This is an optimization exercise on Yosys and OpenROAD, whose aim is small area, a short achievable clock period and few clock cycles, not a production implementation.
Only simulation tests tie the RTL to the original design; equivalence was not proved.
Some runs may be left out. An edit can pass the tests and still lose a function that they never use.

Run 1, signal wires on met1:
The bar under the picture is 100 um long. Supply wires on this layer in grey.
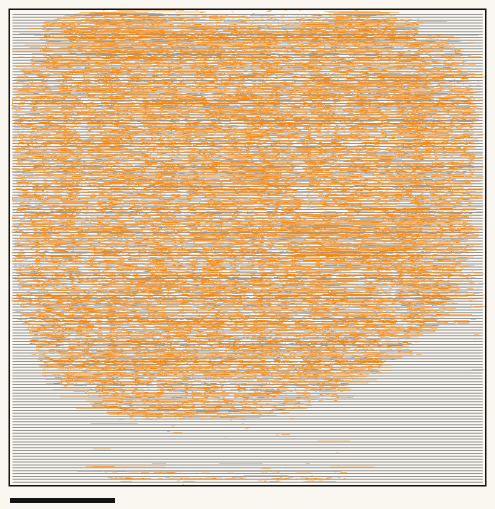
Run 1, M2 wires:
The bar under the picture is 100 um long. Cells faint in the background.
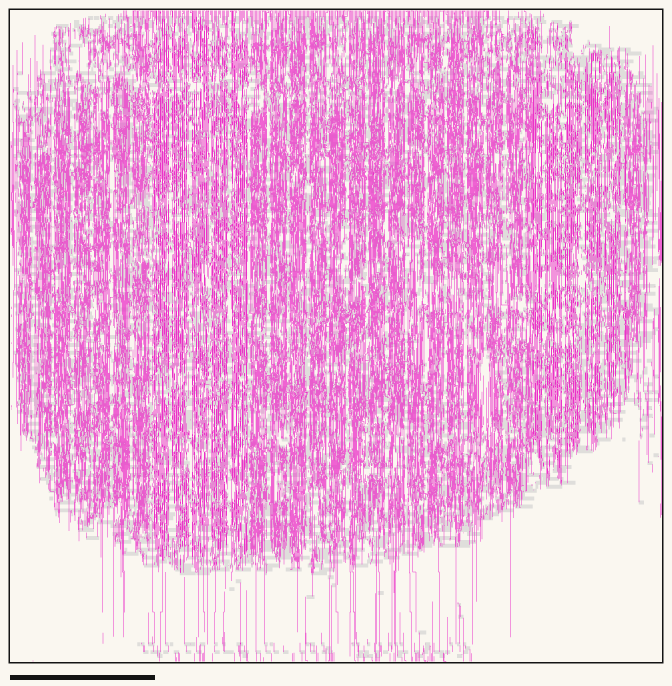
Run 1, metal 3:
Cells faint in the background.
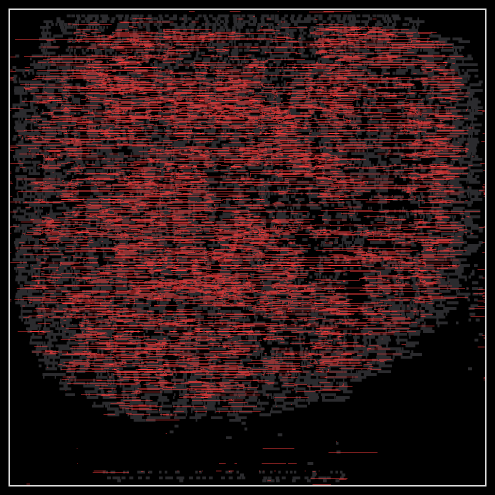
[design/flow/config.mk]
export PLATFORM = sky130hd
export DESIGN_NAME = y86_cpu
export DESIGN_NICKNAME = y86_cpu
export VERILOG_FILES = /design/flow/design.v
export SDC_FILE = /design/flow/constraint.sdc
export NUM_CORES = 4
export LEC_CHECK = 0
export CAP_MARGIN = 20
export CORE_MARGIN = 2
export CORE_UTILIZATION = 40
export PLACE_DENSITY = 0.6
export SLEW_MARGIN = 20
[design/flow/constraint.sdc]
create_clock -name core_clock -period 60.0 [get_ports {clk}]
set_input_delay 12.0000 -clock core_clock [delete_from_list [all_inputs] [get_ports {clk}]]
set_output_delay 12.0000 -clock core_clock [all_outputs]
set_load 0.01 [all_outputs]
[design/flow/design.v]
module halfadder(input a,input b, output sum,output carry);  
xor xor1(sum,a,b); 
and and1(carry,a,b); 
endmodule
module full_adder(output sum, output cout, input a, b, c_in);
wire w1;
wire w2;
halfadder h1(a, b, w1, w2);
wire w3;
halfadder h2(w1, c_in, sum, w3);
or o1(cout, w2, w3);
endmodule
module add64(S,overflow,A,B,control);
output signed [63:0] S;
input [1:0] control;
input signed [63:0] A;
input signed [63:0] B;
output overflow;
wire signed [63:0] tempA;
wire signed [63:0] tempB;
wire signed [63:0] tempS;
wire tempC;
wire x;
wire y;
reg temp;
xor(x,A[63],B[63]);
wire carry[64:0];
assign carry[0]=1'b0;
genvar i;
for(i=0;i<64;i=i+1)
begin
    assign tempA[i] = A[i];
    assign tempB[i] = B[i];
    full_adder f(tempS[i], carry[i+1],tempA[i] ,tempB[i],carry[i]);
    assign S[i] = tempS[i];
end
xor(y,A[63],S[63]);
always@(*)
begin
    if (x==1'b0)
    begin
        if(y==1'b1)
         temp = 1'b1; 
        else 
        temp = 1'b0; 
    end 
    else
      temp = 1'b0;
end 
assign overflow = temp;
endmodule
module sub64(S,overflow,A,B,control);
output signed [63:0] S;
output overflow;
input [1:0] control;
input signed [63:0] A;
input signed [63:0] B;
wire signed [63:0] tempA;
wire signed [63:0] tempB;
wire signed [63:0] tempS;
wire signed [63:0] Bnot;
wire tempC;
wire x;
xor(x,A[63],B[63]);
wire y;
reg temp;
wire [64:0] carry;
assign carry[0]=1'b1;
genvar k;
generate for(k=0;k<64;k=k+1)
        begin
            not(Bnot[k],B[k]);
        end
endgenerate
genvar i;
for(i=0;i<64;i=i+1)
begin
    assign tempA[i] = A[i];
    assign tempB[i] = Bnot[i];
    full_adder f(tempS[i], carry[i+1],tempA[i] ,tempB[i],carry[i]);
    assign S[i] = tempS[i];
end
xor(y,B[63],S[63]);
always@(*)
begin
    if (x==1'b1)
    begin
        if (y==1'b0)
            temp = 1'b1;
        else 
            temp = 1'b0;
    end
    else 
        temp = 1'b0;
end
assign overflow = temp;
endmodule
module and64(output signed [63:0] C ,output overflow ,input signed [63:0] A,input signed [63:0] B,input [1:0] control);
    genvar i;
    for(i = 0; i < 64; i = i + 1) begin
        and(C[i], A[i], B[i]);
    end
    assign overflow = 1'b0;
endmodule
module xor64(output signed [63:0] C ,output overflow,input signed [63:0] A,input signed [63:0] B,input [1:0] control);
    genvar i;
    for(i=0; i<64; i=i+1) begin
        xor(C[i], A[i], B[i]);
    end
    assign overflow = 1'b0;
endmodule
module ALU(control,A,B,C,overflow);
input [1:0] control;
input signed [63:0] A;
input signed [63:0] B;
output signed [63:0] C;
reg signed [63:0] tempC;
wire overflow1;
wire overflow2;
wire overflow3;
wire overflow4;
reg OF1;
output overflow;
wire signed [63:0] out1;
wire signed [63:0] out2;
wire signed [63:0] out3;
wire signed [63:0] out4;
wire signed [63:0] tempA;
wire signed [63:0] tempB;
assign tempA = A;
assign tempB = B;
add64 a(out1,overflow1,tempA,tempB,control);
sub64 s(out2,overflow2,tempA,tempB,control);
and64 a1(out3,overflow3,tempA,tempB,control);
xor64 x(out4,overflow4,tempA,tempB,control);
always@(*)
begin
    case (control)
    2'b00: begin tempC = out1; OF1 = overflow1; end
    2'b01: begin tempC = out2; OF1 = overflow2; end
    2'b10: begin tempC = out3; OF1 = overflow3; end
    default: begin tempC = out4; OF1 = overflow4; end
    endcase
end
assign C = tempC;
assign overflow = OF1;
endmodule
module y86_cpu (
    input             clk,
    input             rst,
    output     [63:0] imem_addr,
    input      [79:0] imem_rdata,
    output     [63:0] dmem_addr,
    output            dmem_we,
    output     [63:0] dmem_wdata,
    input      [63:0] dmem_rdata,
    output     [1:0]  stat,
    input      [3:0]  dbg_reg,
    output     [63:0] dbg_val
);
    localparam S_FETCH = 2'd0, S_EXEC = 2'd1, S_MEM = 2'd2, S_HALT = 2'd3;
    localparam I_HALT = 4'h0, I_NOP = 4'h1, I_RRMOVQ = 4'h2, I_IRMOVQ = 4'h3,
               I_RMMOVQ = 4'h4, I_MRMOVQ = 4'h5, I_OPQ = 4'h6, I_JXX = 4'h7,
               I_CALL = 4'h8, I_RET = 4'h9, I_PUSHQ = 4'hA, I_POPQ = 4'hB;
    localparam RSP = 4'd4, RNONE = 4'hF;
    reg [1:0]  state;
    reg [63:0] pc;
    reg [1:0]  stat_r;
    reg        zf, sf, of;
    reg [63:0] regs [0:14];
    reg [3:0]  m_dst;       
    reg        m_ret;       
    wire [3:0]  icode = imem_rdata[79:76];
    wire [3:0]  ifun  = imem_rdata[75:72];
    wire [3:0]  rA    = imem_rdata[71:68];
    wire [3:0]  rB    = imem_rdata[67:64];
    wire [63:0] valC_r  = imem_rdata[63:0];      
    wire [63:0] valC_j  = imem_rdata[71:8];      
    wire is_rrmov = icode == I_RRMOVQ;
    wire is_irmov = icode == I_IRMOVQ;
    wire is_rmmov = icode == I_RMMOVQ;
    wire is_mrmov = icode == I_MRMOVQ;
    wire is_op    = icode == I_OPQ;
    wire is_jxx   = icode == I_JXX;
    wire is_call  = icode == I_CALL;
    wire is_ret   = icode == I_RET;
    wire is_push  = icode == I_PUSHQ;
    wire is_pop   = icode == I_POPQ;
    wire is_halt  = icode == I_HALT;
    wire instr_valid = (icode <= 4'hB) &&
                       !((is_rrmov || is_jxx) && ifun > 4'd6) &&
                       !(is_op && ifun > 4'd3);
    reg [3:0] ilen;
    always @(*) begin
        case (icode)
            I_RRMOVQ, I_OPQ, I_PUSHQ, I_POPQ: ilen = 4'd2;
            I_IRMOVQ, I_RMMOVQ, I_MRMOVQ:     ilen = 4'd10;
            I_JXX, I_CALL:                    ilen = 4'd9;
            default:                          ilen = 4'd1;
        endcase
    end
    wire [63:0] valP = pc + {60'd0, ilen};
    wire stack_op = is_push || is_pop || is_call || is_ret;
    wire [3:0] srcA = (is_pop || is_ret) ? RSP : rA;
    wire [3:0] srcB = stack_op ? RSP : rB;
    wire [63:0] valA = (srcA == RNONE) ? 64'd0 : regs[srcA];
    wire [63:0] valB = (srcB == RNONE) ? 64'd0 : regs[srcB];
    reg cnd;
    always @(*) begin
        case (ifun)
            4'd0:    cnd = 1'b1;
            4'd1:    cnd = (sf ^ of) | zf;
            4'd2:    cnd = sf ^ of;
            4'd3:    cnd = zf;
            4'd4:    cnd = ~zf;
            4'd5:    cnd = ~(sf ^ of);
            4'd6:    cnd = ~(sf ^ of) & ~zf;
            default: cnd = 1'b0;
        endcase
    end
    reg [1:0]  alu_ctl;
    reg [63:0] alu_a, alu_b;
    always @(*) begin
        alu_a   = valB;
        alu_b   = valA;
        alu_ctl = 2'b00;
        if (is_op) begin
            alu_ctl = ifun[1:0];
        end else if (is_rmmov || is_mrmov) begin
            alu_b = valC_r;
        end else if (is_push || is_call) begin
            alu_b   = 64'd8;
            alu_ctl = 2'b01;
        end else if (is_pop || is_ret) begin
            alu_b = 64'd8;
        end
    end
    wire [63:0] alu_out;
    wire        alu_of;
    ALU alu (alu_ctl, alu_a, alu_b, alu_out, alu_of);
    wire [63:0] valE = is_irmov ? valC_r : is_rrmov ? valA : alu_out;
    reg [3:0] dstE;
    always @(*) begin
        if (is_rrmov)      dstE = cnd ? rB : RNONE;
        else if (is_irmov || is_op) dstE = rB;
        else if (stack_op) dstE = RSP;
        else               dstE = RNONE;
    end
    wire exec = state == S_EXEC;
    assign dmem_addr  = (is_pop || is_ret) ? valA : alu_out;
    assign dmem_we    = exec && instr_valid && (is_rmmov || is_push || is_call);
    assign dmem_wdata = is_call ? valP : valA;
    reg        rf_we;
    reg [3:0]  rf_wa;
    reg [63:0] rf_wd;
    always @(*) begin
        rf_we = 1'b0;
        rf_wa = dstE;
        rf_wd = valE;
        if (exec && instr_valid && !is_halt && dstE != RNONE)
            rf_we = 1'b1;
        if (state == S_MEM && !m_ret && m_dst != RNONE) begin
            rf_we = 1'b1;
            rf_wa = m_dst;
            rf_wd = dmem_rdata;
        end
    end
    integer i;
    always @(posedge clk) begin
        if (rst) begin
            for (i = 0; i < 15; i = i + 1)
                regs[i] <= 64'd0;
        end else if (rf_we) begin
            regs[rf_wa] <= rf_wd;
        end
    end
    always @(posedge clk) begin
        if (rst) begin
            state  <= S_FETCH;
            pc     <= 64'd0;
            stat_r <= 2'd0;
            zf     <= 1'b1;
            sf     <= 1'b0;
            of     <= 1'b0;
            m_dst  <= RNONE;
            m_ret  <= 1'b0;
        end else begin
            case (state)
                S_FETCH: state <= S_EXEC;
                S_EXEC: begin
                    if (!instr_valid) begin
                        state  <= S_HALT;
                        stat_r <= 2'd2;
                    end else if (is_halt) begin
                        state  <= S_HALT;
                        stat_r <= 2'd1;
                    end else begin
                        if (is_op) begin
                            zf <= alu_out == 64'd0;
                            sf <= alu_out[63];
                            of <= alu_of;
                        end
                        if (is_jxx)
                            pc <= cnd ? valC_j : valP;
                        else if (is_call)
                            pc <= valC_j;
                        else
                            pc <= valP;
                        if (is_mrmov || is_pop || is_ret) begin
                            state <= S_MEM;
                            m_dst <= is_ret ? RNONE : rA;
                            m_ret <= is_ret;
                        end else begin
                            state <= S_FETCH;
                        end
                    end
                end
                S_MEM: begin
                    if (m_ret)
                        pc <= dmem_rdata;
                    state <= S_FETCH;
                end
                default: state <= S_HALT;
            endcase
        end
    end
    assign imem_addr = pc;
    assign stat      = stat_r;
    assign dbg_val   = (dbg_reg == RNONE) ? 64'd0 : regs[dbg_reg];
endmodule
[design/flow/run.sh]
#!/bin/bash
# synth_recipe.tcl (not shown) runs the flow's synth.tcl, then flattens the netlist and writes it again
# the make line also repeats each setting of config.mk as NAME=value (left out here)
make -C /OpenROAD-flow-scripts/flow DESIGN_CONFIG=/design/flow/config.mk WORK_HOME=/design/flow/orfs CLKGATE_MAP_FILE= SYNTH_SCRIPT=/design/flow/synth_recipe.tcl finish
==> notes.md, run 1 <==
fin crit share=0.978; Post-Route M1 WL=141000 um; most used cell, CP=fa_1; RSZ-0062 raised after global routing=no; DRT Pass-1 Iters=8; Seq area share=0.356; CP max FO=22; Worst path max stage delay=0.83 ns; Worst slew margin=0.0730; Die Width=450 um; Vias/cell=7.37; fillcell total=18400; area delta synth->final=13.9%; # rows=163; routed len/inst=40.6 um; top sig layer=met5; CTS max path bufs=3; GP Congestion=1.01; worst slew pin tran=1.39 ns; largest net degree at the start of global routing=107; Sink Count=1100; XOR/XNOR Fraction of Synth Area=0.00726; post-synthesis register bit count=1100; Initial Util=0.403; ranking of synthesized cells by area=edfxtp_1 (39%), mux4_2 (12%), nor3_1 (4.2%), nor2_1 (3.8%), mux2i_1 (3.2%); global-route wire length before repair=591000 um; Yosys top cell area share=0.386; Fin. Hold Viols=0; Reg2Reg Depth=79; Ys Warns=4; Compound-Gate Fraction of Synth Area=0.161; fmax=0.0170 GHz; commonest cells after routing, fill and taps aside=edfxtp_1 (1024), nor2_1 (793), nor3_1 (667), nand2_1 (491), o21ai_0 (441); fin util=0.459; CP required=48.00 ns; H-tree depth=4; Well Taps=2640; Crit path max-delay family=adder cells; buffering overhead=0.0704; status=no timing/DRC/antenna violations; commonest non-fill, non-tap cell in the layout=edfxtp_1; min-delay src=stat_r[1]$_SDFFE_PP0P_; GR Util met2=0.574; Hold Buf Count CTS=0; worst hold slack=0.497 ns; Top class by area=multi-input combinational cells; crit path kind=in2out; syn_area_per_cell=10.3 um^2; most frequent cell after synthesis=edfxtp_1; Worst-path clk slew=0.06 ns; Remaining DRCs=0; WHS Endpoint=stat_r[1]$_SDFFE_PP0P_; fraction of area in multi-input gates=0.483; count of plain and timing-repair buffers=695; Adder-Cell Fraction of Synth Area=0.0421; Pins Over Slew Limit=0; CTS tree=built; Placed Area=0.0865 mm^2; Most flops, register=regs; Initial DRC Count=15600; Die Span Y=450 um; element type at the critical path end=output pin; crit path launch=imem_rdata[78]; initial antenna violation count=34; max_cap viols=0; CP Depth=76; number of non-clock inverters=230; CTS Buf Count=130; endpoints failing setup=0; post-detail-place hpwl=280000 um; antenna viol nets, final=0; count of cell types in the netlist=92; Met2 Routed Length=176000 um; total die area=0.203 mm^2; busiest layer in global routing=met2; sequential fraction of the synthesis area=0.405; fraction of layout cells with a size suffix above 1=0.158; WHS Path Cells=2; core area=0.198 mm^2; Critical path buffers and inverters=5; prevailing post-synth register cell=edfxtp_1; Diodes inserted=34; Total GRT Usage=0.413; number of gates resized after cts=0; Fin Clk Skew=0.0605 ns; CP max-delay cell=clkdlybuf4s50_1; Clk Tree Root Cell=clkbuf_16; leading area contributor after synthesis=edfxtp_1; Multi-In Gates=5674; Met3 Wirelength=65100 um; Fin Setup TNS=0 ns; FF+latch count=1100; Startpoint Class=input port; vias in the first global route=73200; clkbuf count=161; Setup WS pre-CTS=1.47 ns; dpl cells=10300; reg-to-reg critical path startpoint=regs[5][0]$_SDFFCE_PN0P_; EDFF count, synth=1024; Clock Latency Late Sink=0.86 ns; grt ovf=0; fin nets=8174; Top Ports=409
Testbench counts for the RTL of run 1, summed over its fixed seeds: cycles 44,355.
Notes on 'signal wires on met1' above:
share of all routed wire	33%
wire length on this layer	141 mm
longest straight run	225 um
M1 GR Usage: 0.499
final wirelength: 431000 um
vias: 78100

Notes on 'M2 wires' above:
nets with wire on the layer	6883
main direction	vertical

Notes on 'metal 3' above:
nets with wire on the layer	1577
wire length on this layer	65.1 mm
share of all routed wire	15%
met3 usage: 0.146

Run 1, worst path highlighted:
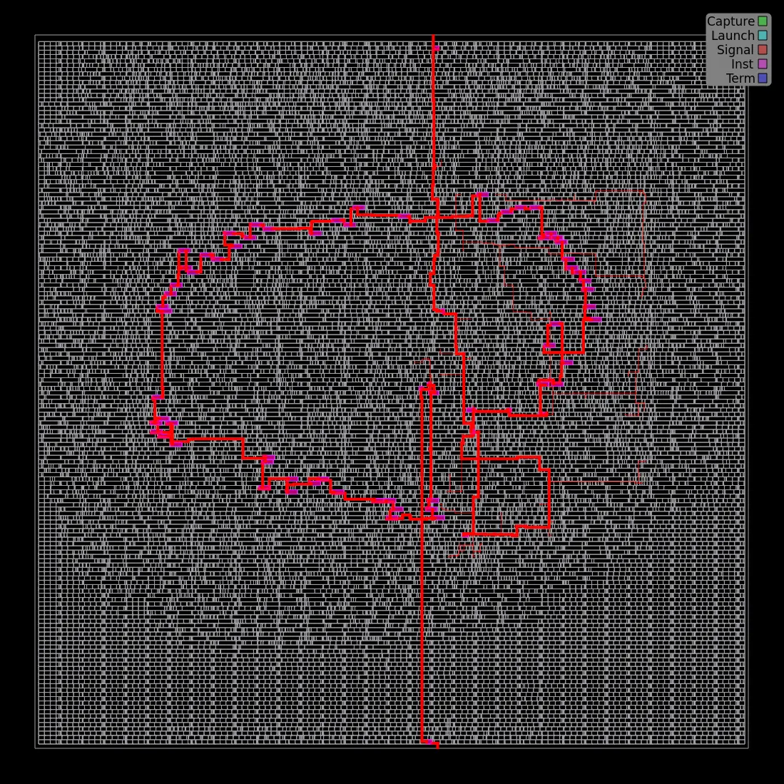

--- run 2 (changed files replaced; the others as in run 1) ---
==> design/flow/design.v <==
module add64 (
    input  [63:0] a,
    input  [63:0] b,
    input         ci,
    output [63:0] s
);
    reg [63:0] G, P, c;
    integer l, i;
    always @(*) begin
        P = a ^ b;
        G = a & b;
        G[0] = G[0] | (P[0] & ci);
        for (l = 0; l < 6; l = l + 1)
            for (i = 0; i < 64; i = i + 1)
                if (((i + 1) % (2 << l)) == 0) begin
                    G[i] = G[i] | (P[i] & G[i - (1 << l)]);
                    P[i] = P[i] & P[i - (1 << l)];
                end
        for (l = 4; l >= 0; l = l - 1)
            for (i = 0; i < 64; i = i + 1)
                if (((i + 1) % (2 << l)) == (1 << l) && i > (1 << l)) begin
                    G[i] = G[i] | (P[i] & G[i - (1 << l)]);
                    P[i] = P[i] & P[i - (1 << l)];
                end
        c = {G[62:0], ci};
    end
    assign s = a ^ b ^ c;
endmodule
module inc60 (
    input  [59:0] a,
    output [59:0] s
);
    reg [63:0] P;
    integer l, i;
    always @(*) begin
        P = {4'b0, a};
        for (l = 0; l < 6; l = l + 1)
            for (i = 0; i < 64; i = i + 1)
                if (((i + 1) % (2 << l)) == 0)
                    P[i] = P[i] & P[i - (1 << l)];
        for (l = 4; l >= 0; l = l - 1)
            for (i = 0; i < 64; i = i + 1)
                if (((i + 1) % (2 << l)) == (1 << l) && i > (1 << l))
                    P[i] = P[i] & P[i - (1 << l)];
    end
    assign s = a ^ {P[58:0], 1'b1};
endmodule
module y86_cpu (
    input             clk,
    input             rst,
    output     [63:0] imem_addr,
    input      [79:0] imem_rdata,
    output     [63:0] dmem_addr,
    output            dmem_we,
    output     [63:0] dmem_wdata,
    input      [63:0] dmem_rdata,
    output     [1:0]  stat,
    input      [3:0]  dbg_reg,
    output     [63:0] dbg_val
);
    localparam I_HALT = 4'h0, I_NOP = 4'h1, I_RRMOVQ = 4'h2, I_IRMOVQ = 4'h3,
               I_RMMOVQ = 4'h4, I_MRMOVQ = 4'h5, I_OPQ = 4'h6, I_JXX = 4'h7,
               I_CALL = 4'h8, I_RET = 4'h9, I_PUSHQ = 4'hA, I_POPQ = 4'hB;
    localparam RSP = 4'd4, RNONE = 4'hF;
    reg [1:0]  stat_r;
    reg        zf, sf, of;
    reg        boot;           
    reg [63:0] fpc;            
    reg        f_valid;        
    reg        e_valid;
    reg [3:0]  e_icode, e_ifun;
    reg [3:0]  e_srcA, e_srcB, e_rA, e_rB;
    reg        e_bad;          
    reg [63:0] e_valC;         
    reg        w_we;           
    reg        w_load;         
    reg [3:0]  w_dst;
    reg [63:0] w_val;
    reg        w_ret;          
    wire halted = stat_r != 2'd0;
    wire [63:0] rf [0:15];
    assign rf[15] = 64'd0;
    wire [63:0] w_data = w_load ? dmem_rdata : w_val;
    wire        sp_we;         
    wire [63:0] sp_new;
    genvar g;
    generate
        for (g = 0; g < 15; g = g + 1) begin : R
            reg [63:0] q;
            assign rf[g] = q;
            if (g == 4) begin : SP
                always @(posedge clk)
                    if (rst)                       q <= 64'd0;
                    else if (sp_we)                q <= sp_new;
                    else if (w_we && w_dst == g)   q <= w_data;
            end else begin : GP
                always @(posedge clk)
                    if (rst)                       q <= 64'd0;
                    else if (w_we && w_dst == g)   q <= w_data;
            end
        end
    endgenerate
    wire [3:0]  rb_addr = halted ? dbg_reg : e_srcB;
    wire [63:0] rb_raw  = rf[rb_addr];
    wire [63:0] ra_raw  = rf[e_srcA];
    assign dbg_val = rb_raw;
    wire bypA = w_we && !w_load && w_dst == e_srcA;
    wire bypB = w_we && !w_load && w_dst == e_srcB;
    wire [63:0] valA = bypA ? w_val : ra_raw;
    wire [63:0] valB = bypB ? w_val : rb_raw;
    wire e_rrmov = e_icode == I_RRMOVQ;
    wire e_irmov = e_icode == I_IRMOVQ;
    wire e_rmmov = e_icode == I_RMMOVQ;
    wire e_mrmov = e_icode == I_MRMOVQ;
    wire e_op    = e_icode == I_OPQ;
    wire e_call  = e_icode == I_CALL;
    wire e_ret   = e_icode == I_RET;
    wire e_push  = e_icode == I_PUSHQ;
    wire e_pop   = e_icode == I_POPQ;
    wire e_halt  = e_icode == I_HALT;
    wire stall = e_valid && w_we && w_load &&
                 (w_dst == e_srcA || w_dst == e_srcB);
    wire e_live = e_valid && !halted;
    wire e_go   = e_live && !stall && !e_bad && !e_halt;
    reg e_cnd;
    always @(*) begin
        case (e_ifun)
            4'd0:    e_cnd = 1'b1;
            4'd1:    e_cnd = (sf ^ of) | zf;
            4'd2:    e_cnd = sf ^ of;
            4'd3:    e_cnd = zf;
            4'd4:    e_cnd = ~zf;
            4'd5:    e_cnd = ~(sf ^ of);
            4'd6:    e_cnd = ~(sf ^ of) & ~zf;
            default: e_cnd = 1'b0;
        endcase
    end
    wire        e_sub = e_op && e_ifun[1:0] == 2'd1;
    wire [63:0] opB   = e_op ? valA :
                        (e_rmmov || e_mrmov) ? e_valC :
                        (e_push || e_call) ? 64'hFFFF_FFFF_FFFF_FFF8 :
                        64'd8;
    wire [63:0] sum;
    add64 adder (.a(valB), .b(e_sub ? ~opB : opB), .ci(e_sub), .s(sum));
    reg  [63:0] alu_out;
    always @(*) begin
        case (e_ifun[1:0])
            2'd2:    alu_out = valB & valA;
            2'd3:    alu_out = valB ^ valA;
            default: alu_out = sum;
        endcase
        if (!e_op) alu_out = sum;
    end
    wire alu_of = (e_ifun[1:0] == 2'd0) ? (valA[63] == valB[63]) && (sum[63] != valB[63]) :
                  (e_ifun[1:0] == 2'd1) ? (valA[63] != valB[63]) && (sum[63] != valB[63]) :
                  1'b0;
    wire alu_zf = alu_out == 64'd0;
    wire alu_sf = alu_out[63];
    wire n_zf = (e_go && e_op) ? alu_zf : zf;
    wire n_sf = (e_go && e_op) ? alu_sf : sf;
    wire n_of = (e_go && e_op) ? alu_of : of;
    assign sp_we  = e_go && (e_push || e_pop || e_call || e_ret);
    assign sp_new = sum;
    assign dmem_addr  = (e_pop || e_ret) ? valB : sum;
    assign dmem_we    = e_go && (e_rmmov || e_push || e_call);
    assign dmem_wdata = e_call ? e_valC : valA;
    wire [3:0] e_dst = (e_op || e_irmov)    ? e_rB :
                       e_rrmov              ? (e_cnd ? e_rB : RNONE) :
                       (e_mrmov || e_pop)   ? e_rA :
                       RNONE;
    wire [63:0] e_res = e_irmov ? e_valC : e_rrmov ? valA : alu_out;
    wire [3:0]  f_icode = imem_rdata[79:76];
    wire [3:0]  f_ifun  = imem_rdata[75:72];
    wire [3:0]  f_rA    = imem_rdata[71:68];
    wire [3:0]  f_rB    = imem_rdata[67:64];
    wire [63:0] f_valC  = imem_rdata[63:0];
    wire [63:0] f_dest  = imem_rdata[71:8];
    wire f_jxx  = f_icode == I_JXX;
    wire f_call = f_icode == I_CALL;
    wire f_ret  = f_icode == I_RET;
    wire [4:0]  lo1  = {1'b0, fpc[3:0]} + 5'd1;
    wire [4:0]  lo2  = {1'b0, fpc[3:0]} + 5'd2;
    wire [4:0]  lo9  = {1'b0, fpc[3:0]} + 5'd9;
    wire [4:0]  lo10 = {1'b0, fpc[3:0]} + 5'd10;
    reg  [4:0]  f_lo;
    always @(*) begin
        case (f_icode)
            I_RRMOVQ, I_OPQ, I_PUSHQ, I_POPQ: f_lo = lo2;
            I_IRMOVQ, I_RMMOVQ, I_MRMOVQ:     f_lo = lo10;
            I_JXX, I_CALL:                    f_lo = lo9;
            default:                          f_lo = lo1;
        endcase
    end
    wire [59:0] fpc_hi1;
    inc60 pcinc (.a(fpc[63:4]), .s(fpc_hi1));
    wire [63:0] f_valP  = {f_lo[4] ? fpc_hi1 : fpc[63:4], f_lo[3:0]};
    reg f_cnd;
    always @(*) begin
        case (f_ifun)
            4'd0:    f_cnd = 1'b1;
            4'd1:    f_cnd = (n_sf ^ n_of) | n_zf;
            4'd2:    f_cnd = n_sf ^ n_of;
            4'd3:    f_cnd = n_zf;
            4'd4:    f_cnd = ~n_zf;
            4'd5:    f_cnd = ~(n_sf ^ n_of);
            4'd6:    f_cnd = ~(n_sf ^ n_of) & ~n_zf;
            default: f_cnd = 1'b0;
        endcase
    end
    wire f_bad = (f_icode > 4'hB) ||
                 ((f_icode == I_RRMOVQ || f_jxx) && f_ifun > 4'd6) ||
                 (f_icode == I_OPQ && f_ifun > 4'd3);
    reg [3:0] f_srcA, f_srcB;
    always @(*) begin
        f_srcA = RNONE;
        f_srcB = RNONE;
        case (f_icode)
            I_RRMOVQ:          f_srcA = f_rA;
            I_RMMOVQ, I_OPQ: begin f_srcA = f_rA; f_srcB = f_rB; end
            I_MRMOVQ:          f_srcB = f_rB;
            I_PUSHQ: begin     f_srcA = f_rA; f_srcB = RSP; end
            I_POPQ, I_CALL, I_RET: f_srcB = RSP;
            default: ;
        endcase
    end
    reg [63:0] next_pc;
    always @(*) begin
        if (w_ret)
            next_pc = dmem_rdata;
        else if (stall || !f_valid)
            next_pc = fpc;
        else if (f_call || (f_jxx && f_cnd))
            next_pc = f_dest;
        else
            next_pc = f_valP;
    end
    assign imem_addr = next_pc;
    always @(posedge clk) begin
        if (rst) begin
            stat_r  <= 2'd0;
            zf      <= 1'b1;
            sf      <= 1'b0;
            of      <= 1'b0;
            boot    <= 1'b1;
            fpc     <= 64'd0;
            f_valid <= 1'b0;
            e_valid <= 1'b0;
            w_we    <= 1'b0;
            w_load  <= 1'b0;
            w_ret   <= 1'b0;
        end else begin
            boot <= 1'b0;
            fpc  <= next_pc;
            if (boot || w_ret)
                f_valid <= 1'b1;
            else if (!stall && f_valid && f_ret)
                f_valid <= 1'b0;
            if (!stall) begin
                e_valid <= f_valid && !boot && !w_ret;
                e_icode <= f_icode;
                e_ifun  <= f_ifun;
                e_rA    <= f_rA;
                e_rB    <= f_rB;
                e_srcA  <= f_srcA;
                e_srcB  <= f_srcB;
                e_bad   <= f_bad;
                e_valC  <= f_call ? f_valP : f_valC;
            end
            if (e_live && !stall && e_bad)
                stat_r <= 2'd2;
            else if (e_live && !stall && e_halt)
                stat_r <= 2'd1;
            if (e_go && e_op) begin
                zf <= alu_zf;
                sf <= alu_sf;
                of <= alu_of;
            end
            w_we   <= e_go && e_dst != RNONE;
            w_load <= e_mrmov || e_pop;
            w_dst  <= e_dst;
            w_val  <= e_res;
            w_ret  <= e_go && e_ret;
        end
    end
    assign stat = stat_r;
endmodule
Run 2, worst path highlighted:
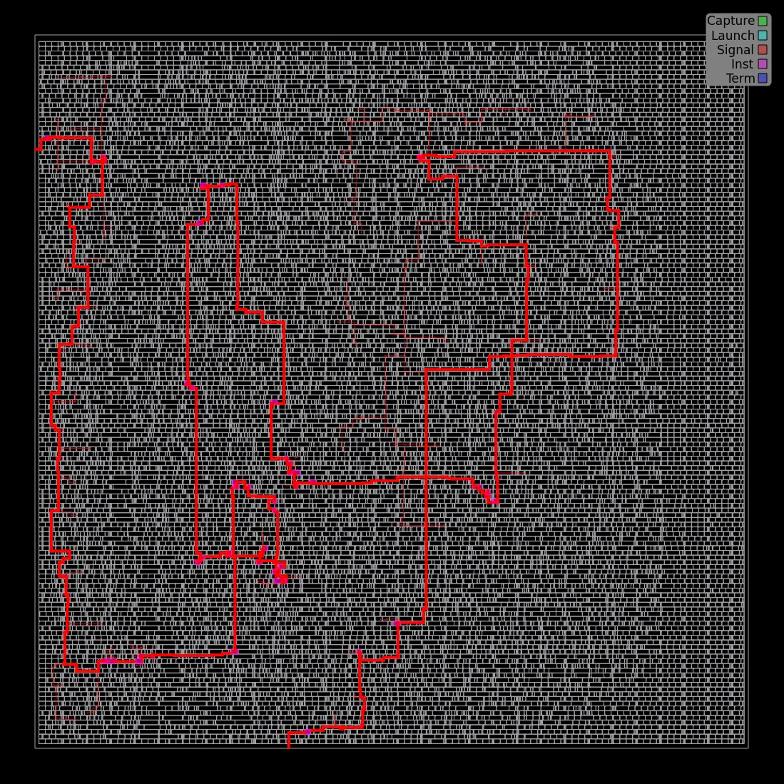
Finished Layout Cells: 10300
Fin Setup TNS: 0 ns
fin crit period: 37.59 ns

Run 2, metal 4:
The bar under the picture is 100 um long. Supply wires on this layer in grey. Cells faint in the background.
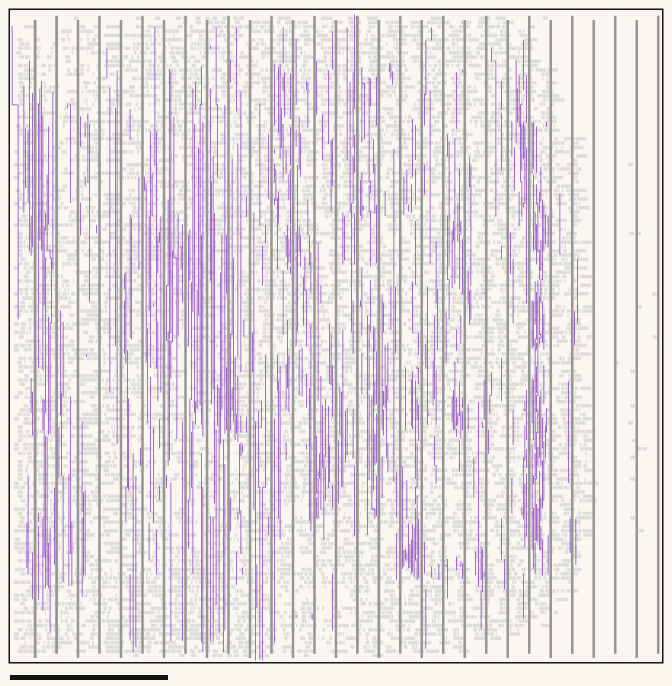
longest straight run	236 um
wire length on this layer	23.4 mm
main direction	vertical
final wirelength: 348000 um
vias: 70500

==> run 2 against run 1 <==
  * Fmax up 56%
  * Clock skew down 0.030 ns
  * Synthesized area down 16%
  * First-iteration DRC count down 26%
  * Critical path type unchanged
==> notes.md, run 2 <==
status=no timing/DRC/antenna violations; commonest non-fill, non-tap cell in the layout=nor2_1; busiest layer in global routing=met2; Diodes inserted=12 (-65%); fin util=0.467 (+0.00764); number of non-clock inverters=95 (-59%); Vias/cell=6.87 (-6.8%); reg2reg end=fpc[23]$_SDFF_PP0_; Top class by area=multi-input combinational cells; most frequent cell after synthesis=nor2_1; CP max FO=62 (+180%); largest net degree at the start of global routing=207 (+93%); WHS Path Cells=2 (unchanged); Total GRT Usage=0.392 (-0.0209); min-delay src=boot$_DFF_P_; buffering overhead=0.0769 (+0.00643); ranking of synthesized cells by area=dfxtp_1 (31%), a211oi_1 (12%), nor2_1 (7.9%), edfxtp_1 (7.1%), a22oi_1 (4.4%); syn_area_per_cell=8.30 um^2 (-19%); Reg2Reg Depth=41 (-48%); Hold Buf Count CTS=0 (unchanged); Initial DRC Count=11500 (-26%); Setup WS pre-CTS=23.15 ns (+21.68 ns); CP max-delay cell=a311oi_1; Post-Route M1 WL=134000 um (-4.7%); crit path kind=in2out; Top Ports=409 (unchanged); FF+latch count=1192 (+8.4%); CP required=48.00 ns (about the same); DRT Pass-1 Iters=14 (+6); GP Congestion=1.01 (-0.52%); antenna viol nets, final=0 (unchanged); post-detail-place hpwl=231000 um (-17%); Die Width=412 um (-8.5%); Worst slew margin=0.104 (+0.0310); Pins Over Slew Limit=0 (unchanged); fillcell total=16000 (-13%); fraction of area in multi-input gates=0.494 (+0.0116); Initial Util=0.403 (about the same); crit path launch=dbg_reg[0]; sequential fraction of the synthesis area=0.382 (-0.0228); Ys Warns=3 (-1); initial antenna violation count=26 (-24%); Adder-Cell Fraction of Synth Area=0.0395 (-0.00260); CTS Buf Count=135 (+3.8%); worst slew pin tran=1.34 ns (-0.0515 ns); CTS tree=built; Fin Clk Skew=0.0305 ns (-0.0299 ns); core area=0.165 mm^2 (-17%); Clock Latency Late Sink=0.82 ns (-0.04 ns); fin crit share=0.626 (-0.352); RSZ-0062 raised after global routing=no; WHS Endpoint=f_valid$_SDFFE_PP0P_; M1 GR Usage=0.510 (+0.0105); Multi-In Gates=5894 (+3.9%); worst hold slack=0.491 ns (-0.00638 ns); fmax=0.0266 GHz (+56%); prevailing post-synth register cell=dfxtp_1; global-route wire length before repair=483000 um (-18%); fraction of layout cells with a size suffix above 1=0.0799 (-0.0781); Die Span Y=412 um (-8.5%); count of plain and timing-repair buffers=630 (-9.4%); Startpoint Class=input port; Worst-path clk slew=0.06 ns (about the same); element type at the critical path end=output pin; Met2 Routed Length=139000 um (-21%); max_cap viols=0 (unchanged); Seq area share=0.330 (-0.0253); Placed Area=0.0725 mm^2 (-16%); total die area=0.170 mm^2 (-16%); Compound-Gate Fraction of Synth Area=0.323 (+0.162); Well Taps=2189 (-17%); CTS max path bufs=3 (unchanged); dpl cells=9996 (-3.3%); Met3 Wirelength=50800 um (-22%); clkbuf count=196 (+22%); area delta synth->final=15.8%; grt ovf=0 (unchanged); endpoints failing setup=0 (unchanged); CP Depth=43 (-43%); count of cell types in the netlist=87 (-5.4%); number of gates resized after cts=0 (unchanged); vias in the first global route=64000 (-13%); H-tree depth=4 (unchanged); Clk Tree Root Cell=clkbuf_16; commonest cells after routing, fill and taps aside=nor2_1 (1366), a211oi_1 (1042), dfxtp_1 (1033), nand2_1 (503), a21oi_1 (455); leading area contributor after synthesis=dfxtp_1; post-synthesis register bit count=1192 (+8.4%); Crit path max-delay family=compound AO/OA/AOI/OAI gates; top sig layer=met5; Critical path buffers and inverters=6 (+1); XOR/XNOR Fraction of Synth Area=0.0100 (+0.00275); Most flops, register=R.q; Sink Count=1192 (+8.4%); EDFF count, synth=157 (-85%); clock network area share=0.0580
Testbench counts for the RTL of run 2, summed over its fixed seeds: cycles 22,423.
Run 2, the clock network:
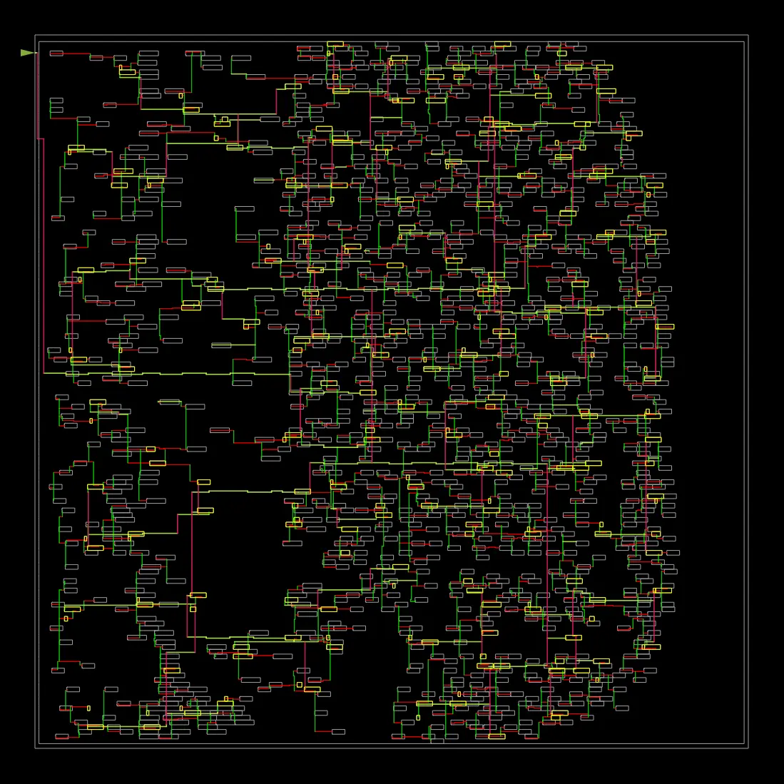

--- run 3 (diff from run 2) ---
--- a/design/flow/design.v
+++ b/design/flow/design.v
@@ -73,4 +73,5 @@
     reg        e_bad;          
     reg [63:0] e_valC;         
+    reg [63:0] opA;            
     reg        w_we;           
     reg        w_load;         
@@ -79,33 +80,40 @@
     reg        w_ret;          
     wire halted = stat_r != 2'd0;
+    reg  [3:0] f_srcA, f_srcB;
     wire [63:0] rf [0:15];
     assign rf[15] = 64'd0;
+    wire [15:0] rv = {1'b0, rvalid};
     wire [63:0] w_data = w_load ? dmem_rdata : w_val;
     wire        sp_we;         
     wire [63:0] sp_new;
+    reg [14:0] rvalid;
     genvar g;
     generate
         for (g = 0; g < 15; g = g + 1) begin : R
             reg [63:0] q;
+            wire wr_w = w_we && w_dst == g;
             assign rf[g] = q;
             if (g == 4) begin : SP
                 always @(posedge clk)
-                    if (rst)                       q <= 64'd0;
-                    else if (sp_we)                q <= sp_new;
-                    else if (w_we && w_dst == g)   q <= w_data;
+                    if (sp_we)      q <= sp_new;
+                    else if (wr_w)  q <= w_data;
+                always @(posedge clk)
+                    if (rst)                 rvalid[g] <= 1'b0;
+                    else if (sp_we || wr_w)  rvalid[g] <= 1'b1;
             end else begin : GP
                 always @(posedge clk)
-                    if (rst)                       q <= 64'd0;
-                    else if (w_we && w_dst == g)   q <= w_data;
+                    if (wr_w)       q <= w_data;
+                always @(posedge clk)
+                    if (rst)        rvalid[g] <= 1'b0;
+                    else if (wr_w)  rvalid[g] <= 1'b1;
             end
         end
     endgenerate
-    wire [3:0]  rb_addr = halted ? dbg_reg : e_srcB;
-    wire [63:0] rb_raw  = rf[rb_addr];
-    wire [63:0] ra_raw  = rf[e_srcA];
-    assign dbg_val = rb_raw;
-    wire bypA = w_we && !w_load && w_dst == e_srcA;
+    wire [3:0]  ra_addr = halted ? dbg_reg : f_srcA;
+    wire [63:0] ra_raw  = rf[ra_addr] & {64{rv[ra_addr]}};
+    assign dbg_val = ra_raw;
+    wire [63:0] rb_raw  = rf[e_srcB] & {64{rv[e_srcB]}};
     wire bypB = w_we && !w_load && w_dst == e_srcB;
-    wire [63:0] valA = bypA ? w_val : ra_raw;
+    wire [63:0] valA = opA;
     wire [63:0] valB = bypB ? w_val : rb_raw;
     wire e_rrmov = e_icode == I_RRMOVQ;
@@ -211,5 +219,4 @@
                  ((f_icode == I_RRMOVQ || f_jxx) && f_ifun > 4'd6) ||
                  (f_icode == I_OPQ && f_ifun > 4'd3);
-    reg [3:0] f_srcA, f_srcB;
     always @(*) begin
         f_srcA = RNONE;
@@ -224,4 +231,11 @@
         endcase
     end
+    wire e_wr_dst = e_go && e_dst != RNONE && e_dst == f_srcA;
+    wire e_wr_sp  = e_go && (e_push || e_pop || e_call || e_ret) && f_srcA == RSP;
+    wire w_wr_a   = w_we && w_dst == f_srcA;
+    wire [63:0] f_opA = e_wr_dst ? e_res :
+                        e_wr_sp  ? sum :
+                        w_wr_a   ? w_data :
+                        ra_raw;
     reg [63:0] next_pc;
     always @(*) begin
@@ -266,4 +280,7 @@
                 e_bad   <= f_bad;
                 e_valC  <= f_call ? f_valP : f_valC;
+                opA     <= f_opA;
+            end else if (w_dst == e_srcA) begin
+                opA     <= dmem_rdata;
             end
             if (e_live && !stall && e_bad)
Run 3, the clock network:
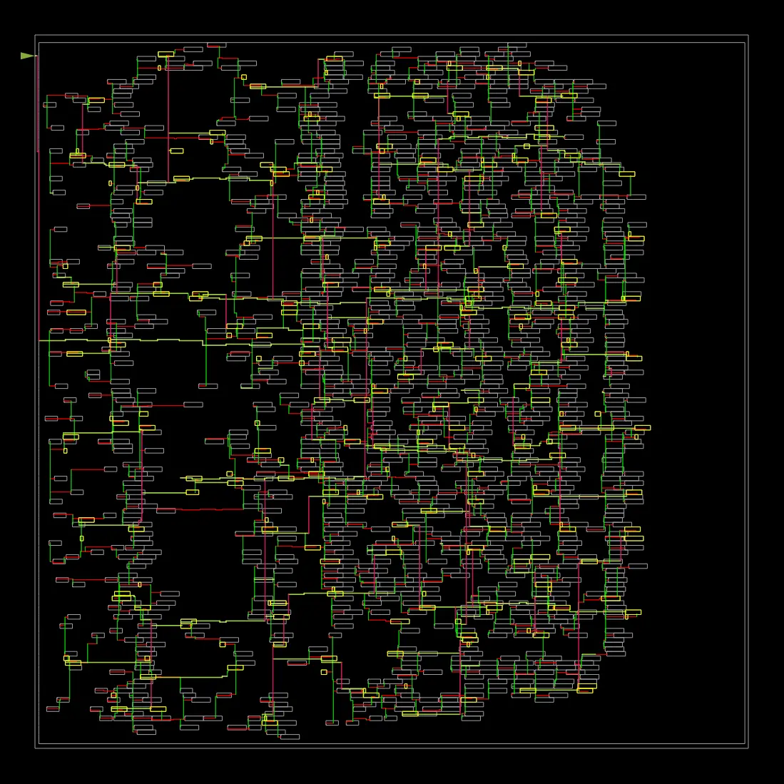
CTS Buf Count: 139
clkbuf count: 167
Sink Count: 1271
Clock Latency Late Sink: 0.83 ns

Run 3, worst path highlighted:
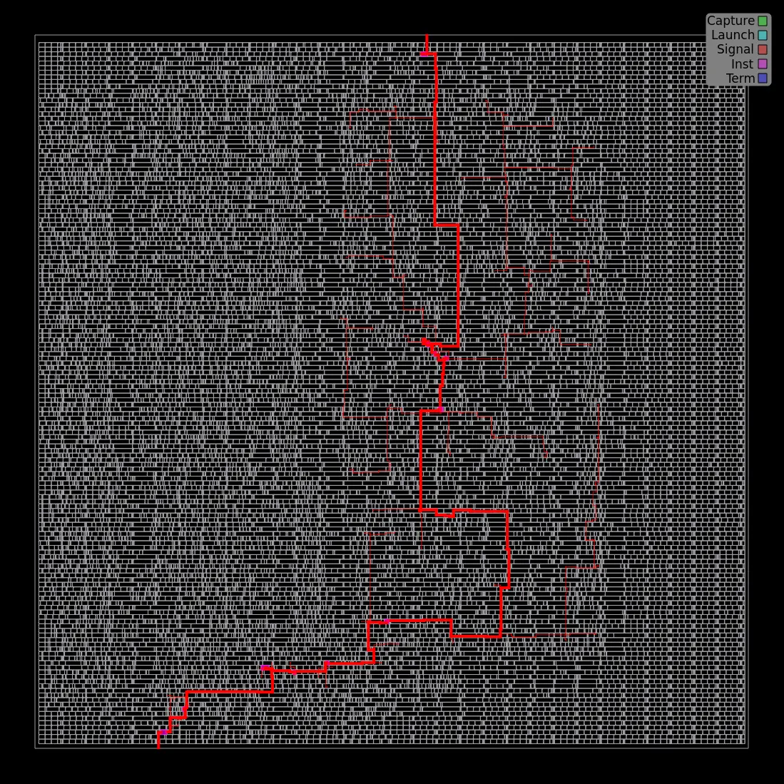
fin crit period: 30.20 ns
Worst Slack Setup Final: 29.80 ns
fin util: 0.470
Finished Layout Cells: 9020

==> run 3 against run 2 <==
  * Sequential share of layout area rose by 13 points
  * Design area rose by 5.0%
  * Fmax rose by 24%
  * Synthesized area rose by 4.4%
  * Count of clock-buffer cells in the layout fell by 29
  * Critical path depth fell by 31
  * First-iteration DRC count rose by 6.0%
==> notes.md, run 3 <==
grt ovf=0 (unchanged); Largest register FFs=960; Well Taps=2310 (+5.5%); reg-to-reg critical path startpoint=e_srcB[1]$_DFFE_PP_; total die area=0.177 mm^2 (+4.3%); dpl cells=8755 (-12%); M1 GR Usage=0.472 (-0.0381); design area=0.0809 mm^2; crit path launch=imem_rdata[78]; R2R setup slack=45.82 ns; Total GRT Usage=0.370 (-0.0216); Ys Warns=3 (unchanged); Mapped Cells=6375; Worst Path Arrival=18.20 ns; Die Width=421 um (+2.1%); max_cap viols=0 (unchanged); main combinational cell family by area after synthesis=compound AO/OA/AOI/OAI gates; final wirelength=337000 um (-3.1%); GR Util met2=0.526; post-detail-place hpwl=224000 um (-3.2%); min-delay src=sf$_SDFF_PP0_; fin nets=6927; number of non-clock inverters=107 (+13%); Synth Area in Simple Gates=0.123; endpoints failing setup=0 (unchanged); Reg2Reg Depth=34 (-17%); sequential fraction of the synthesis area=0.537 (+0.154); multi-input logic area=0.0301 mm^2; Setup WS pre-CTS=30.21 ns (+7.06 ns); CP max-delay cell=nor3_1; worst hold slack=0.466 ns (-0.0248 ns); worst slew pin tran=1.22 ns (-0.119 ns); vias=63600 (-9.7%); most frequent cell after synthesis=edfxtp_1; Hold Buf Count CTS=0 (unchanged); Setup Buffers After CTS=0; ranking of synthesized cells by area=edfxtp_1 (51%), a22oi_1 (6.9%), nand2_1 (3.3%), ha_1 (2.8%), a21oi_1 (2.7%); DRT Pass-1 Iters=13 (-1); leading area contributor after synthesis=edfxtp_1; register area=0.0373 mm^2; vias in the first global route=59800 (-6.6%); Top Ports=409 (unchanged); Worst-path clk slew=0.06 ns (about the same); antenna viol nets, final=0 (unchanged); met3 usage=0.142; Clk Tree Root Cell=clkbuf_16; Die Span Y=421 um (+2.1%); count of plain and timing-repair buffers=612 (-2.9%); CP Depth=12 (-72%); global-route wire length before repair=462000 um (-4.3%); Pins Over Slew Limit=0 (unchanged); count of cell types in the netlist=93 (+6.9%); WHS Endpoint=sf$_SDFF_PP0_; EDFF count, synth=1181 (+650%); Critical path buffers and inverters=4 (-2); Worst slew margin=0.179 (+0.0750); CP max FO=42 (-32%); commonest cells after routing, fill and taps aside=edfxtp_1 (1181), a22oi_1 (639), nand2_1 (612), clkdlybuf4s50_1 (407), a21oi_1 (373); H-tree depth=4 (unchanged); number of gates resized after cts=0 (unchanged); Compound-Gate Fraction of Synth Area=0.220 (-0.102); post-synthesis register bit count=1271 (+6.6%); commonest non-fill, non-tap cell in the layout=edfxtp_1; fraction of area in multi-input gates=0.372 (-0.122); CP required=48.00 ns (about the same); Post-Route M1 WL=119000 um (-12%); Remaining DRCs=0; Initial DRC Count=12200 (+6.0%); Seq area share=0.461 (+0.130); cell area after synthesis=0.0694 mm^2; fillcell total=15700 (-1.9%); core area=0.172 mm^2 (+4.3%); element type at the critical path end=output pin; GP Congestion=1.01 (about the same); area delta synth->final=16.5%; FF+latch count=1271 (+6.6%); Initial Util=0.403 (about the same); crit path kind=in2out; Most flops, register=R.q; XOR/XNOR Fraction of Synth Area=0.0142 (+0.00419); reg2reg end=fpc[16]$_SDFF_PP0_; fin crit share=0.503 (-0.123); fmax=0.0331 GHz (+24%); WHS Path Cells=2 (unchanged); fraction of layout cells with a size suffix above 1=0.103 (+0.0234); status=no timing/DRC/antenna violations; Startpoint Class=input port; clock network area share=0.0563 (-0.00165); Crit path max-delay family=buffers and inverters; initial antenna violation count=9 (-65%); Multi-In Gates=4456 (-24%); CTS max path bufs=3 (unchanged); async set-or-reset flop fraction in the synthesized netlist=0; Fin Clk Skew=0.0347 ns (+0.00421 ns); Fin Setup TNS=0 ns (unchanged); Placed Area=0.0763 mm^2 (+5.3%); # rows=152; top sig layer=met5; crit path to=dbg_val[57]; post-synthesis mux area share=0.0308; syn_area_per_cell=10.9 um^2 (+31%); prevailing post-synth register cell=edfxtp_1; Vias/cell=7.05 (+2.6%); worst hold path class=reg2reg; buffering overhead=0.0701 (-0.00678); Diodes inserted=10 (-2); Top class by area=sequential cells; Met2 Routed Length=137000 um (-0.98%); largest net degree at the start of global routing=129 (-38%); Worst path max stage delay=0.91 ns; busiest layer in global routing=met2; Adder-Cell Fraction of Synth Area=0.0380 (-0.00149); CTS tree=built; Buffers on Ports=408; Met3 Wirelength=54500 um (+7.2%); RSZ-0062 raised after global routing=no; Commonest cells post-synth=edfxtp_1 (1181), a22oi_1 (639), nand2_1 (614), clkbuf_1 (428), a21oi_1 (377)
Testbench counts for the RTL of run 3, summed over its fixed seeds: cycles 22,423.
Run 3, metal 3:
Cells faint in the background.
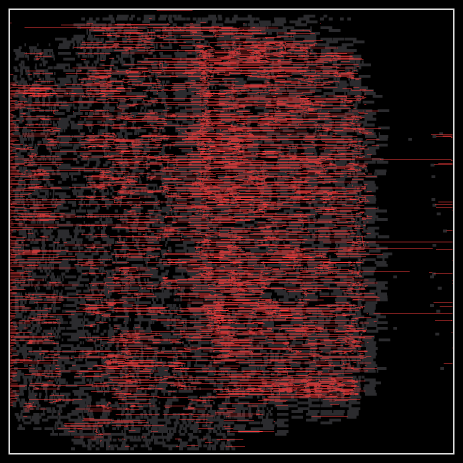

--- run 4 (diff from run 3) ---
--- a/design/flow/design.v
+++ b/design/flow/design.v
@@ -110,5 +110,5 @@
         end
     endgenerate
-    wire [3:0]  ra_addr = halted ? dbg_reg : f_srcA;
+    wire [3:0]  ra_addr = halted ? dbg_reg : imem_rdata[71:68];
     wire [63:0] ra_raw  = rf[ra_addr] & {64{rv[ra_addr]}};
     assign dbg_val = ra_raw;
@@ -187,20 +187,22 @@
     wire f_call = f_icode == I_CALL;
     wire f_ret  = f_icode == I_RET;
-    wire [4:0]  lo1  = {1'b0, fpc[3:0]} + 5'd1;
-    wire [4:0]  lo2  = {1'b0, fpc[3:0]} + 5'd2;
-    wire [4:0]  lo9  = {1'b0, fpc[3:0]} + 5'd9;
-    wire [4:0]  lo10 = {1'b0, fpc[3:0]} + 5'd10;
-    reg  [4:0]  f_lo;
-    always @(*) begin
-        case (f_icode)
-            I_RRMOVQ, I_OPQ, I_PUSHQ, I_POPQ: f_lo = lo2;
-            I_IRMOVQ, I_RMMOVQ, I_MRMOVQ:     f_lo = lo10;
-            I_JXX, I_CALL:                    f_lo = lo9;
-            default:                          f_lo = lo1;
-        endcase
-    end
+    wire [3:0] x = fpc[3:0];
+    wire [3:0] lo1  = {x[3] ^ (x[2] & x[1] & x[0]), x[2] ^ (x[1] & x[0]), x[1] ^ x[0], ~x[0]};
+    wire [3:0] lo2  = {x[3] ^ (x[2] & x[1]), x[2] ^ x[1], ~x[1], x[0]};
+    wire [3:0] lo9  = {~lo1[3], lo1[2:0]};
+    wire [3:0] lo10 = {~lo2[3], lo2[2:0]};
+    wire k1  = &x;
+    wire k2  = x[3] & x[2] & x[1];
+    wire k9  = x[3] | (x[2] & x[1] & x[0]);
+    wire k10 = x[3] | (x[2] & x[1]);
+    wire c2  = f_icode == I_RRMOVQ || f_icode == I_OPQ || f_icode == I_PUSHQ || f_icode == I_POPQ;
+    wire c10 = f_icode == I_IRMOVQ || f_icode == I_RMMOVQ || f_icode == I_MRMOVQ;
+    wire c9  = f_jxx || f_call;
+    wire c1  = !(c2 || c10 || c9);
+    wire [3:0] f_lo = ({4{c1}} & lo1) | ({4{c2}} & lo2) | ({4{c9}} & lo9) | ({4{c10}} & lo10);
+    wire f_carry = (c1 & k1) | (c2 & k2) | (c9 & k9) | (c10 & k10);
     wire [59:0] fpc_hi1;
     inc60 pcinc (.a(fpc[63:4]), .s(fpc_hi1));
-    wire [63:0] f_valP  = {f_lo[4] ? fpc_hi1 : fpc[63:4], f_lo[3:0]};
+    wire [63:0] f_valP  = {f_carry ? fpc_hi1 : fpc[63:4], f_lo};
     reg f_cnd;
     always @(*) begin
@@ -238,15 +240,14 @@
                         w_wr_a   ? w_data :
                         ra_raw;
-    reg [63:0] next_pc;
-    always @(*) begin
-        if (w_ret)
-            next_pc = dmem_rdata;
-        else if (stall || !f_valid)
-            next_pc = fpc;
-        else if (f_call || (f_jxx && f_cnd))
-            next_pc = f_dest;
-        else
-            next_pc = f_valP;
-    end
+    wire hold  = stall || !f_valid;        
+    wire f_tgt = f_call || (f_jxx && f_cnd);
+    wire s_ret = w_ret;
+    wire s_fpc = !w_ret && hold;
+    wire s_tgt = !hold && f_tgt;
+    wire s_seq = !hold && !f_tgt;
+    wire [63:0] next_pc = ({64{s_ret}} & dmem_rdata) |
+                          ({64{s_fpc}} & fpc) |
+                          ({64{s_tgt}} & f_dest) |
+                          ({64{s_seq}} & f_valP);
     assign imem_addr = next_pc;
     always @(posedge clk) begin
Run 4, metal 3:
Cells faint in the background.
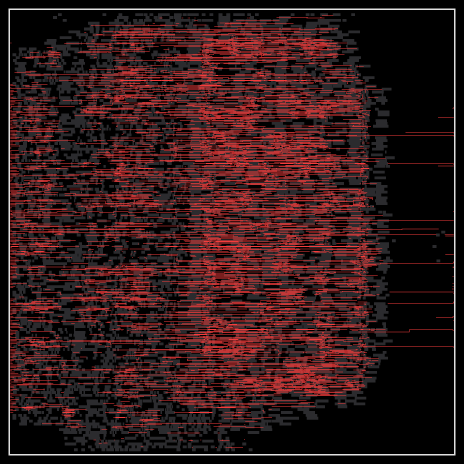
main direction	horizontal
longest straight run	216 um
share of all routed wire	17%
vias: 63000
final wirelength: 341000 um

Run 4, worst path highlighted:
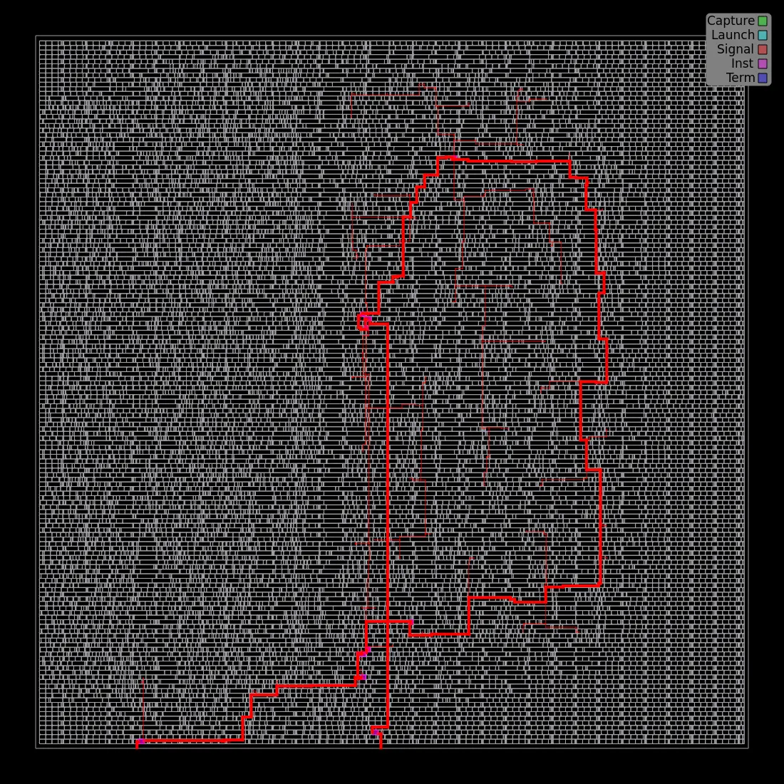
fin util: 0.468
Worst Slack Setup Final: 30.96 ns
Finished Layout Cells: 8838

==> run 4 against run 3 <==
  * Sequential share of layout area shrank 0.17 points
  * Setup slack gained 1.2 ns
  * First-iteration DRC count shrank 0.33%
  * Utilization shrank 0.24 points
  * Non-clock buffer count shrank 23
  * Cell count shrank 2.0%
  * Critical path depth shrank 2
  * Wire length grew 1.2%
  * Hold slack gained 0.019 ns
  * Largest cell class unchanged
==> notes.md, run 4 <==
status=no timing/DRC/antenna violations; top sig layer=met5; met3 usage=0.161 (+0.0194); CTS Buf Count=140 (+0.72%); post-detail-place hpwl=221000 um (-1.3%); fmax=0.0344 GHz (+4.0%); register area=0.0373 mm^2 (about the same); CTS max path bufs=3 (unchanged); fin crit share=0.484 (-0.0193); Well Taps=2325 (+0.65%); multi-input logic area=0.0306 mm^2 (+1.7%); clock network area share=0.0571 (+0.000814); Clk Tree Root Cell=clkbuf_16; Diodes inserted=7 (-3); clkbuf count=170 (+1.8%); M1 GR Usage=0.464 (-0.00767); crit path launch=imem_rdata[71]; Die Span Y=422 um (+0.31%); worst hold path class=reg2reg; total die area=0.178 mm^2 (+0.63%); element type at the critical path end=output pin; Adder-Cell Fraction of Synth Area=0.0375 (-0.000543); Remaining DRCs=0 (unchanged); Most flops, register=R.q; commonest non-fill, non-tap cell in the layout=edfxtp_1; Largest register FFs=960 (unchanged); Commonest cells post-synth=edfxtp_1 (1181), a22oi_1 (635), a21oi_1 (430), nand2_1 (421), clkbuf_1 (398); min-delay src=rvalid[13]$_SDFFE_PP0P_; buffering overhead=0.0678 (-0.00233); Fin Clk Skew=0.0327 ns (-0.00203 ns); antenna viol nets, final=0 (unchanged); CTS tree=built; Met3 Wirelength=57300 um (+5.0%); area delta synth->final=16.2%; Top Ports=409 (unchanged); syn_area_per_cell=11.3 um^2 (+3.8%); Worst Path Arrival=17.04 ns (-1.16 ns); global-route wire length before repair=468000 um (+1.2%); max_cap viols=0 (unchanged); Critical path buffers and inverters=4 (unchanged); Pins Over Slew Limit=0 (unchanged); R2R setup slack=46.79 ns (+0.97 ns); CP max FO=35 (-17%); endpoints failing setup=0 (unchanged); post-synthesis register bit count=1271 (unchanged); Seq area share=0.459 (-0.00169); most frequent cell after synthesis=edfxtp_1; XOR/XNOR Fraction of Synth Area=0.0127 (-0.00154); Crit path max-delay family=buffers and inverters; number of non-clock inverters=69 (-36%); main combinational cell family by area after synthesis=compound AO/OA/AOI/OAI gates; RSZ-0062 raised after global routing=no; Reg2Reg Depth=32 (-5.9%); async set-or-reset flop fraction in the synthesized netlist=0 (unchanged); Placed Area=0.0765 mm^2 (+0.32%); fin crit period=29.04 ns (-1.16 ns); Startpoint Class=input port; sequential fraction of the synthesis area=0.533 (-0.00337); Total GRT Usage=0.369 (-0.00109); fraction of layout cells with a size suffix above 1=0.116 (+0.0128); Post-Route M1 WL=120000 um (+0.49%); EDFF count, synth=1181 (unchanged); prevailing post-synth register cell=edfxtp_1; Sink Count=1271 (unchanged); grt ovf=0 (unchanged); Fin Setup TNS=0 ns (unchanged); largest net degree at the start of global routing=97 (-25%); initial antenna violation count=14 (+5); Die Width=422 um (+0.31%); Mapped Cells=6182 (-3.0%); worst slew pin tran=1.33 ns (+0.108 ns); Buffers on Ports=408 (unchanged); fraction of area in multi-input gates=0.377 (+0.00498); WHS Path Cells=2 (unchanged); dpl cells=8568 (-2.1%); Ys Warns=3 (unchanged); CP max-delay cell=and2_2; Clock Latency Late Sink=0.83 ns (about the same); commonest cells after routing, fill and taps aside=edfxtp_1 (1181), a22oi_1 (635), a21oi_1 (427), nand2_1 (416), clkdlybuf4s50_1 (407); busiest layer in global routing=met2; design area=0.0812 mm^2 (+0.36%); H-tree depth=4 (unchanged); vias in the first global route=59200 (-1.0%); CP required=48.00 ns (about the same); crit path kind=in2out; Multi-In Gates=4316 (-3.1%)
Testbench counts for the RTL of run 4, summed over its fixed seeds: cycles 22,423.
Run 4, metal 4:
The bar under the picture is 100 um long. Supply wires on this layer in grey. Cells faint in the background.
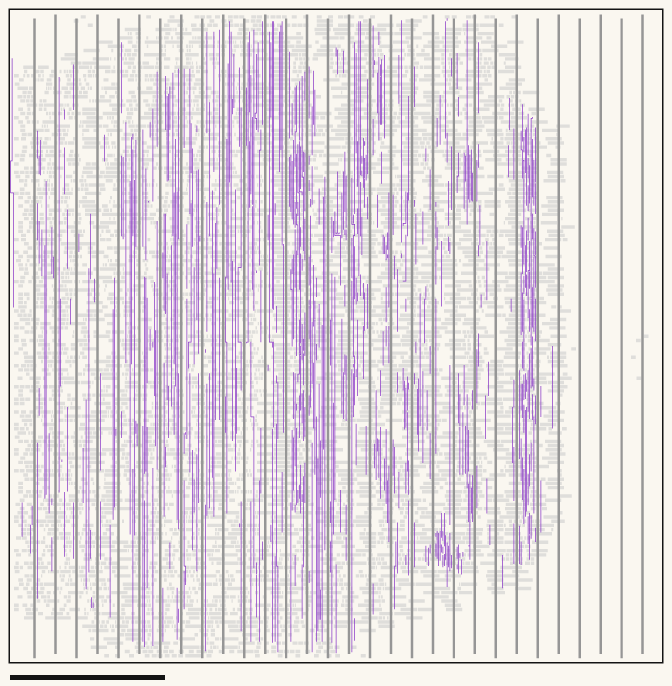

--- run 5 (diff from run 4) ---
--- a/design/flow/design.v
+++ b/design/flow/design.v
@@ -79,4 +79,10 @@
     reg [63:0] w_val;
     reg        w_ret;          
+    reg        w_pred;         
+    reg [63:0] ras;            
+    reg        ras_v;
+    reg        e_pred;         
+    wire mis      = w_ret && w_pred && (dmem_rdata != ras);
+    wire redirect = w_ret && (!w_pred || mis);
     wire halted = stat_r != 2'd0;
     reg  [3:0] f_srcA, f_srcB;
@@ -127,8 +133,10 @@
     wire e_pop   = e_icode == I_POPQ;
     wire e_halt  = e_icode == I_HALT;
+    wire e_store = e_rmmov || e_push || e_call;
     wire stall = e_valid && w_we && w_load &&
                  (w_dst == e_srcA || w_dst == e_srcB);
     wire e_live = e_valid && !halted;
     wire e_go   = e_live && !stall && !e_bad && !e_halt;
+    wire e_commit = e_go && !mis;
     reg e_cnd;
     always @(*) begin
@@ -168,8 +176,8 @@
     wire n_sf = (e_go && e_op) ? alu_sf : sf;
     wire n_of = (e_go && e_op) ? alu_of : of;
-    assign sp_we  = e_go && (e_push || e_pop || e_call || e_ret);
+    assign sp_we  = e_commit && (e_push || e_pop || e_call || e_ret);
     assign sp_new = sum;
     assign dmem_addr  = (e_pop || e_ret) ? valB : sum;
-    assign dmem_we    = e_go && (e_rmmov || e_push || e_call);
+    assign dmem_we    = e_commit && e_store;
     assign dmem_wdata = e_call ? e_valC : valA;
     wire [3:0] e_dst = (e_op || e_irmov)    ? e_rB :
@@ -240,12 +248,15 @@
                         w_wr_a   ? w_data :
                         ra_raw;
-    wire hold  = stall || !f_valid;        
+    wire hold  = stall || !f_valid;
     wire f_tgt = f_call || (f_jxx && f_cnd);
-    wire s_ret = w_ret;
-    wire s_fpc = !w_ret && hold;
-    wire s_tgt = !hold && f_tgt;
-    wire s_seq = !hold && !f_tgt;
+    wire f_pret = f_ret && ras_v;          
+    wire s_ret = redirect;
+    wire s_fpc = !redirect && hold;
+    wire s_ras = !redirect && !hold && f_pret;
+    wire s_tgt = !redirect && !hold && f_tgt;
+    wire s_seq = !redirect && !hold && !f_tgt && !f_pret;
     wire [63:0] next_pc = ({64{s_ret}} & dmem_rdata) |
                           ({64{s_fpc}} & fpc) |
+                          ({64{s_ras}} & ras) |
                           ({64{s_tgt}} & f_dest) |
                           ({64{s_seq}} & f_valP);
@@ -264,13 +275,25 @@
             w_load  <= 1'b0;
             w_ret   <= 1'b0;
+            w_pred  <= 1'b0;
+            ras_v   <= 1'b0;
+            e_pred  <= 1'b0;
         end else begin
             boot <= 1'b0;
             fpc  <= next_pc;
-            if (boot || w_ret)
+            if (boot || redirect)
                 f_valid <= 1'b1;
-            else if (!stall && f_valid && f_ret)
+            else if (!stall && f_valid && f_ret && !ras_v)
                 f_valid <= 1'b0;
+            if (f_valid && !stall && !redirect) begin
+                if (f_call && !(e_valid && e_ret && e_pred)) begin
+                    ras   <= f_valP;
+                    ras_v <= 1'b1;
+                end else if (f_pret) begin
+                    ras_v <= 1'b0;
+                end
+            end
             if (!stall) begin
-                e_valid <= f_valid && !boot && !w_ret;
+                e_valid <= f_valid && !boot && !redirect;
+                e_pred  <= f_pret;
                 e_icode <= f_icode;
                 e_ifun  <= f_ifun;
@@ -282,21 +305,24 @@
                 e_valC  <= f_call ? f_valP : f_valC;
                 opA     <= f_opA;
-            end else if (w_dst == e_srcA) begin
+            end else if (w_we && w_load && w_dst == e_srcA) begin
                 opA     <= dmem_rdata;
             end
-            if (e_live && !stall && e_bad)
+            if (mis)
+                e_valid <= 1'b0;
+            if (e_live && !stall && !mis && e_bad)
                 stat_r <= 2'd2;
-            else if (e_live && !stall && e_halt)
+            else if (e_live && !stall && !mis && e_halt)
                 stat_r <= 2'd1;
-            if (e_go && e_op) begin
+            if (e_commit && e_op) begin
                 zf <= alu_zf;
                 sf <= alu_sf;
                 of <= alu_of;
             end
-            w_we   <= e_go && e_dst != RNONE;
+            w_we   <= e_commit && e_dst != RNONE;
             w_load <= e_mrmov || e_pop;
             w_dst  <= e_dst;
             w_val  <= e_res;
-            w_ret  <= e_go && e_ret;
+            w_ret  <= e_commit && e_ret;
+            w_pred <= e_pred;
         end
     end
==> design/flow/flow/run.sh (new file) <==
#!/bin/bash
# The standard layout (standard.sh: standard synthesis, floorplan,
# power grid, placement, CTS, routing), with one change: the buffers that
# placement puts on every input and output port are sky130_fd_sc_hd__buf_1
# instead of the cell buffer_ports picks by default.
set -uo pipefail
bash standard.sh "BUFFER_PORTS_ARGS=-buffer_cell sky130_fd_sc_hd__buf_1" finish > make_finish.log 2>&1
rc=$?
tail -40 make_finish.log
exit $rc
==> design/flow/standard.sh (new file) <==
#!/bin/bash
# synth_recipe.tcl (not shown) runs the flow's synth.tcl, then flattens the netlist and writes it again
# the make line also repeats each setting of config.mk as NAME=value (left out here)
make -C /OpenROAD-flow-scripts/flow DESIGN_CONFIG=/design/flow/config.mk WORK_HOME=/design/flow/orfs CLKGATE_MAP_FILE= SYNTH_SCRIPT=/design/flow/synth_recipe.tcl "${@:-finish}"
removed: design/flow/run.sh
Run 5, metal 4:
The bar under the picture is 100 um long. Supply wires on this layer in grey. Cells faint in the background.
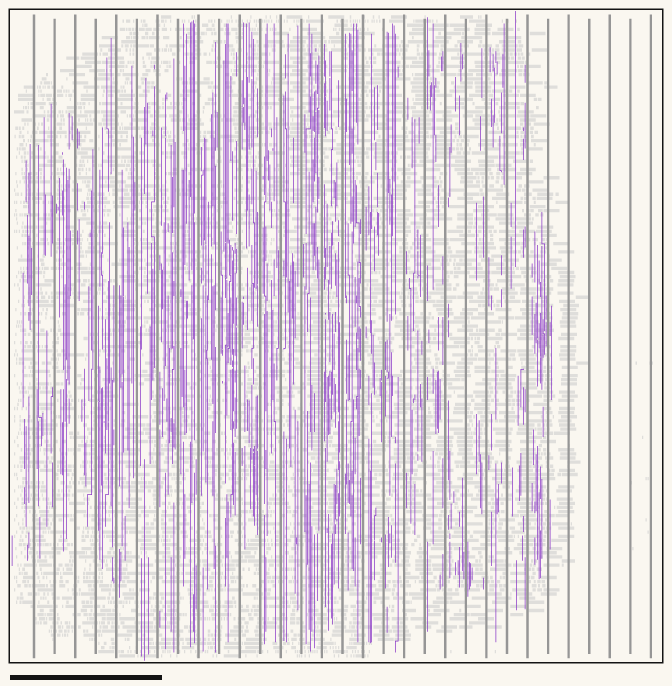
nets with wire on the layer	405
share of all routed wire	8.8%
main direction	vertical

==> run 5 against run 4 <==
  * Cell count increased by 5.4%
  * Synthesized area increased by 4.0%
  * Sequential share of layout area rose by 2.0 points
  * Critical endpoint is now dbg_val[42]
==> notes.md, run 5 <==
status=no timing/DRC/antenna violations; Crit path max-delay family=simple AND/OR/NAND/NOR gates; Fin Clk Skew=0.0312 ns (-0.00149 ns); XOR/XNOR Fraction of Synth Area=0.0253 (+0.0126); buffering overhead=0.0387 (-0.0291); most frequent cell after synthesis=edfxtp_1; Mapped Cells=6602 (+6.8%); Ys Warns=3 (unchanged); Seq area share=0.479 (+0.0200); CTS Buf Count=146 (+4.3%); Pins Over Slew Limit=0 (unchanged); H-tree depth=4 (unchanged); R2R setup slack=48.03 ns (+1.24 ns); Fin Setup TNS=0 ns (unchanged); sequential fraction of the synthesis area=0.540 (+0.00662); commonest cells after routing, fill and taps aside=edfxtp_1 (1245), a22oi_1 (682), nand2_1 (494), o21ai_0 (418), buf_1 (407); Multi-In Gates=4544 (+5.3%); fraction of layout cells with a size suffix above 1=0.112 (-0.00437); design area=0.0820 mm^2 (+0.92%); antenna viol nets, final=0 (unchanged); crit path launch=imem_rdata[70]; element type at the critical path end=output pin; CP max FO=33 (-5.7%); Sink Count=1338 (+5.3%); commonest non-fill, non-tap cell in the layout=edfxtp_1; CP max-delay cell=and2_4; Well Taps=2370 (+1.9%); global-route wire length before repair=513000 um (+9.6%); RSZ-0062 raised after global routing=no; final wirelength=381000 um (+12%); routed len/inst=40.9 um; multi-input logic area=0.0311 mm^2 (+1.6%); vias in the first global route=61600 (+4.1%); EDFF count, synth=1245 (+5.4%); area delta synth->final=12.8%; Remaining DRCs=0 (unchanged); worst hold path class=reg2reg; fin crit share=0.474 (-0.00979); Reg2Reg Depth=34 (+6.3%); endpoints failing setup=0 (unchanged); async set-or-reset flop fraction in the synthesized netlist=0 (unchanged); Largest register FFs=960 (unchanged); Clock Latency Late Sink=0.86 ns (+0.03 ns); Die Width=430 um (+2.0%); CTS max path bufs=3 (unchanged); Met2 Routed Length=157000 um; Post-Route M1 WL=133000 um (+11%); Clk Tree Root Cell=clkbuf_16; fraction of area in multi-input gates=0.380 (+0.00267); dpl cells=9037 (+5.5%); register area=0.0393 mm^2 (+5.3%); Die Span Y=430 um (+2.0%); met3 usage=0.137 (-0.0241); Worst Path Arrival=16.45 ns (-0.59 ns); CP required=48.00 ns (about the same); Diodes inserted=15 (+8); CTS tree=built; number of non-clock inverters=175 (+150%); max_cap viols=0 (unchanged); Buffers on Ports=408 (unchanged); Top Ports=409 (unchanged); Commonest cells post-synth=edfxtp_1 (1245), a22oi_1 (682), nand2_1 (498), o21ai_0 (423), clkbuf_1 (413); vias=66700 (+5.9%); grt ovf=0 (unchanged); Finished Layout Cells=9316 (+5.4%); M1 GR Usage=0.500 (+0.0360); worst slew pin tran=1.37 ns (+0.0419 ns); reg-to-reg critical path startpoint=e_srcB[2]$_DFFE_PP_; Worst Slack Setup Final=31.55 ns (+0.587 ns); clock network area share=0.0581 (+0.000945); WHS Path Cells=2 (unchanged); Startpoint Class=input port; clkbuf count=184 (+8.2%); post-synthesis register bit count=1338 (+5.3%); busiest layer in global routing=met2; syn_area_per_cell=11.0 um^2 (-2.6%); Most flops, register=R.q; Placed Area=0.0772 mm^2 (+0.80%); Critical path buffers and inverters=4 (unchanged); Adder-Cell Fraction of Synth Area=0.0360 (-0.00145); largest net degree at the start of global routing=88 (-9.3%); Total GRT Usage=0.396 (+0.0272); crit path kind=in2out; initial antenna violation count=27 (+13)
Testbench counts for the RTL of run 5, summed over its fixed seeds: cycles 21,099.
Run 5, worst path highlighted:
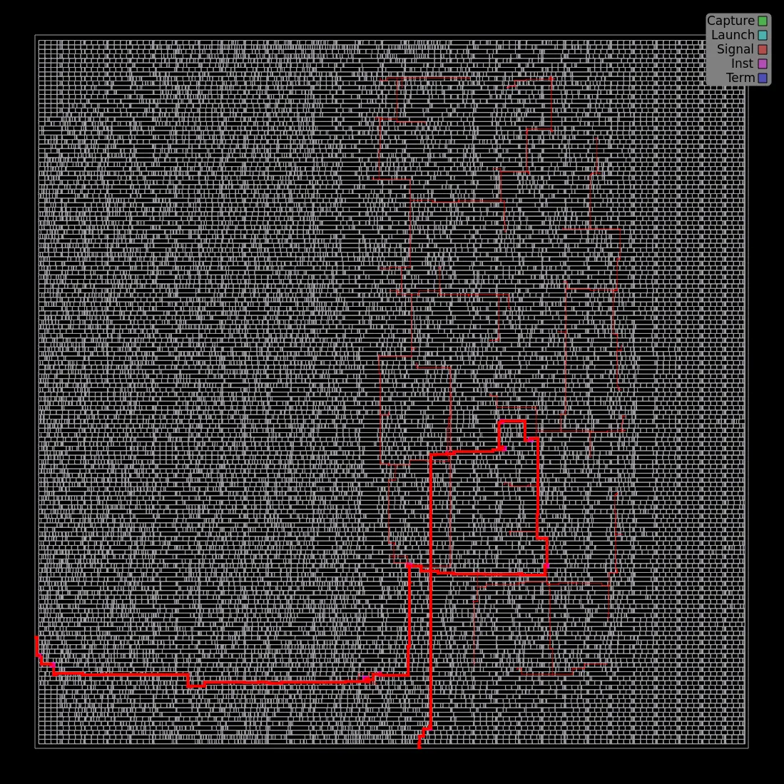
fin util: 0.453
fin crit period: 28.45 ns

Run 5, M2 wires:
The bar under the picture is 100 um long. Cells faint in the background.
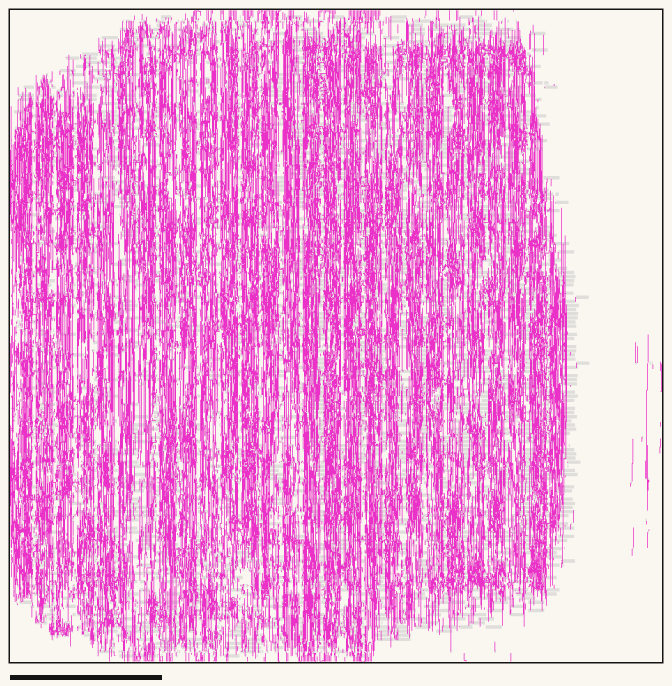

--- run 6 (diff from run 5) ---
--- a/design/flow/design.v
+++ b/design/flow/design.v
@@ -83,6 +83,7 @@
     reg        ras_v;
     reg        e_pred;         
+    reg        mis_r;          
     wire mis      = w_ret && w_pred && (dmem_rdata != ras);
-    wire redirect = w_ret && (!w_pred || mis);
+    wire redirect = w_ret && !w_pred;
     wire halted = stat_r != 2'd0;
     reg  [3:0] f_srcA, f_srcB;
@@ -138,5 +139,5 @@
     wire e_live = e_valid && !halted;
     wire e_go   = e_live && !stall && !e_bad && !e_halt;
-    wire e_commit = e_go && !mis;
+    wire e_commit = e_go && !mis && !mis_r;
     reg e_cnd;
     always @(*) begin
@@ -251,9 +252,10 @@
     wire f_tgt = f_call || (f_jxx && f_cnd);
     wire f_pret = f_ret && ras_v;          
+    wire jump  = redirect || mis_r;
     wire s_ret = redirect;
-    wire s_fpc = !redirect && hold;
-    wire s_ras = !redirect && !hold && f_pret;
-    wire s_tgt = !redirect && !hold && f_tgt;
-    wire s_seq = !redirect && !hold && !f_tgt && !f_pret;
+    wire s_fpc = !jump && hold && !boot;    
+    wire s_ras = mis_r || (!jump && !hold && f_pret);
+    wire s_tgt = !jump && !hold && f_tgt;
+    wire s_seq = !jump && !hold && !f_tgt && !f_pret;
     wire [63:0] next_pc = ({64{s_ret}} & dmem_rdata) |
                           ({64{s_fpc}} & fpc) |
@@ -269,48 +271,30 @@
             of      <= 1'b0;
             boot    <= 1'b1;
-            fpc     <= 64'd0;
             f_valid <= 1'b0;
             e_valid <= 1'b0;
             w_we    <= 1'b0;
-            w_load  <= 1'b0;
             w_ret   <= 1'b0;
-            w_pred  <= 1'b0;
             ras_v   <= 1'b0;
-            e_pred  <= 1'b0;
+            mis_r   <= 1'b0;
         end else begin
-            boot <= 1'b0;
-            fpc  <= next_pc;
-            if (boot || redirect)
+            boot  <= 1'b0;
+            mis_r <= mis;
+            if (boot || jump)
                 f_valid <= 1'b1;
             else if (!stall && f_valid && f_ret && !ras_v)
                 f_valid <= 1'b0;
-            if (f_valid && !stall && !redirect) begin
-                if (f_call && !(e_valid && e_ret && e_pred)) begin
-                    ras   <= f_valP;
+            if (!mis && f_valid && !stall && !jump) begin
+                if (f_call && !(e_valid && e_ret && e_pred))
                     ras_v <= 1'b1;
-                end else if (f_pret) begin
+                else if (f_pret)
                     ras_v <= 1'b0;
-                end
             end
-            if (!stall) begin
-                e_valid <= f_valid && !boot && !redirect;
-                e_pred  <= f_pret;
-                e_icode <= f_icode;
-                e_ifun  <= f_ifun;
-                e_rA    <= f_rA;
-                e_rB    <= f_rB;
-                e_srcA  <= f_srcA;
-                e_srcB  <= f_srcB;
-                e_bad   <= f_bad;
-                e_valC  <= f_call ? f_valP : f_valC;
-                opA     <= f_opA;
-            end else if (w_we && w_load && w_dst == e_srcA) begin
-                opA     <= dmem_rdata;
-            end
-            if (mis)
+            if (!stall)
+                e_valid <= f_valid && !boot && !jump;
+            if (mis_r)
                 e_valid <= 1'b0;
-            if (e_live && !stall && !mis && e_bad)
+            if (e_live && !stall && !mis && !mis_r && e_bad)
                 stat_r <= 2'd2;
-            else if (e_live && !stall && !mis && e_halt)
+            else if (e_live && !stall && !mis && !mis_r && e_halt)
                 stat_r <= 2'd1;
             if (e_commit && e_op) begin
@@ -319,11 +303,32 @@
                 of <= alu_of;
             end
-            w_we   <= e_commit && e_dst != RNONE;
-            w_load <= e_mrmov || e_pop;
-            w_dst  <= e_dst;
-            w_val  <= e_res;
-            w_ret  <= e_commit && e_ret;
-            w_pred <= e_pred;
+            w_we  <= e_commit && e_dst != RNONE;
+            w_ret <= e_commit && e_ret;
+        end
+    end
+    always @(posedge clk) begin
+        fpc <= next_pc;
+        if (mis)
+            ras <= dmem_rdata;
+        else if (f_valid && !stall && !jump && f_call && !(e_valid && e_ret && e_pred))
+            ras <= f_valP;
+        if (!stall) begin
+            e_pred  <= f_pret;
+            e_icode <= f_icode;
+            e_ifun  <= f_ifun;
+            e_rA    <= f_rA;
+            e_rB    <= f_rB;
+            e_srcA  <= f_srcA;
+            e_srcB  <= f_srcB;
+            e_bad   <= f_bad;
+            e_valC  <= f_call ? f_valP : f_valC;
+            opA     <= f_opA;
+        end else if (w_we && w_load && w_dst == e_srcA) begin
+            opA     <= dmem_rdata;
         end
+        w_load <= e_mrmov || e_pop;
+        w_dst  <= e_dst;
+        w_val  <= e_res;
+        w_pred <= e_pred;
     end
     assign stat = stat_r;
==> design/flow/flow/run.sh (replaced) <==
#!/bin/bash
# The standard layout (standard.sh: standard synthesis, floorplan,
# power grid, placement, CTS, routing) with two changes:
#  - the buffers that placement puts on every input and output port are
#    sky130_fd_sc_hd__buf_1 instead of the cell buffer_ports picks;
#  - repair_timing aims for 33 ns of setup slack instead of 0, so that it
#    also works on the input-to-output paths that set the achieved period.
# The clock period and all constraints are the design's, unchanged.
set -uo pipefail
bash standard.sh "BUFFER_PORTS_ARGS=-buffer_cell sky130_fd_sc_hd__buf_1" \
    SETUP_SLACK_MARGIN=33 finish > make_finish.log 2>&1
rc=$?
tail -40 make_finish.log
exit $rc
Run 6, M2 wires:
The bar under the picture is 100 um long. Cells faint in the background.
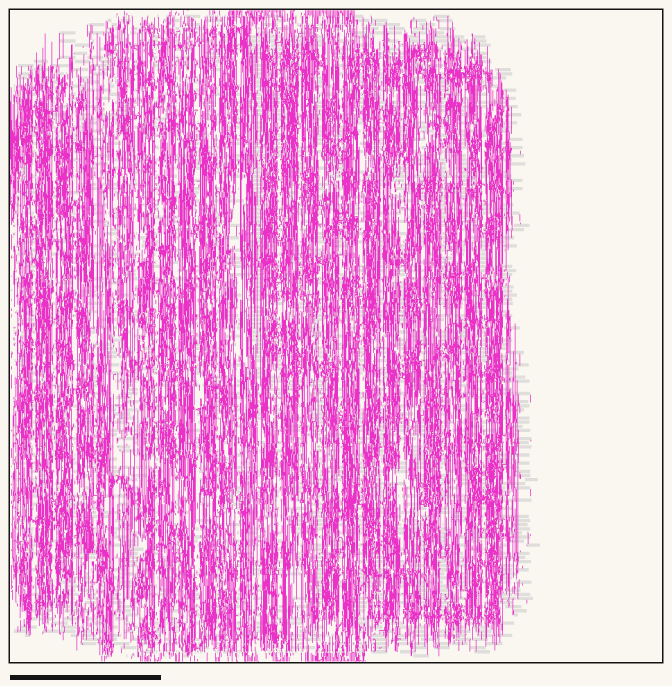
share of all routed wire	41%
wire length on this layer	148 mm
main direction	vertical

Run 6, metal 4:
The bar under the picture is 100 um long. Supply wires on this layer in grey. Cells faint in the background.
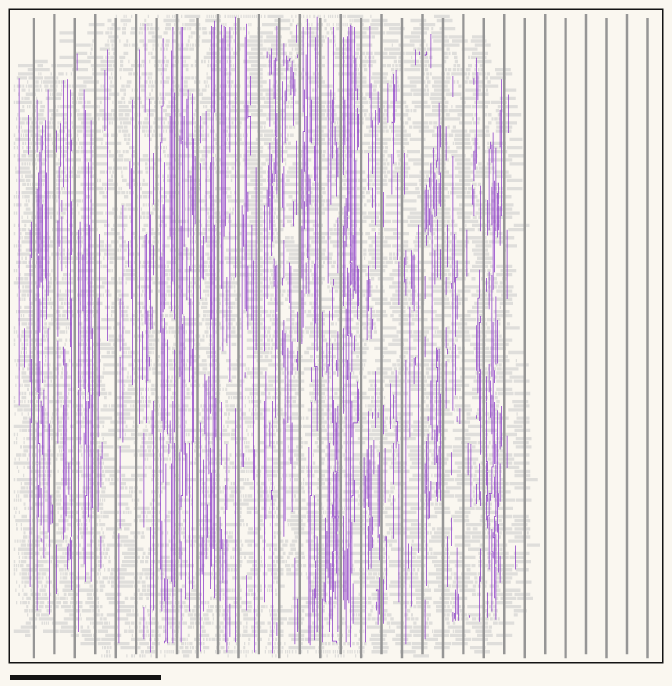
wire length on this layer	31.4 mm
main direction	vertical
share of all routed wire	8.8%
vias: 66200
final wirelength: 358000 um

==> run 6 against run 5 <==
  * Still clean
  * Sequential share of layout area down 2.1 points
  * Die area up 1.1%
  * Global-route usage down 2.8 points
  * Non-clock buffer count up 22
  * Critical path type unchanged
  * Highest routed layer unchanged
==> notes.md, run 6 <==
dpl cells=9183 (+1.6%); reg-to-reg critical path startpoint=e_srcB[0]$_DFFE_PN_; fraction of area in multi-input gates=0.394 (+0.0145); Fin Setup TNS=0 ns (unchanged); prevailing post-synth register cell=edfxtp_1; min-delay src=e_pred$_DFFE_PN_; critical path cell sequence=buf_1, buf_4, or4b_2, o21ai_4, buf_12, and2_4, buf_4, clkbuf_16, a222oi_1, nand3_1, o22a_1, and2_1, buf_1; CP max-delay cell=or4b_2; EDFF count, synth=1178 (-5.4%); count of cell types in the netlist=93; Met3 Wirelength=55100 um; fillcell total=16800; Finished Layout Cells=9501 (+2.0%); Worst path max stage delay=0.73 ns; Met2 Routed Length=148000 um (-5.3%); Worst Path Arrival=15.09 ns (-1.36 ns); largest net degree at the start of global routing=102 (+16%); RSZ-0062 raised after global routing=yes; M1 GR Usage=0.456 (-0.0438); design area=0.0844 mm^2 (+2.9%); initial antenna violation count=14 (-48%); global-route wire length before repair=486000 um (-5.2%); fraction of layout cells with a size suffix above 1=0.115 (+0.00319); vias in the first global route=61400 (-0.41%); number of gates resized after cts=142; Top class by area=sequential cells; Setup Buffers After CTS=18; register area=0.0386 mm^2 (-1.7%); fin util=0.461 (+0.00774); clock network area share=0.0576 (-0.000501); Most flops, register=R.q; Seq area share=0.458 (-0.0213); Clock Latency Late Sink=0.83 ns (-0.03 ns); Commonest cells post-synth=edfxtp_1 (1178), nand2_1 (624), a22oi_1 (545), a21oi_1 (481), clkbuf_1 (424); clkbuf count=172 (-6.5%); Clk Tree Root Cell=clkbuf_16; WHS Endpoint=w_pred$_DFF_P_; Largest register FFs=960 (unchanged); Placed Area=0.0780 mm^2 (+1.1%); Top Ports=409 (unchanged); CP max FO=20 (-39%); CTS tree=built; Worst slew margin=0.146; Mapped Cells=6665 (+0.95%); multi-input logic area=0.0332 mm^2 (+6.8%); Ys Warns=3 (unchanged); post-synthesis register bit count=1339 (+0.075%); Die Span Y=433 um (+0.54%); fin crit period=27.09 ns (-1.37 ns); Diodes inserted=11 (-4); Buffers on Ports=408 (unchanged); worst hold path class=reg2reg; Post-Route M1 WL=123000 um (-7.9%); buffering overhead=0.0474 (+0.00874); commonest non-fill, non-tap cell in the layout=edfxtp_1; XOR/XNOR Fraction of Synth Area=0.0260 (+0.000677); element type at the critical path end=output pin; endpoints failing setup=0 (unchanged); R2R setup slack=47.51 ns (-0.52 ns); worst hold slack=0.398 ns; status=no timing/DRC/antenna violations; routed len/inst=37.6 um (-7.9%); CTS Buf Count=144 (-1.4%); Critical path buffers and inverters=6 (+2); met3 usage=0.135 (-0.00268); GP Congestion=1.01; crit path launch=imem_rdata[70]; Worst Slack Setup Final=32.91 ns (+1.37 ns); Well Taps=2464 (+4.0%); busiest layer in global routing=met2; grt ovf=0 (unchanged); antenna viol nets, final=0 (unchanged); CTS max path bufs=3 (unchanged); async set-or-reset flop fraction in the synthesized netlist=0 (unchanged); WHS Path Cells=0 (-2); DRT Pass-1 Iters=13; Startpoint Class=input port; leading area contributor after synthesis=edfxtp_1; # rows=157; most frequent cell after synthesis=edfxtp_1; FF+latch count=1339; sequential fraction of the synthesis area=0.525 (-0.0147); max_cap viols=0 (unchanged); reg2reg end=fpc[4]$_DFF_P_; Sink Count=1339 (+0.075%); Fin. Hold Viols=0; GR Util met2=0.529; Total GRT Usage=0.368 (-0.0283); Pins Over Slew Limit=0 (unchanged); crit path kind=in2out; Crit path max-delay family=simple AND/OR/NAND/NOR gates; syn_area_per_cell=11.0 um^2 (+0.15%); H-tree depth=4 (unchanged); Reg2Reg Depth=30 (-12%); fin crit share=0.451 (-0.0228); Initial DRC Count=12600; Fin Clk Skew=0.0296 ns (-0.00165 ns); cell area after synthesis=0.0735 mm^2; Adder-Cell Fraction of Synth Area=0.0356 (-0.000393); Vias/cell=6.96; Multi-In Gates=4650 (+2.3%); Remaining DRCs=0 (unchanged); number of non-clock inverters=141 (-19%); CP required=48.00 ns (about the same); Compound-Gate Fraction of Synth Area=0.190; commonest cells after routing, fill and taps aside=edfxtp_1 (1178), nand2_1 (617), a22oi_1 (544), a21oi_1 (481), buf_1 (399); area delta synth->final=14.8%; Die Width=433 um (+0.54%); top sig layer=met5; worst slew pin tran=1.25 ns (-0.124 ns)
Testbench counts for the RTL of run 6, summed over its fixed seeds: cycles 21,099.
Run 6, signal wires on met1:
The bar under the picture is 100 um long. Supply wires on this layer in grey.
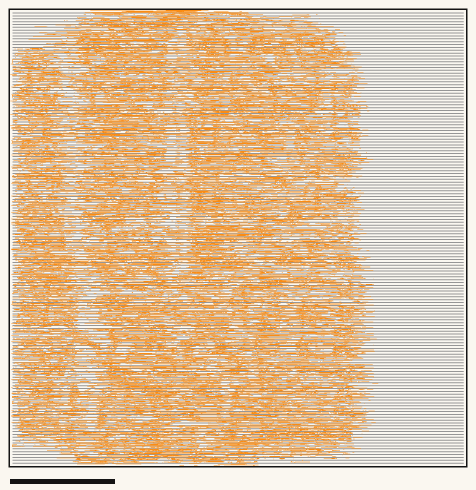

--- run 7 (diff from run 6) ---
--- a/design/flow/design.v
+++ b/design/flow/design.v
@@ -154,6 +154,6 @@
     end
     wire        e_sub = e_op && e_ifun[1:0] == 2'd1;
-    wire [63:0] opB   = e_op ? valA :
-                        (e_rmmov || e_mrmov) ? e_valC :
+    wire [63:0] opB   = (e_op || e_rrmov) ? valA :
+                        (e_rmmov || e_mrmov || e_irmov) ? e_valC :
                         (e_push || e_call) ? 64'hFFFF_FFFF_FFFF_FFF8 :
                         64'd8;
@@ -181,10 +181,10 @@
     assign dmem_addr  = (e_pop || e_ret) ? valB : sum;
     assign dmem_we    = e_commit && e_store;
-    assign dmem_wdata = e_call ? e_valC : valA;
+    assign dmem_wdata = valA;           
     wire [3:0] e_dst = (e_op || e_irmov)    ? e_rB :
                        e_rrmov              ? (e_cnd ? e_rB : RNONE) :
                        (e_mrmov || e_pop)   ? e_rA :
                        RNONE;
-    wire [63:0] e_res = e_irmov ? e_valC : e_rrmov ? valA : alu_out;
+    wire [63:0] e_res = alu_out;
     wire [3:0]  f_icode = imem_rdata[79:76];
     wire [3:0]  f_ifun  = imem_rdata[75:72];
@@ -245,5 +245,6 @@
     wire e_wr_sp  = e_go && (e_push || e_pop || e_call || e_ret) && f_srcA == RSP;
     wire w_wr_a   = w_we && w_dst == f_srcA;
-    wire [63:0] f_opA = e_wr_dst ? e_res :
+    wire [63:0] f_opA = f_call   ? f_valP :
+                        e_wr_dst ? e_res :
                         e_wr_sp  ? sum :
                         w_wr_a   ? w_data :
@@ -322,5 +323,5 @@
             e_srcB  <= f_srcB;
             e_bad   <= f_bad;
-            e_valC  <= f_call ? f_valP : f_valC;
+            e_valC  <= f_valC;
             opA     <= f_opA;
         end else if (w_we && w_load && w_dst == e_srcA) begin
==> design/flow/flow/run.sh (replaced) <==
#!/bin/bash
# The standard layout (standard.sh: standard synthesis, floorplan,
# power grid, placement, CTS, routing) with these changes:
#  - the buffers that placement puts on every input and output port are
#    sky130_fd_sc_hd__buf_1 instead of the cell buffer_ports picks;
#  - repair_timing aims for 33 ns of setup slack instead of 0, so that it
#    also works on the input-to-output paths that set the achieved period;
#  - the clock tree is built from sky130_fd_sc_hd__clkbuf_8.
# The clock period and all constraints are the design's, unchanged.
set -uo pipefail
bash standard.sh "BUFFER_PORTS_ARGS=-buffer_cell sky130_fd_sc_hd__buf_1" \
    SETUP_SLACK_MARGIN=33 CTS_BUF_LIST=sky130_fd_sc_hd__clkbuf_8 \
    finish > make_finish.log 2>&1
rc=$?
tail -40 make_finish.log
exit $rc
Run 7, signal wires on met1:
The bar under the picture is 100 um long. Supply wires on this layer in grey.
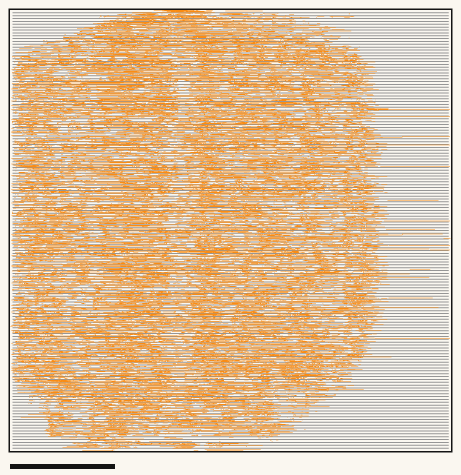
longest straight run	118 um
wire length on this layer	120 mm
nets with wire on the layer	6239

==> run 7 against run 6 <==
  * Still clean on timing, DRC and antenna
  * Cell count down 7.5%
  * Fmax rose by 0.10%
  * Critical endpoint is now dbg_val[22]
  * Largest cell class unchanged
==> notes.md, run 7 <==
Pins Over Slew Limit=0 (unchanged); grt ovf=0 (unchanged); top sig layer=met5; fraction of layout cells with a size suffix above 1=0.151 (+0.0360); area delta synth->final=16.0%; Setup Buffers After CTS=38 (+20); crit path launch=imem_rdata[70]; Placed Area=0.0733 mm^2 (-6.1%); Worst path max stage delay=0.48 ns (-0.25 ns); Top Ports=409 (unchanged); Well Taps=2310 (-6.3%); FF+latch count=1339 (unchanged); status=no timing/DRC/antenna violations; vias in the first global route=56400 (-8.1%); met3 usage=0.138 (+0.00299); CP required=48.00 ns (about the same); async set-or-reset flop fraction in the synthesized netlist=0 (unchanged); WHS Endpoint=w_pred$_DFF_P_; M1 GR Usage=0.476 (+0.0197); Worst Path Arrival=15.06 ns (-0.03 ns); Most flops, register=R.q; commonest non-fill, non-tap cell in the layout=edfxtp_1; max_cap viols=0 (unchanged); worst hold path class=reg2reg; Die Span Y=419 um (-3.2%); Compound-Gate Fraction of Synth Area=0.195 (+0.00446); XOR/XNOR Fraction of Synth Area=0.0277 (+0.00175); register area=0.0386 mm^2 (unchanged); Sink Count=1339 (unchanged); reg-to-reg critical path startpoint=e_srcB[0]$_DFFE_PN_; Worst slew margin=0.158 (+0.0127); Buffers on Ports=408 (unchanged); count of cell types in the netlist=81 (-13%); GR Util met2=0.540 (+0.0108); H-tree depth=4 (unchanged); Startpoint Class=input port; Total GRT Usage=0.378 (+0.00960); busiest layer in global routing=met2; element type at the critical path end=output pin; most frequent cell after synthesis=edfxtp_1; sequential fraction of the synthesis area=0.561 (+0.0354); fillcell total=15600 (-7.3%); post-synthesis register bit count=1339 (unchanged); global-route wire length before repair=462000 um (-5.0%); clock network area share=0.0564 (-0.00114); final wirelength=343000 um (-4.2%); largest net degree at the start of global routing=108 (+5.9%); design area=0.0799 mm^2 (-5.3%); min-delay src=e_pred$_DFFE_PN_; # rows=152 (-3.2%); Adder-Cell Fraction of Synth Area=0.0380 (+0.00240); RSZ-0062 raised after global routing=no; Seq area share=0.483 (+0.0257); Finished Layout Cells=8787 (-7.5%); Remaining DRCs=0 (unchanged); leading area contributor after synthesis=edfxtp_1; Fin Clk Skew=0.0880 ns (+0.0584 ns); fin crit share=0.451 (-0.000458); Initial DRC Count=12800 (+1.8%)
Testbench counts for the RTL of run 7, summed over its fixed seeds: cycles 21,099.
Run 7, M2 wires:
The bar under the picture is 100 um long. Cells faint in the background.
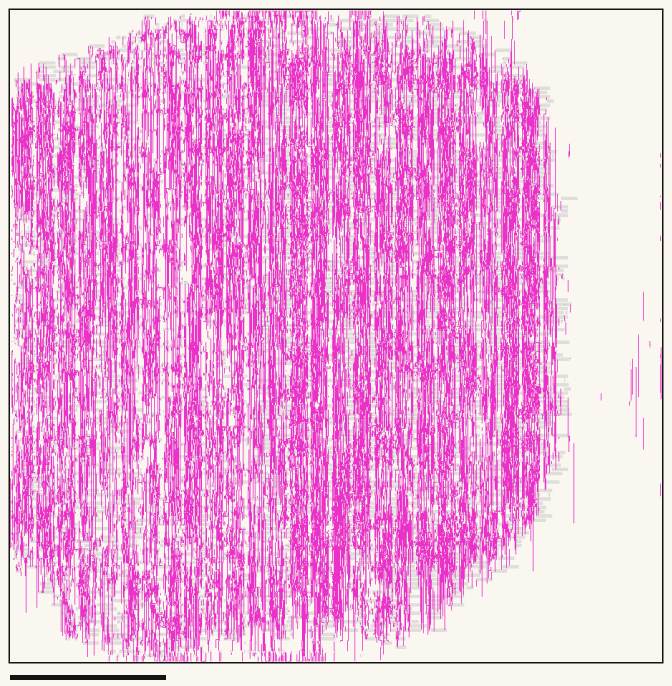
nets with wire on the layer	5596
main direction	vertical
wire length on this layer	140 mm
longest straight run	193 um

Run 7, metal 3:
Cells faint in the background.
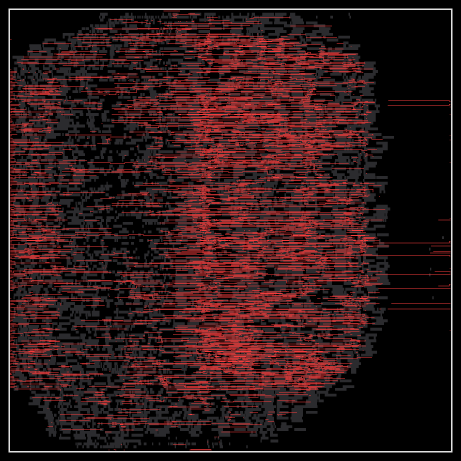

--- run 8 (diff from run 7) ---
--- a/design/flow/config.mk
+++ b/design/flow/config.mk
@@ -8,5 +8,5 @@
 export CAP_MARGIN = 20
 export CORE_MARGIN = 2
-export CORE_UTILIZATION = 40
-export PLACE_DENSITY = 0.6
+export CORE_UTILIZATION = 50
+export PLACE_DENSITY = 0.65
 export SLEW_MARGIN = 20
Run 8, metal 3:
Cells faint in the background.
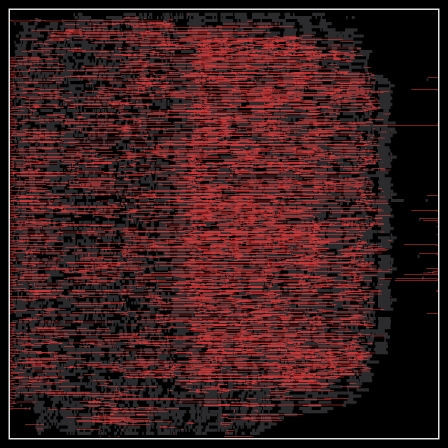
wire length on this layer	59.0 mm
nets with wire on the layer	1490
share of all routed wire	18%
met3 usage: 0.205
final wirelength: 325000 um
vias: 61400

Run 8, worst path highlighted:
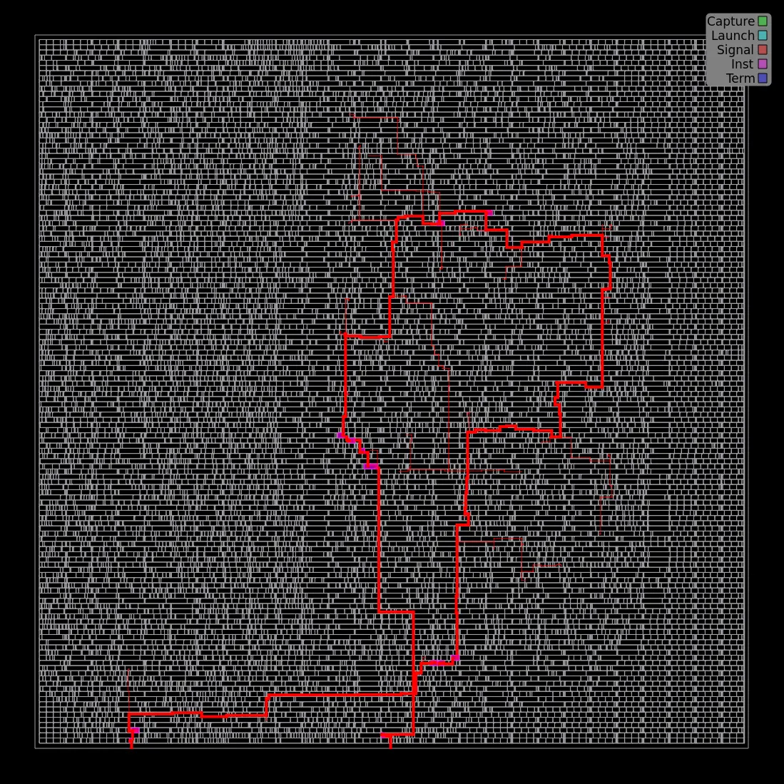
fin crit period: 27.07 ns
Worst Slack Setup Final: 32.93 ns
Finished Layout Cells: 8219
fin util: 0.572

==> run 8 against run 7 <==
  * Highest routed layer unchanged
  * Sequential share of layout area is 0.87 points higher
  * Largest cell class unchanged
  * Still clean
  * Hold slack improved by 0.033 ns
==> notes.md, run 8 <==
status=no timing/DRC/antenna violations; fillcell total=11400 (-27%); Initial Util=0.502; busiest layer in global routing=met2; Clk Tree Root Cell=clkbuf_8; Mapped Cells=5859; RSZ-0062 raised after global routing=no; post-synthesis register bit count=1339 (unchanged); Multi-In Gates=3882; Fin. Hold Viols=0; Remaining DRCs=0 (unchanged); Diodes inserted=10; most frequent cell after synthesis=edfxtp_1; XOR/XNOR Fraction of Synth Area=0.0277 (unchanged); cell area after synthesis=0.0688 mm^2; FF+latch count=1339 (unchanged); Yosys top cell area share=0.514; commonest non-fill, non-tap cell in the layout=edfxtp_1; fmax=0.0369 GHz; Buffers on Ports=408 (unchanged); top sig layer=met5; Post-Route M1 WL=107000 um; post-detail-place hpwl=208000 um; Worst path max stage delay=0.54 ns (+0.06 ns); main combinational cell family by area after synthesis=compound AO/OA/AOI/OAI gates; count of plain and timing-repair buffers=620; Sink Count=1339 (unchanged); crit path to=dbg_val[22]; buffering overhead=0.0487; endpoints failing setup=0; max_cap viols=0 (unchanged); CTS Buf Count=215; multi-input logic area=0.0288 mm^2; CP max-delay cell=or4b_1; Top Ports=409 (unchanged); async set-or-reset flop fraction in the synthesized netlist=0 (unchanged); Hold Buf Count CTS=0; ranking of synthesized cells by area=edfxtp_1 (51%), a22oi_1 (4.7%), dfxtp_1 (4.7%), a222oi_1 (3.5%), mux2_2 (2.9%); Fin Clk Skew=0.0584 ns (-0.0296 ns); Placed Area=0.0724 mm^2 (-1.2%); count of cell types in the netlist=81 (unchanged); Die Width=375 um; Adder-Cell Fraction of Synth Area=0.0380 (unchanged); Setup Buffers After CTS=32 (-16%); WHS Endpoint=w_pred$_DFF_P_; WHS Path Cells=0; syn_area_per_cell=11.8 um^2; H-tree depth=4 (unchanged); fin nets=6572; largest net degree at the start of global routing=95 (-12%); sequential fraction of the synthesis area=0.561 (unchanged); Pins Over Slew Limit=0 (unchanged); Reg2Reg Depth=34; area delta synth->final=14.0%; DRT Pass-1 Iters=17; number of gates resized after cts=168; Top class by area=sequential cells; Ys Warns=3; Vias/cell=7.47; commonest cells after routing, fill and taps aside=edfxtp_1 (1178), nand2_1 (483), a22oi_1 (429), buf_1 (374), nor2_1 (284); antenna viol nets, final=0; worst hold slack=0.409 ns; GP Congestion=1.10; EDFF count, synth=1178; Fin Setup TNS=0 ns; vias in the first global route=57800 (+2.6%); M1 GR Usage=0.555 (+0.0790); element type at the critical path end=output pin; CP Depth=12; register area=0.0386 mm^2 (unchanged); Critical path buffers and inverters=5; worst slew pin tran=1.32 ns; leading area contributor after synthesis=edfxtp_1; Synth Area in Simple Gates=0.101; Seq area share=0.492 (+0.00874); total die area=0.141 mm^2; CP max FO=36; Crit path max-delay family=buffers and inverters; Setup WS pre-CTS=31.24 ns; worst hold path class=reg2reg; clock network area share=0.0551 (-0.00136); reg-to-reg critical path startpoint=e_srcB[0]$_DFFE_PN_; Total GRT Usage=0.446 (+0.0688); Most flops, register=R.q; # rows=136 (-11%); fin crit share=0.451 (about the same); prevailing post-synth register cell=edfxtp_1; post-synthesis mux area share=0.0404; design area=0.0785 mm^2 (-1.8%); fraction of layout cells with a size suffix above 1=0.140 (-0.0112); reg2reg end=fpc[10]$_DFF_P_; clkbuf count=221; Well Taps=1794 (-22%); Commonest cells post-synth=edfxtp_1 (1178), nand2_1 (489), a22oi_1 (430), clkbuf_1 (350), nor2_1 (307); global-route wire length before repair=443000 um (-4.1%); Die Span Y=375 um (-10%); Met3 Wirelength=59000 um; routed len/inst=39.5 um; Met2 Routed Length=129000 um; min-delay src=e_pred$_DFFE_PN_; Worst-path clk slew=0.06 ns; initial antenna violation count=17; number of non-clock inverters=174; Worst Path Arrival=15.07 ns (about the same); CP required=48.00 ns (about the same); Compound-Gate Fraction of Synth Area=0.195 (unchanged); GR Util met2=0.612 (+0.0719); Initial DRC Count=13600 (+5.8%); grt ovf=0 (unchanged); most used cell, CP=buf_6; CTS max path bufs=3; Startpoint Class=input port; crit path launch=imem_rdata[69]; Clock Latency Late Sink=1.01 ns; fraction of area in multi-input gates=0.367; crit path kind=in2out; CTS tree=built; core area=0.137 mm^2; Worst slew margin=0.111 (-0.0468); Largest register FFs=960; dpl cells=7752
Run 8, metal 4:
The bar under the picture is 100 um long. Supply wires on this layer in grey. Cells faint in the background.
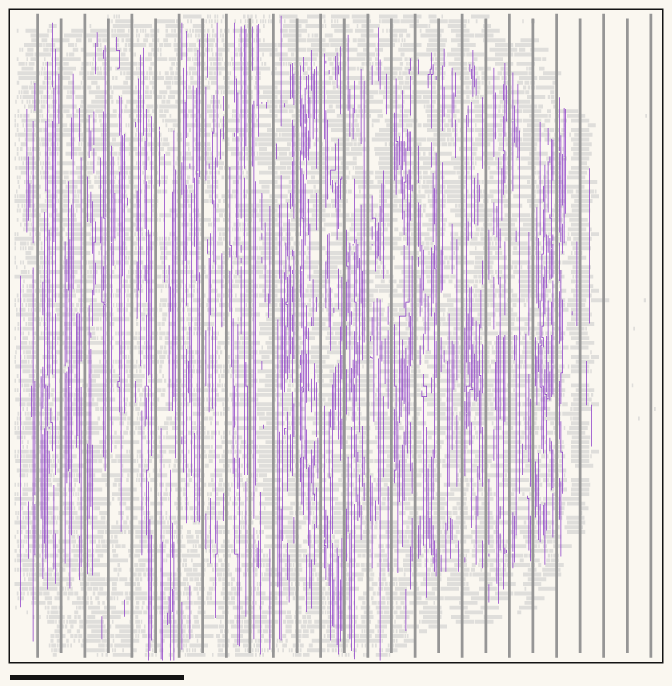

--- run 9 (diff from run 8) ---
--- a/design/flow/config.mk
+++ b/design/flow/config.mk
@@ -9,4 +9,6 @@
 export CORE_MARGIN = 2
 export CORE_UTILIZATION = 50
+export CTS_CLUSTER_DIAMETER = 80
+export CTS_CLUSTER_SIZE = 10
 export PLACE_DENSITY = 0.65
 export SLEW_MARGIN = 20
Run 9, metal 4:
The bar under the picture is 100 um long. Supply wires on this layer in grey. Cells faint in the background.
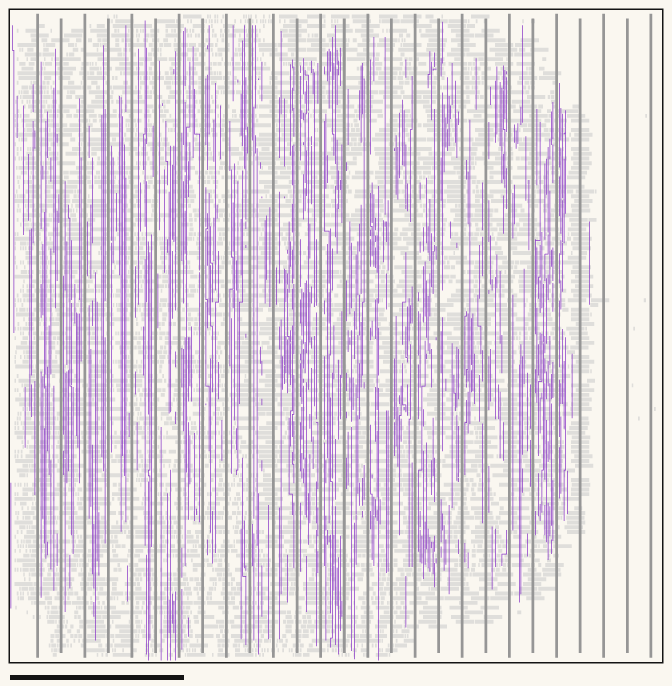
wire length on this layer	29.2 mm
share of all routed wire	9.0%
final wirelength: 323000 um
vias: 61100

==> run 9 against run 8 <==
  * Still clean
  * Cell count down 2.0%
  * Via count down 0.54%
  * Non-clock buffer count up 1
  * First-iteration DRC count up 0.65%
  * Largest cell class unchanged
==> notes.md, run 9 <==
Crit path max-delay family=simple AND/OR/NAND/NOR gates; reg2reg end=fpc[31]$_DFF_P_; fillcell total=11600 (+1.7%); Top class by area=sequential cells; max_cap viols=0 (unchanged); main combinational cell family by area after synthesis=compound AO/OA/AOI/OAI gates; post-synthesis mux area share=0.0404 (unchanged); Placed Area=0.0724 mm^2 (unchanged); Critical path buffers and inverters=2 (-3); Post-Route M1 WL=107000 um (about the same); worst hold slack=0.423 ns (+0.0136 ns); CP Depth=9 (-3); H-tree depth=4 (unchanged); clock network area share=0.0322 (-0.0228); core area=0.137 mm^2 (unchanged); CP max FO=19 (-47%); routed len/inst=40.1 um (+1.4%); Ys Warns=3 (unchanged); Initial Util=0.502 (unchanged); Setup Buffers After CTS=32 (unchanged); Most flops, register=R.q; XOR/XNOR Fraction of Synth Area=0.0277 (unchanged); sequential fraction of the synthesis area=0.561 (unchanged); async set-or-reset flop fraction in the synthesized netlist=0 (unchanged); Pins Over Slew Limit=0 (unchanged); prevailing post-synth register cell=edfxtp_1; crit path launch=dmem_rdata[31]; Clock Latency Late Sink=0.96 ns (-0.05 ns); Well Taps=1794 (unchanged); Worst-path clk slew=0.09 ns (+0.03 ns); element type at the critical path end=output pin; total die area=0.141 mm^2 (unchanged); dpl cells=7752 (unchanged); fraction of layout cells with a size suffix above 1=0.124 (-0.0157); crit path kind=in2out; crit path to=dmem_we; Met2 Routed Length=128000 um (-0.81%); leading area contributor after synthesis=edfxtp_1; Worst path max stage delay=0.55 ns (about the same); Seq area share=0.504 (+0.0117); Startpoint Class=input port; Fin Setup TNS=0 ns (unchanged); Largest register FFs=960 (unchanged); met3 usage=0.205 (about the same); fmax=0.0369 GHz (about the same); Sink Count=1339 (unchanged); Synth Area in Simple Gates=0.101 (unchanged); FF+latch count=1339 (unchanged); fin crit share=0.452 (about the same); CP max-delay cell=or3_1; Fin. Hold Viols=0 (unchanged); top sig layer=met5; # rows=136 (unchanged); cell area after synthesis=0.0688 mm^2 (unchanged); post-synthesis register bit count=1339 (unchanged); CTS max path bufs=3 (unchanged); Worst slew margin=0.0585 (-0.0530); Hold Buf Count CTS=0 (unchanged); Vias/cell=7.58 (+1.5%); Reg2Reg Depth=34 (unchanged); Initial DRC Count=13700 (+0.65%); WHS Path Cells=0 (unchanged); Die Width=375 um (unchanged); M1 GR Usage=0.555 (about the same); Adder-Cell Fraction of Synth Area=0.0380 (unchanged); Compound-Gate Fraction of Synth Area=0.195 (unchanged); Buffers on Ports=408 (unchanged); Remaining DRCs=0 (unchanged); endpoints failing setup=0 (unchanged); commonest cells after routing, fill and taps aside=edfxtp_1 (1178), nand2_1 (483), a22oi_1 (429), buf_1 (386), nor2_1 (284); number of non-clock inverters=174 (unchanged); syn_area_per_cell=11.8 um^2 (unchanged); CTS tree=built; Fin Clk Skew=0.0567 ns (-0.00171 ns); multi-input logic area=0.0288 mm^2 (+0.13%); Clk Tree Root Cell=clkbuf_8; count of plain and timing-repair buffers=621 (+0.16%); Diodes inserted=17 (+7); commonest non-fill, non-tap cell in the layout=edfxtp_1; Worst Path Arrival=15.09 ns (+0.02 ns); RSZ-0062 raised after global routing=yes; reg-to-reg critical path startpoint=e_srcB[0]$_DFFE_PN_; Total GRT Usage=0.445 (-0.00173); global-route wire length before repair=441000 um (-0.45%); number of gates resized after cts=172 (+2.4%); CP required=48.00 ns (about the same); Commonest cells post-synth=edfxtp_1 (1178), nand2_1 (489), a22oi_1 (430), clkbuf_1 (350), nor2_1 (307); status=no timing/DRC/antenna violations; fin util=0.559 (-0.0133); count of cell types in the netlist=81 (unchanged); Mapped Cells=5859 (unchanged); Worst Slack Setup Final=32.91 ns (-0.0204 ns); worst slew pin tran=1.39 ns (+0.0785 ns); design area=0.0766 mm^2 (-2.3%); Yosys top cell area share=0.514 (unchanged); GP Congestion=1.10 (unchanged); initial antenna violation count=22 (+5); worst hold path class=reg2reg; fin crit period=27.09 ns (+0.0204 ns); busiest layer in global routing=met2; CTS Buf Count=152 (-29%); WHS Endpoint=w_pred$_DFF_P_; Die Span Y=375 um (unchanged); min-delay src=e_pred$_DFFE_PN_; register area=0.0386 mm^2 (unchanged)
Run 9, M2 wires:
The bar under the picture is 100 um long. Cells faint in the background.
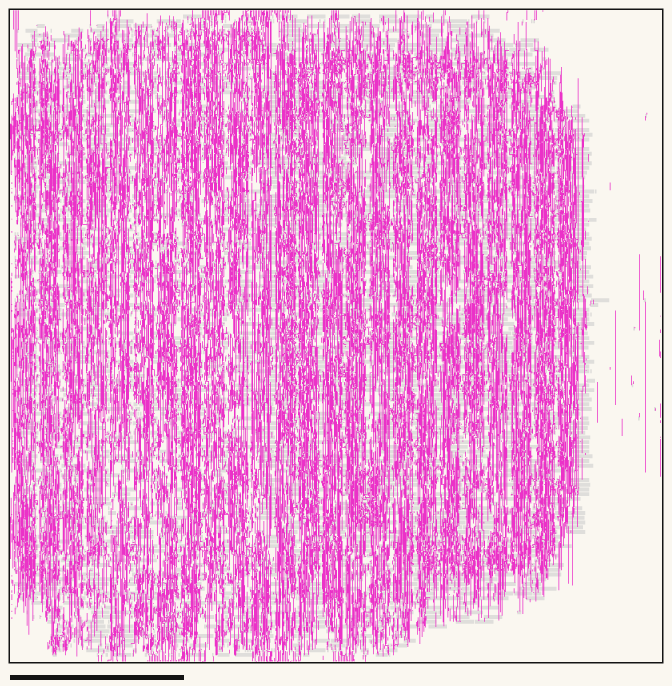
main direction	vertical
wire length on this layer	128 mm
nets with wire on the layer	5589
share of all routed wire	40%
GR Util met2: 0.611

what the ideal ports hide:
How much do the figures lean on ideal ports? The routed layouts below were timed once more, with nothing changed but the port constraints.
Step 1: set_driving_cell puts a clkbuf_16 on clk and a buf_2 on each other input, an assumption about the parent block.
Step 2 also shifts input and output timing later by t, the mid clock arrival at the registers, as if the neighbouring blocks saw the same clock.
a / b / c = ideal ports / drivers / drivers and shift; a / b = the first two.
run | t (ns) | setup WS [ns] | hold slack, ns | worst setup path at the end | worst data-port slew with drivers (ns)
run 1 | 0.932 | 1.314 / 1.290 / 1.290 | 0.497 / 0.497 / 0.497 | input to output | 0.19
run 2 | 0.893 | 22.411 / 22.377 / 22.377 | 0.491 / 0.491 / 0.491 | input to output | 0.09
run 3 | 0.903 | 29.802 / 29.776 / 29.776 | 0.466 / 0.466 / 0.466 | input to output | 0.09
run 4 | 0.898 | 30.960 / 30.937 / 30.937 | 0.485 / 0.485 / 0.485 | input to output | 0.08
run 5 | 0.938 | 31.547 / 31.522 / 31.522 | 0.478 / 0.478 / 0.478 | input to output | 0.13
run 6 | 0.907 | 32.913 / 32.888 / 32.888 | 0.398 / 0.398 / 0.398 | input to output | 0.20
run 7 | 1.093 | 32.940 / 32.916 / 32.916 | 0.376 / 0.376 / 0.376 | input to output | 0.08
run 8 | 1.059 | 32.928 / 32.908 / 32.908 | 0.409 / 0.409 / 0.409 | input to output | 0.09
run 9 | 1.021 | 32.908 / 32.879 / 32.879 | 0.423 / 0.423 / 0.423 | input to output | 0.09
After both steps every run listed still meets setup and hold. For run 2, which loses most, drivers alone change the setup slack by -0.034 ns; drivers and shift together by -0.034 ns.
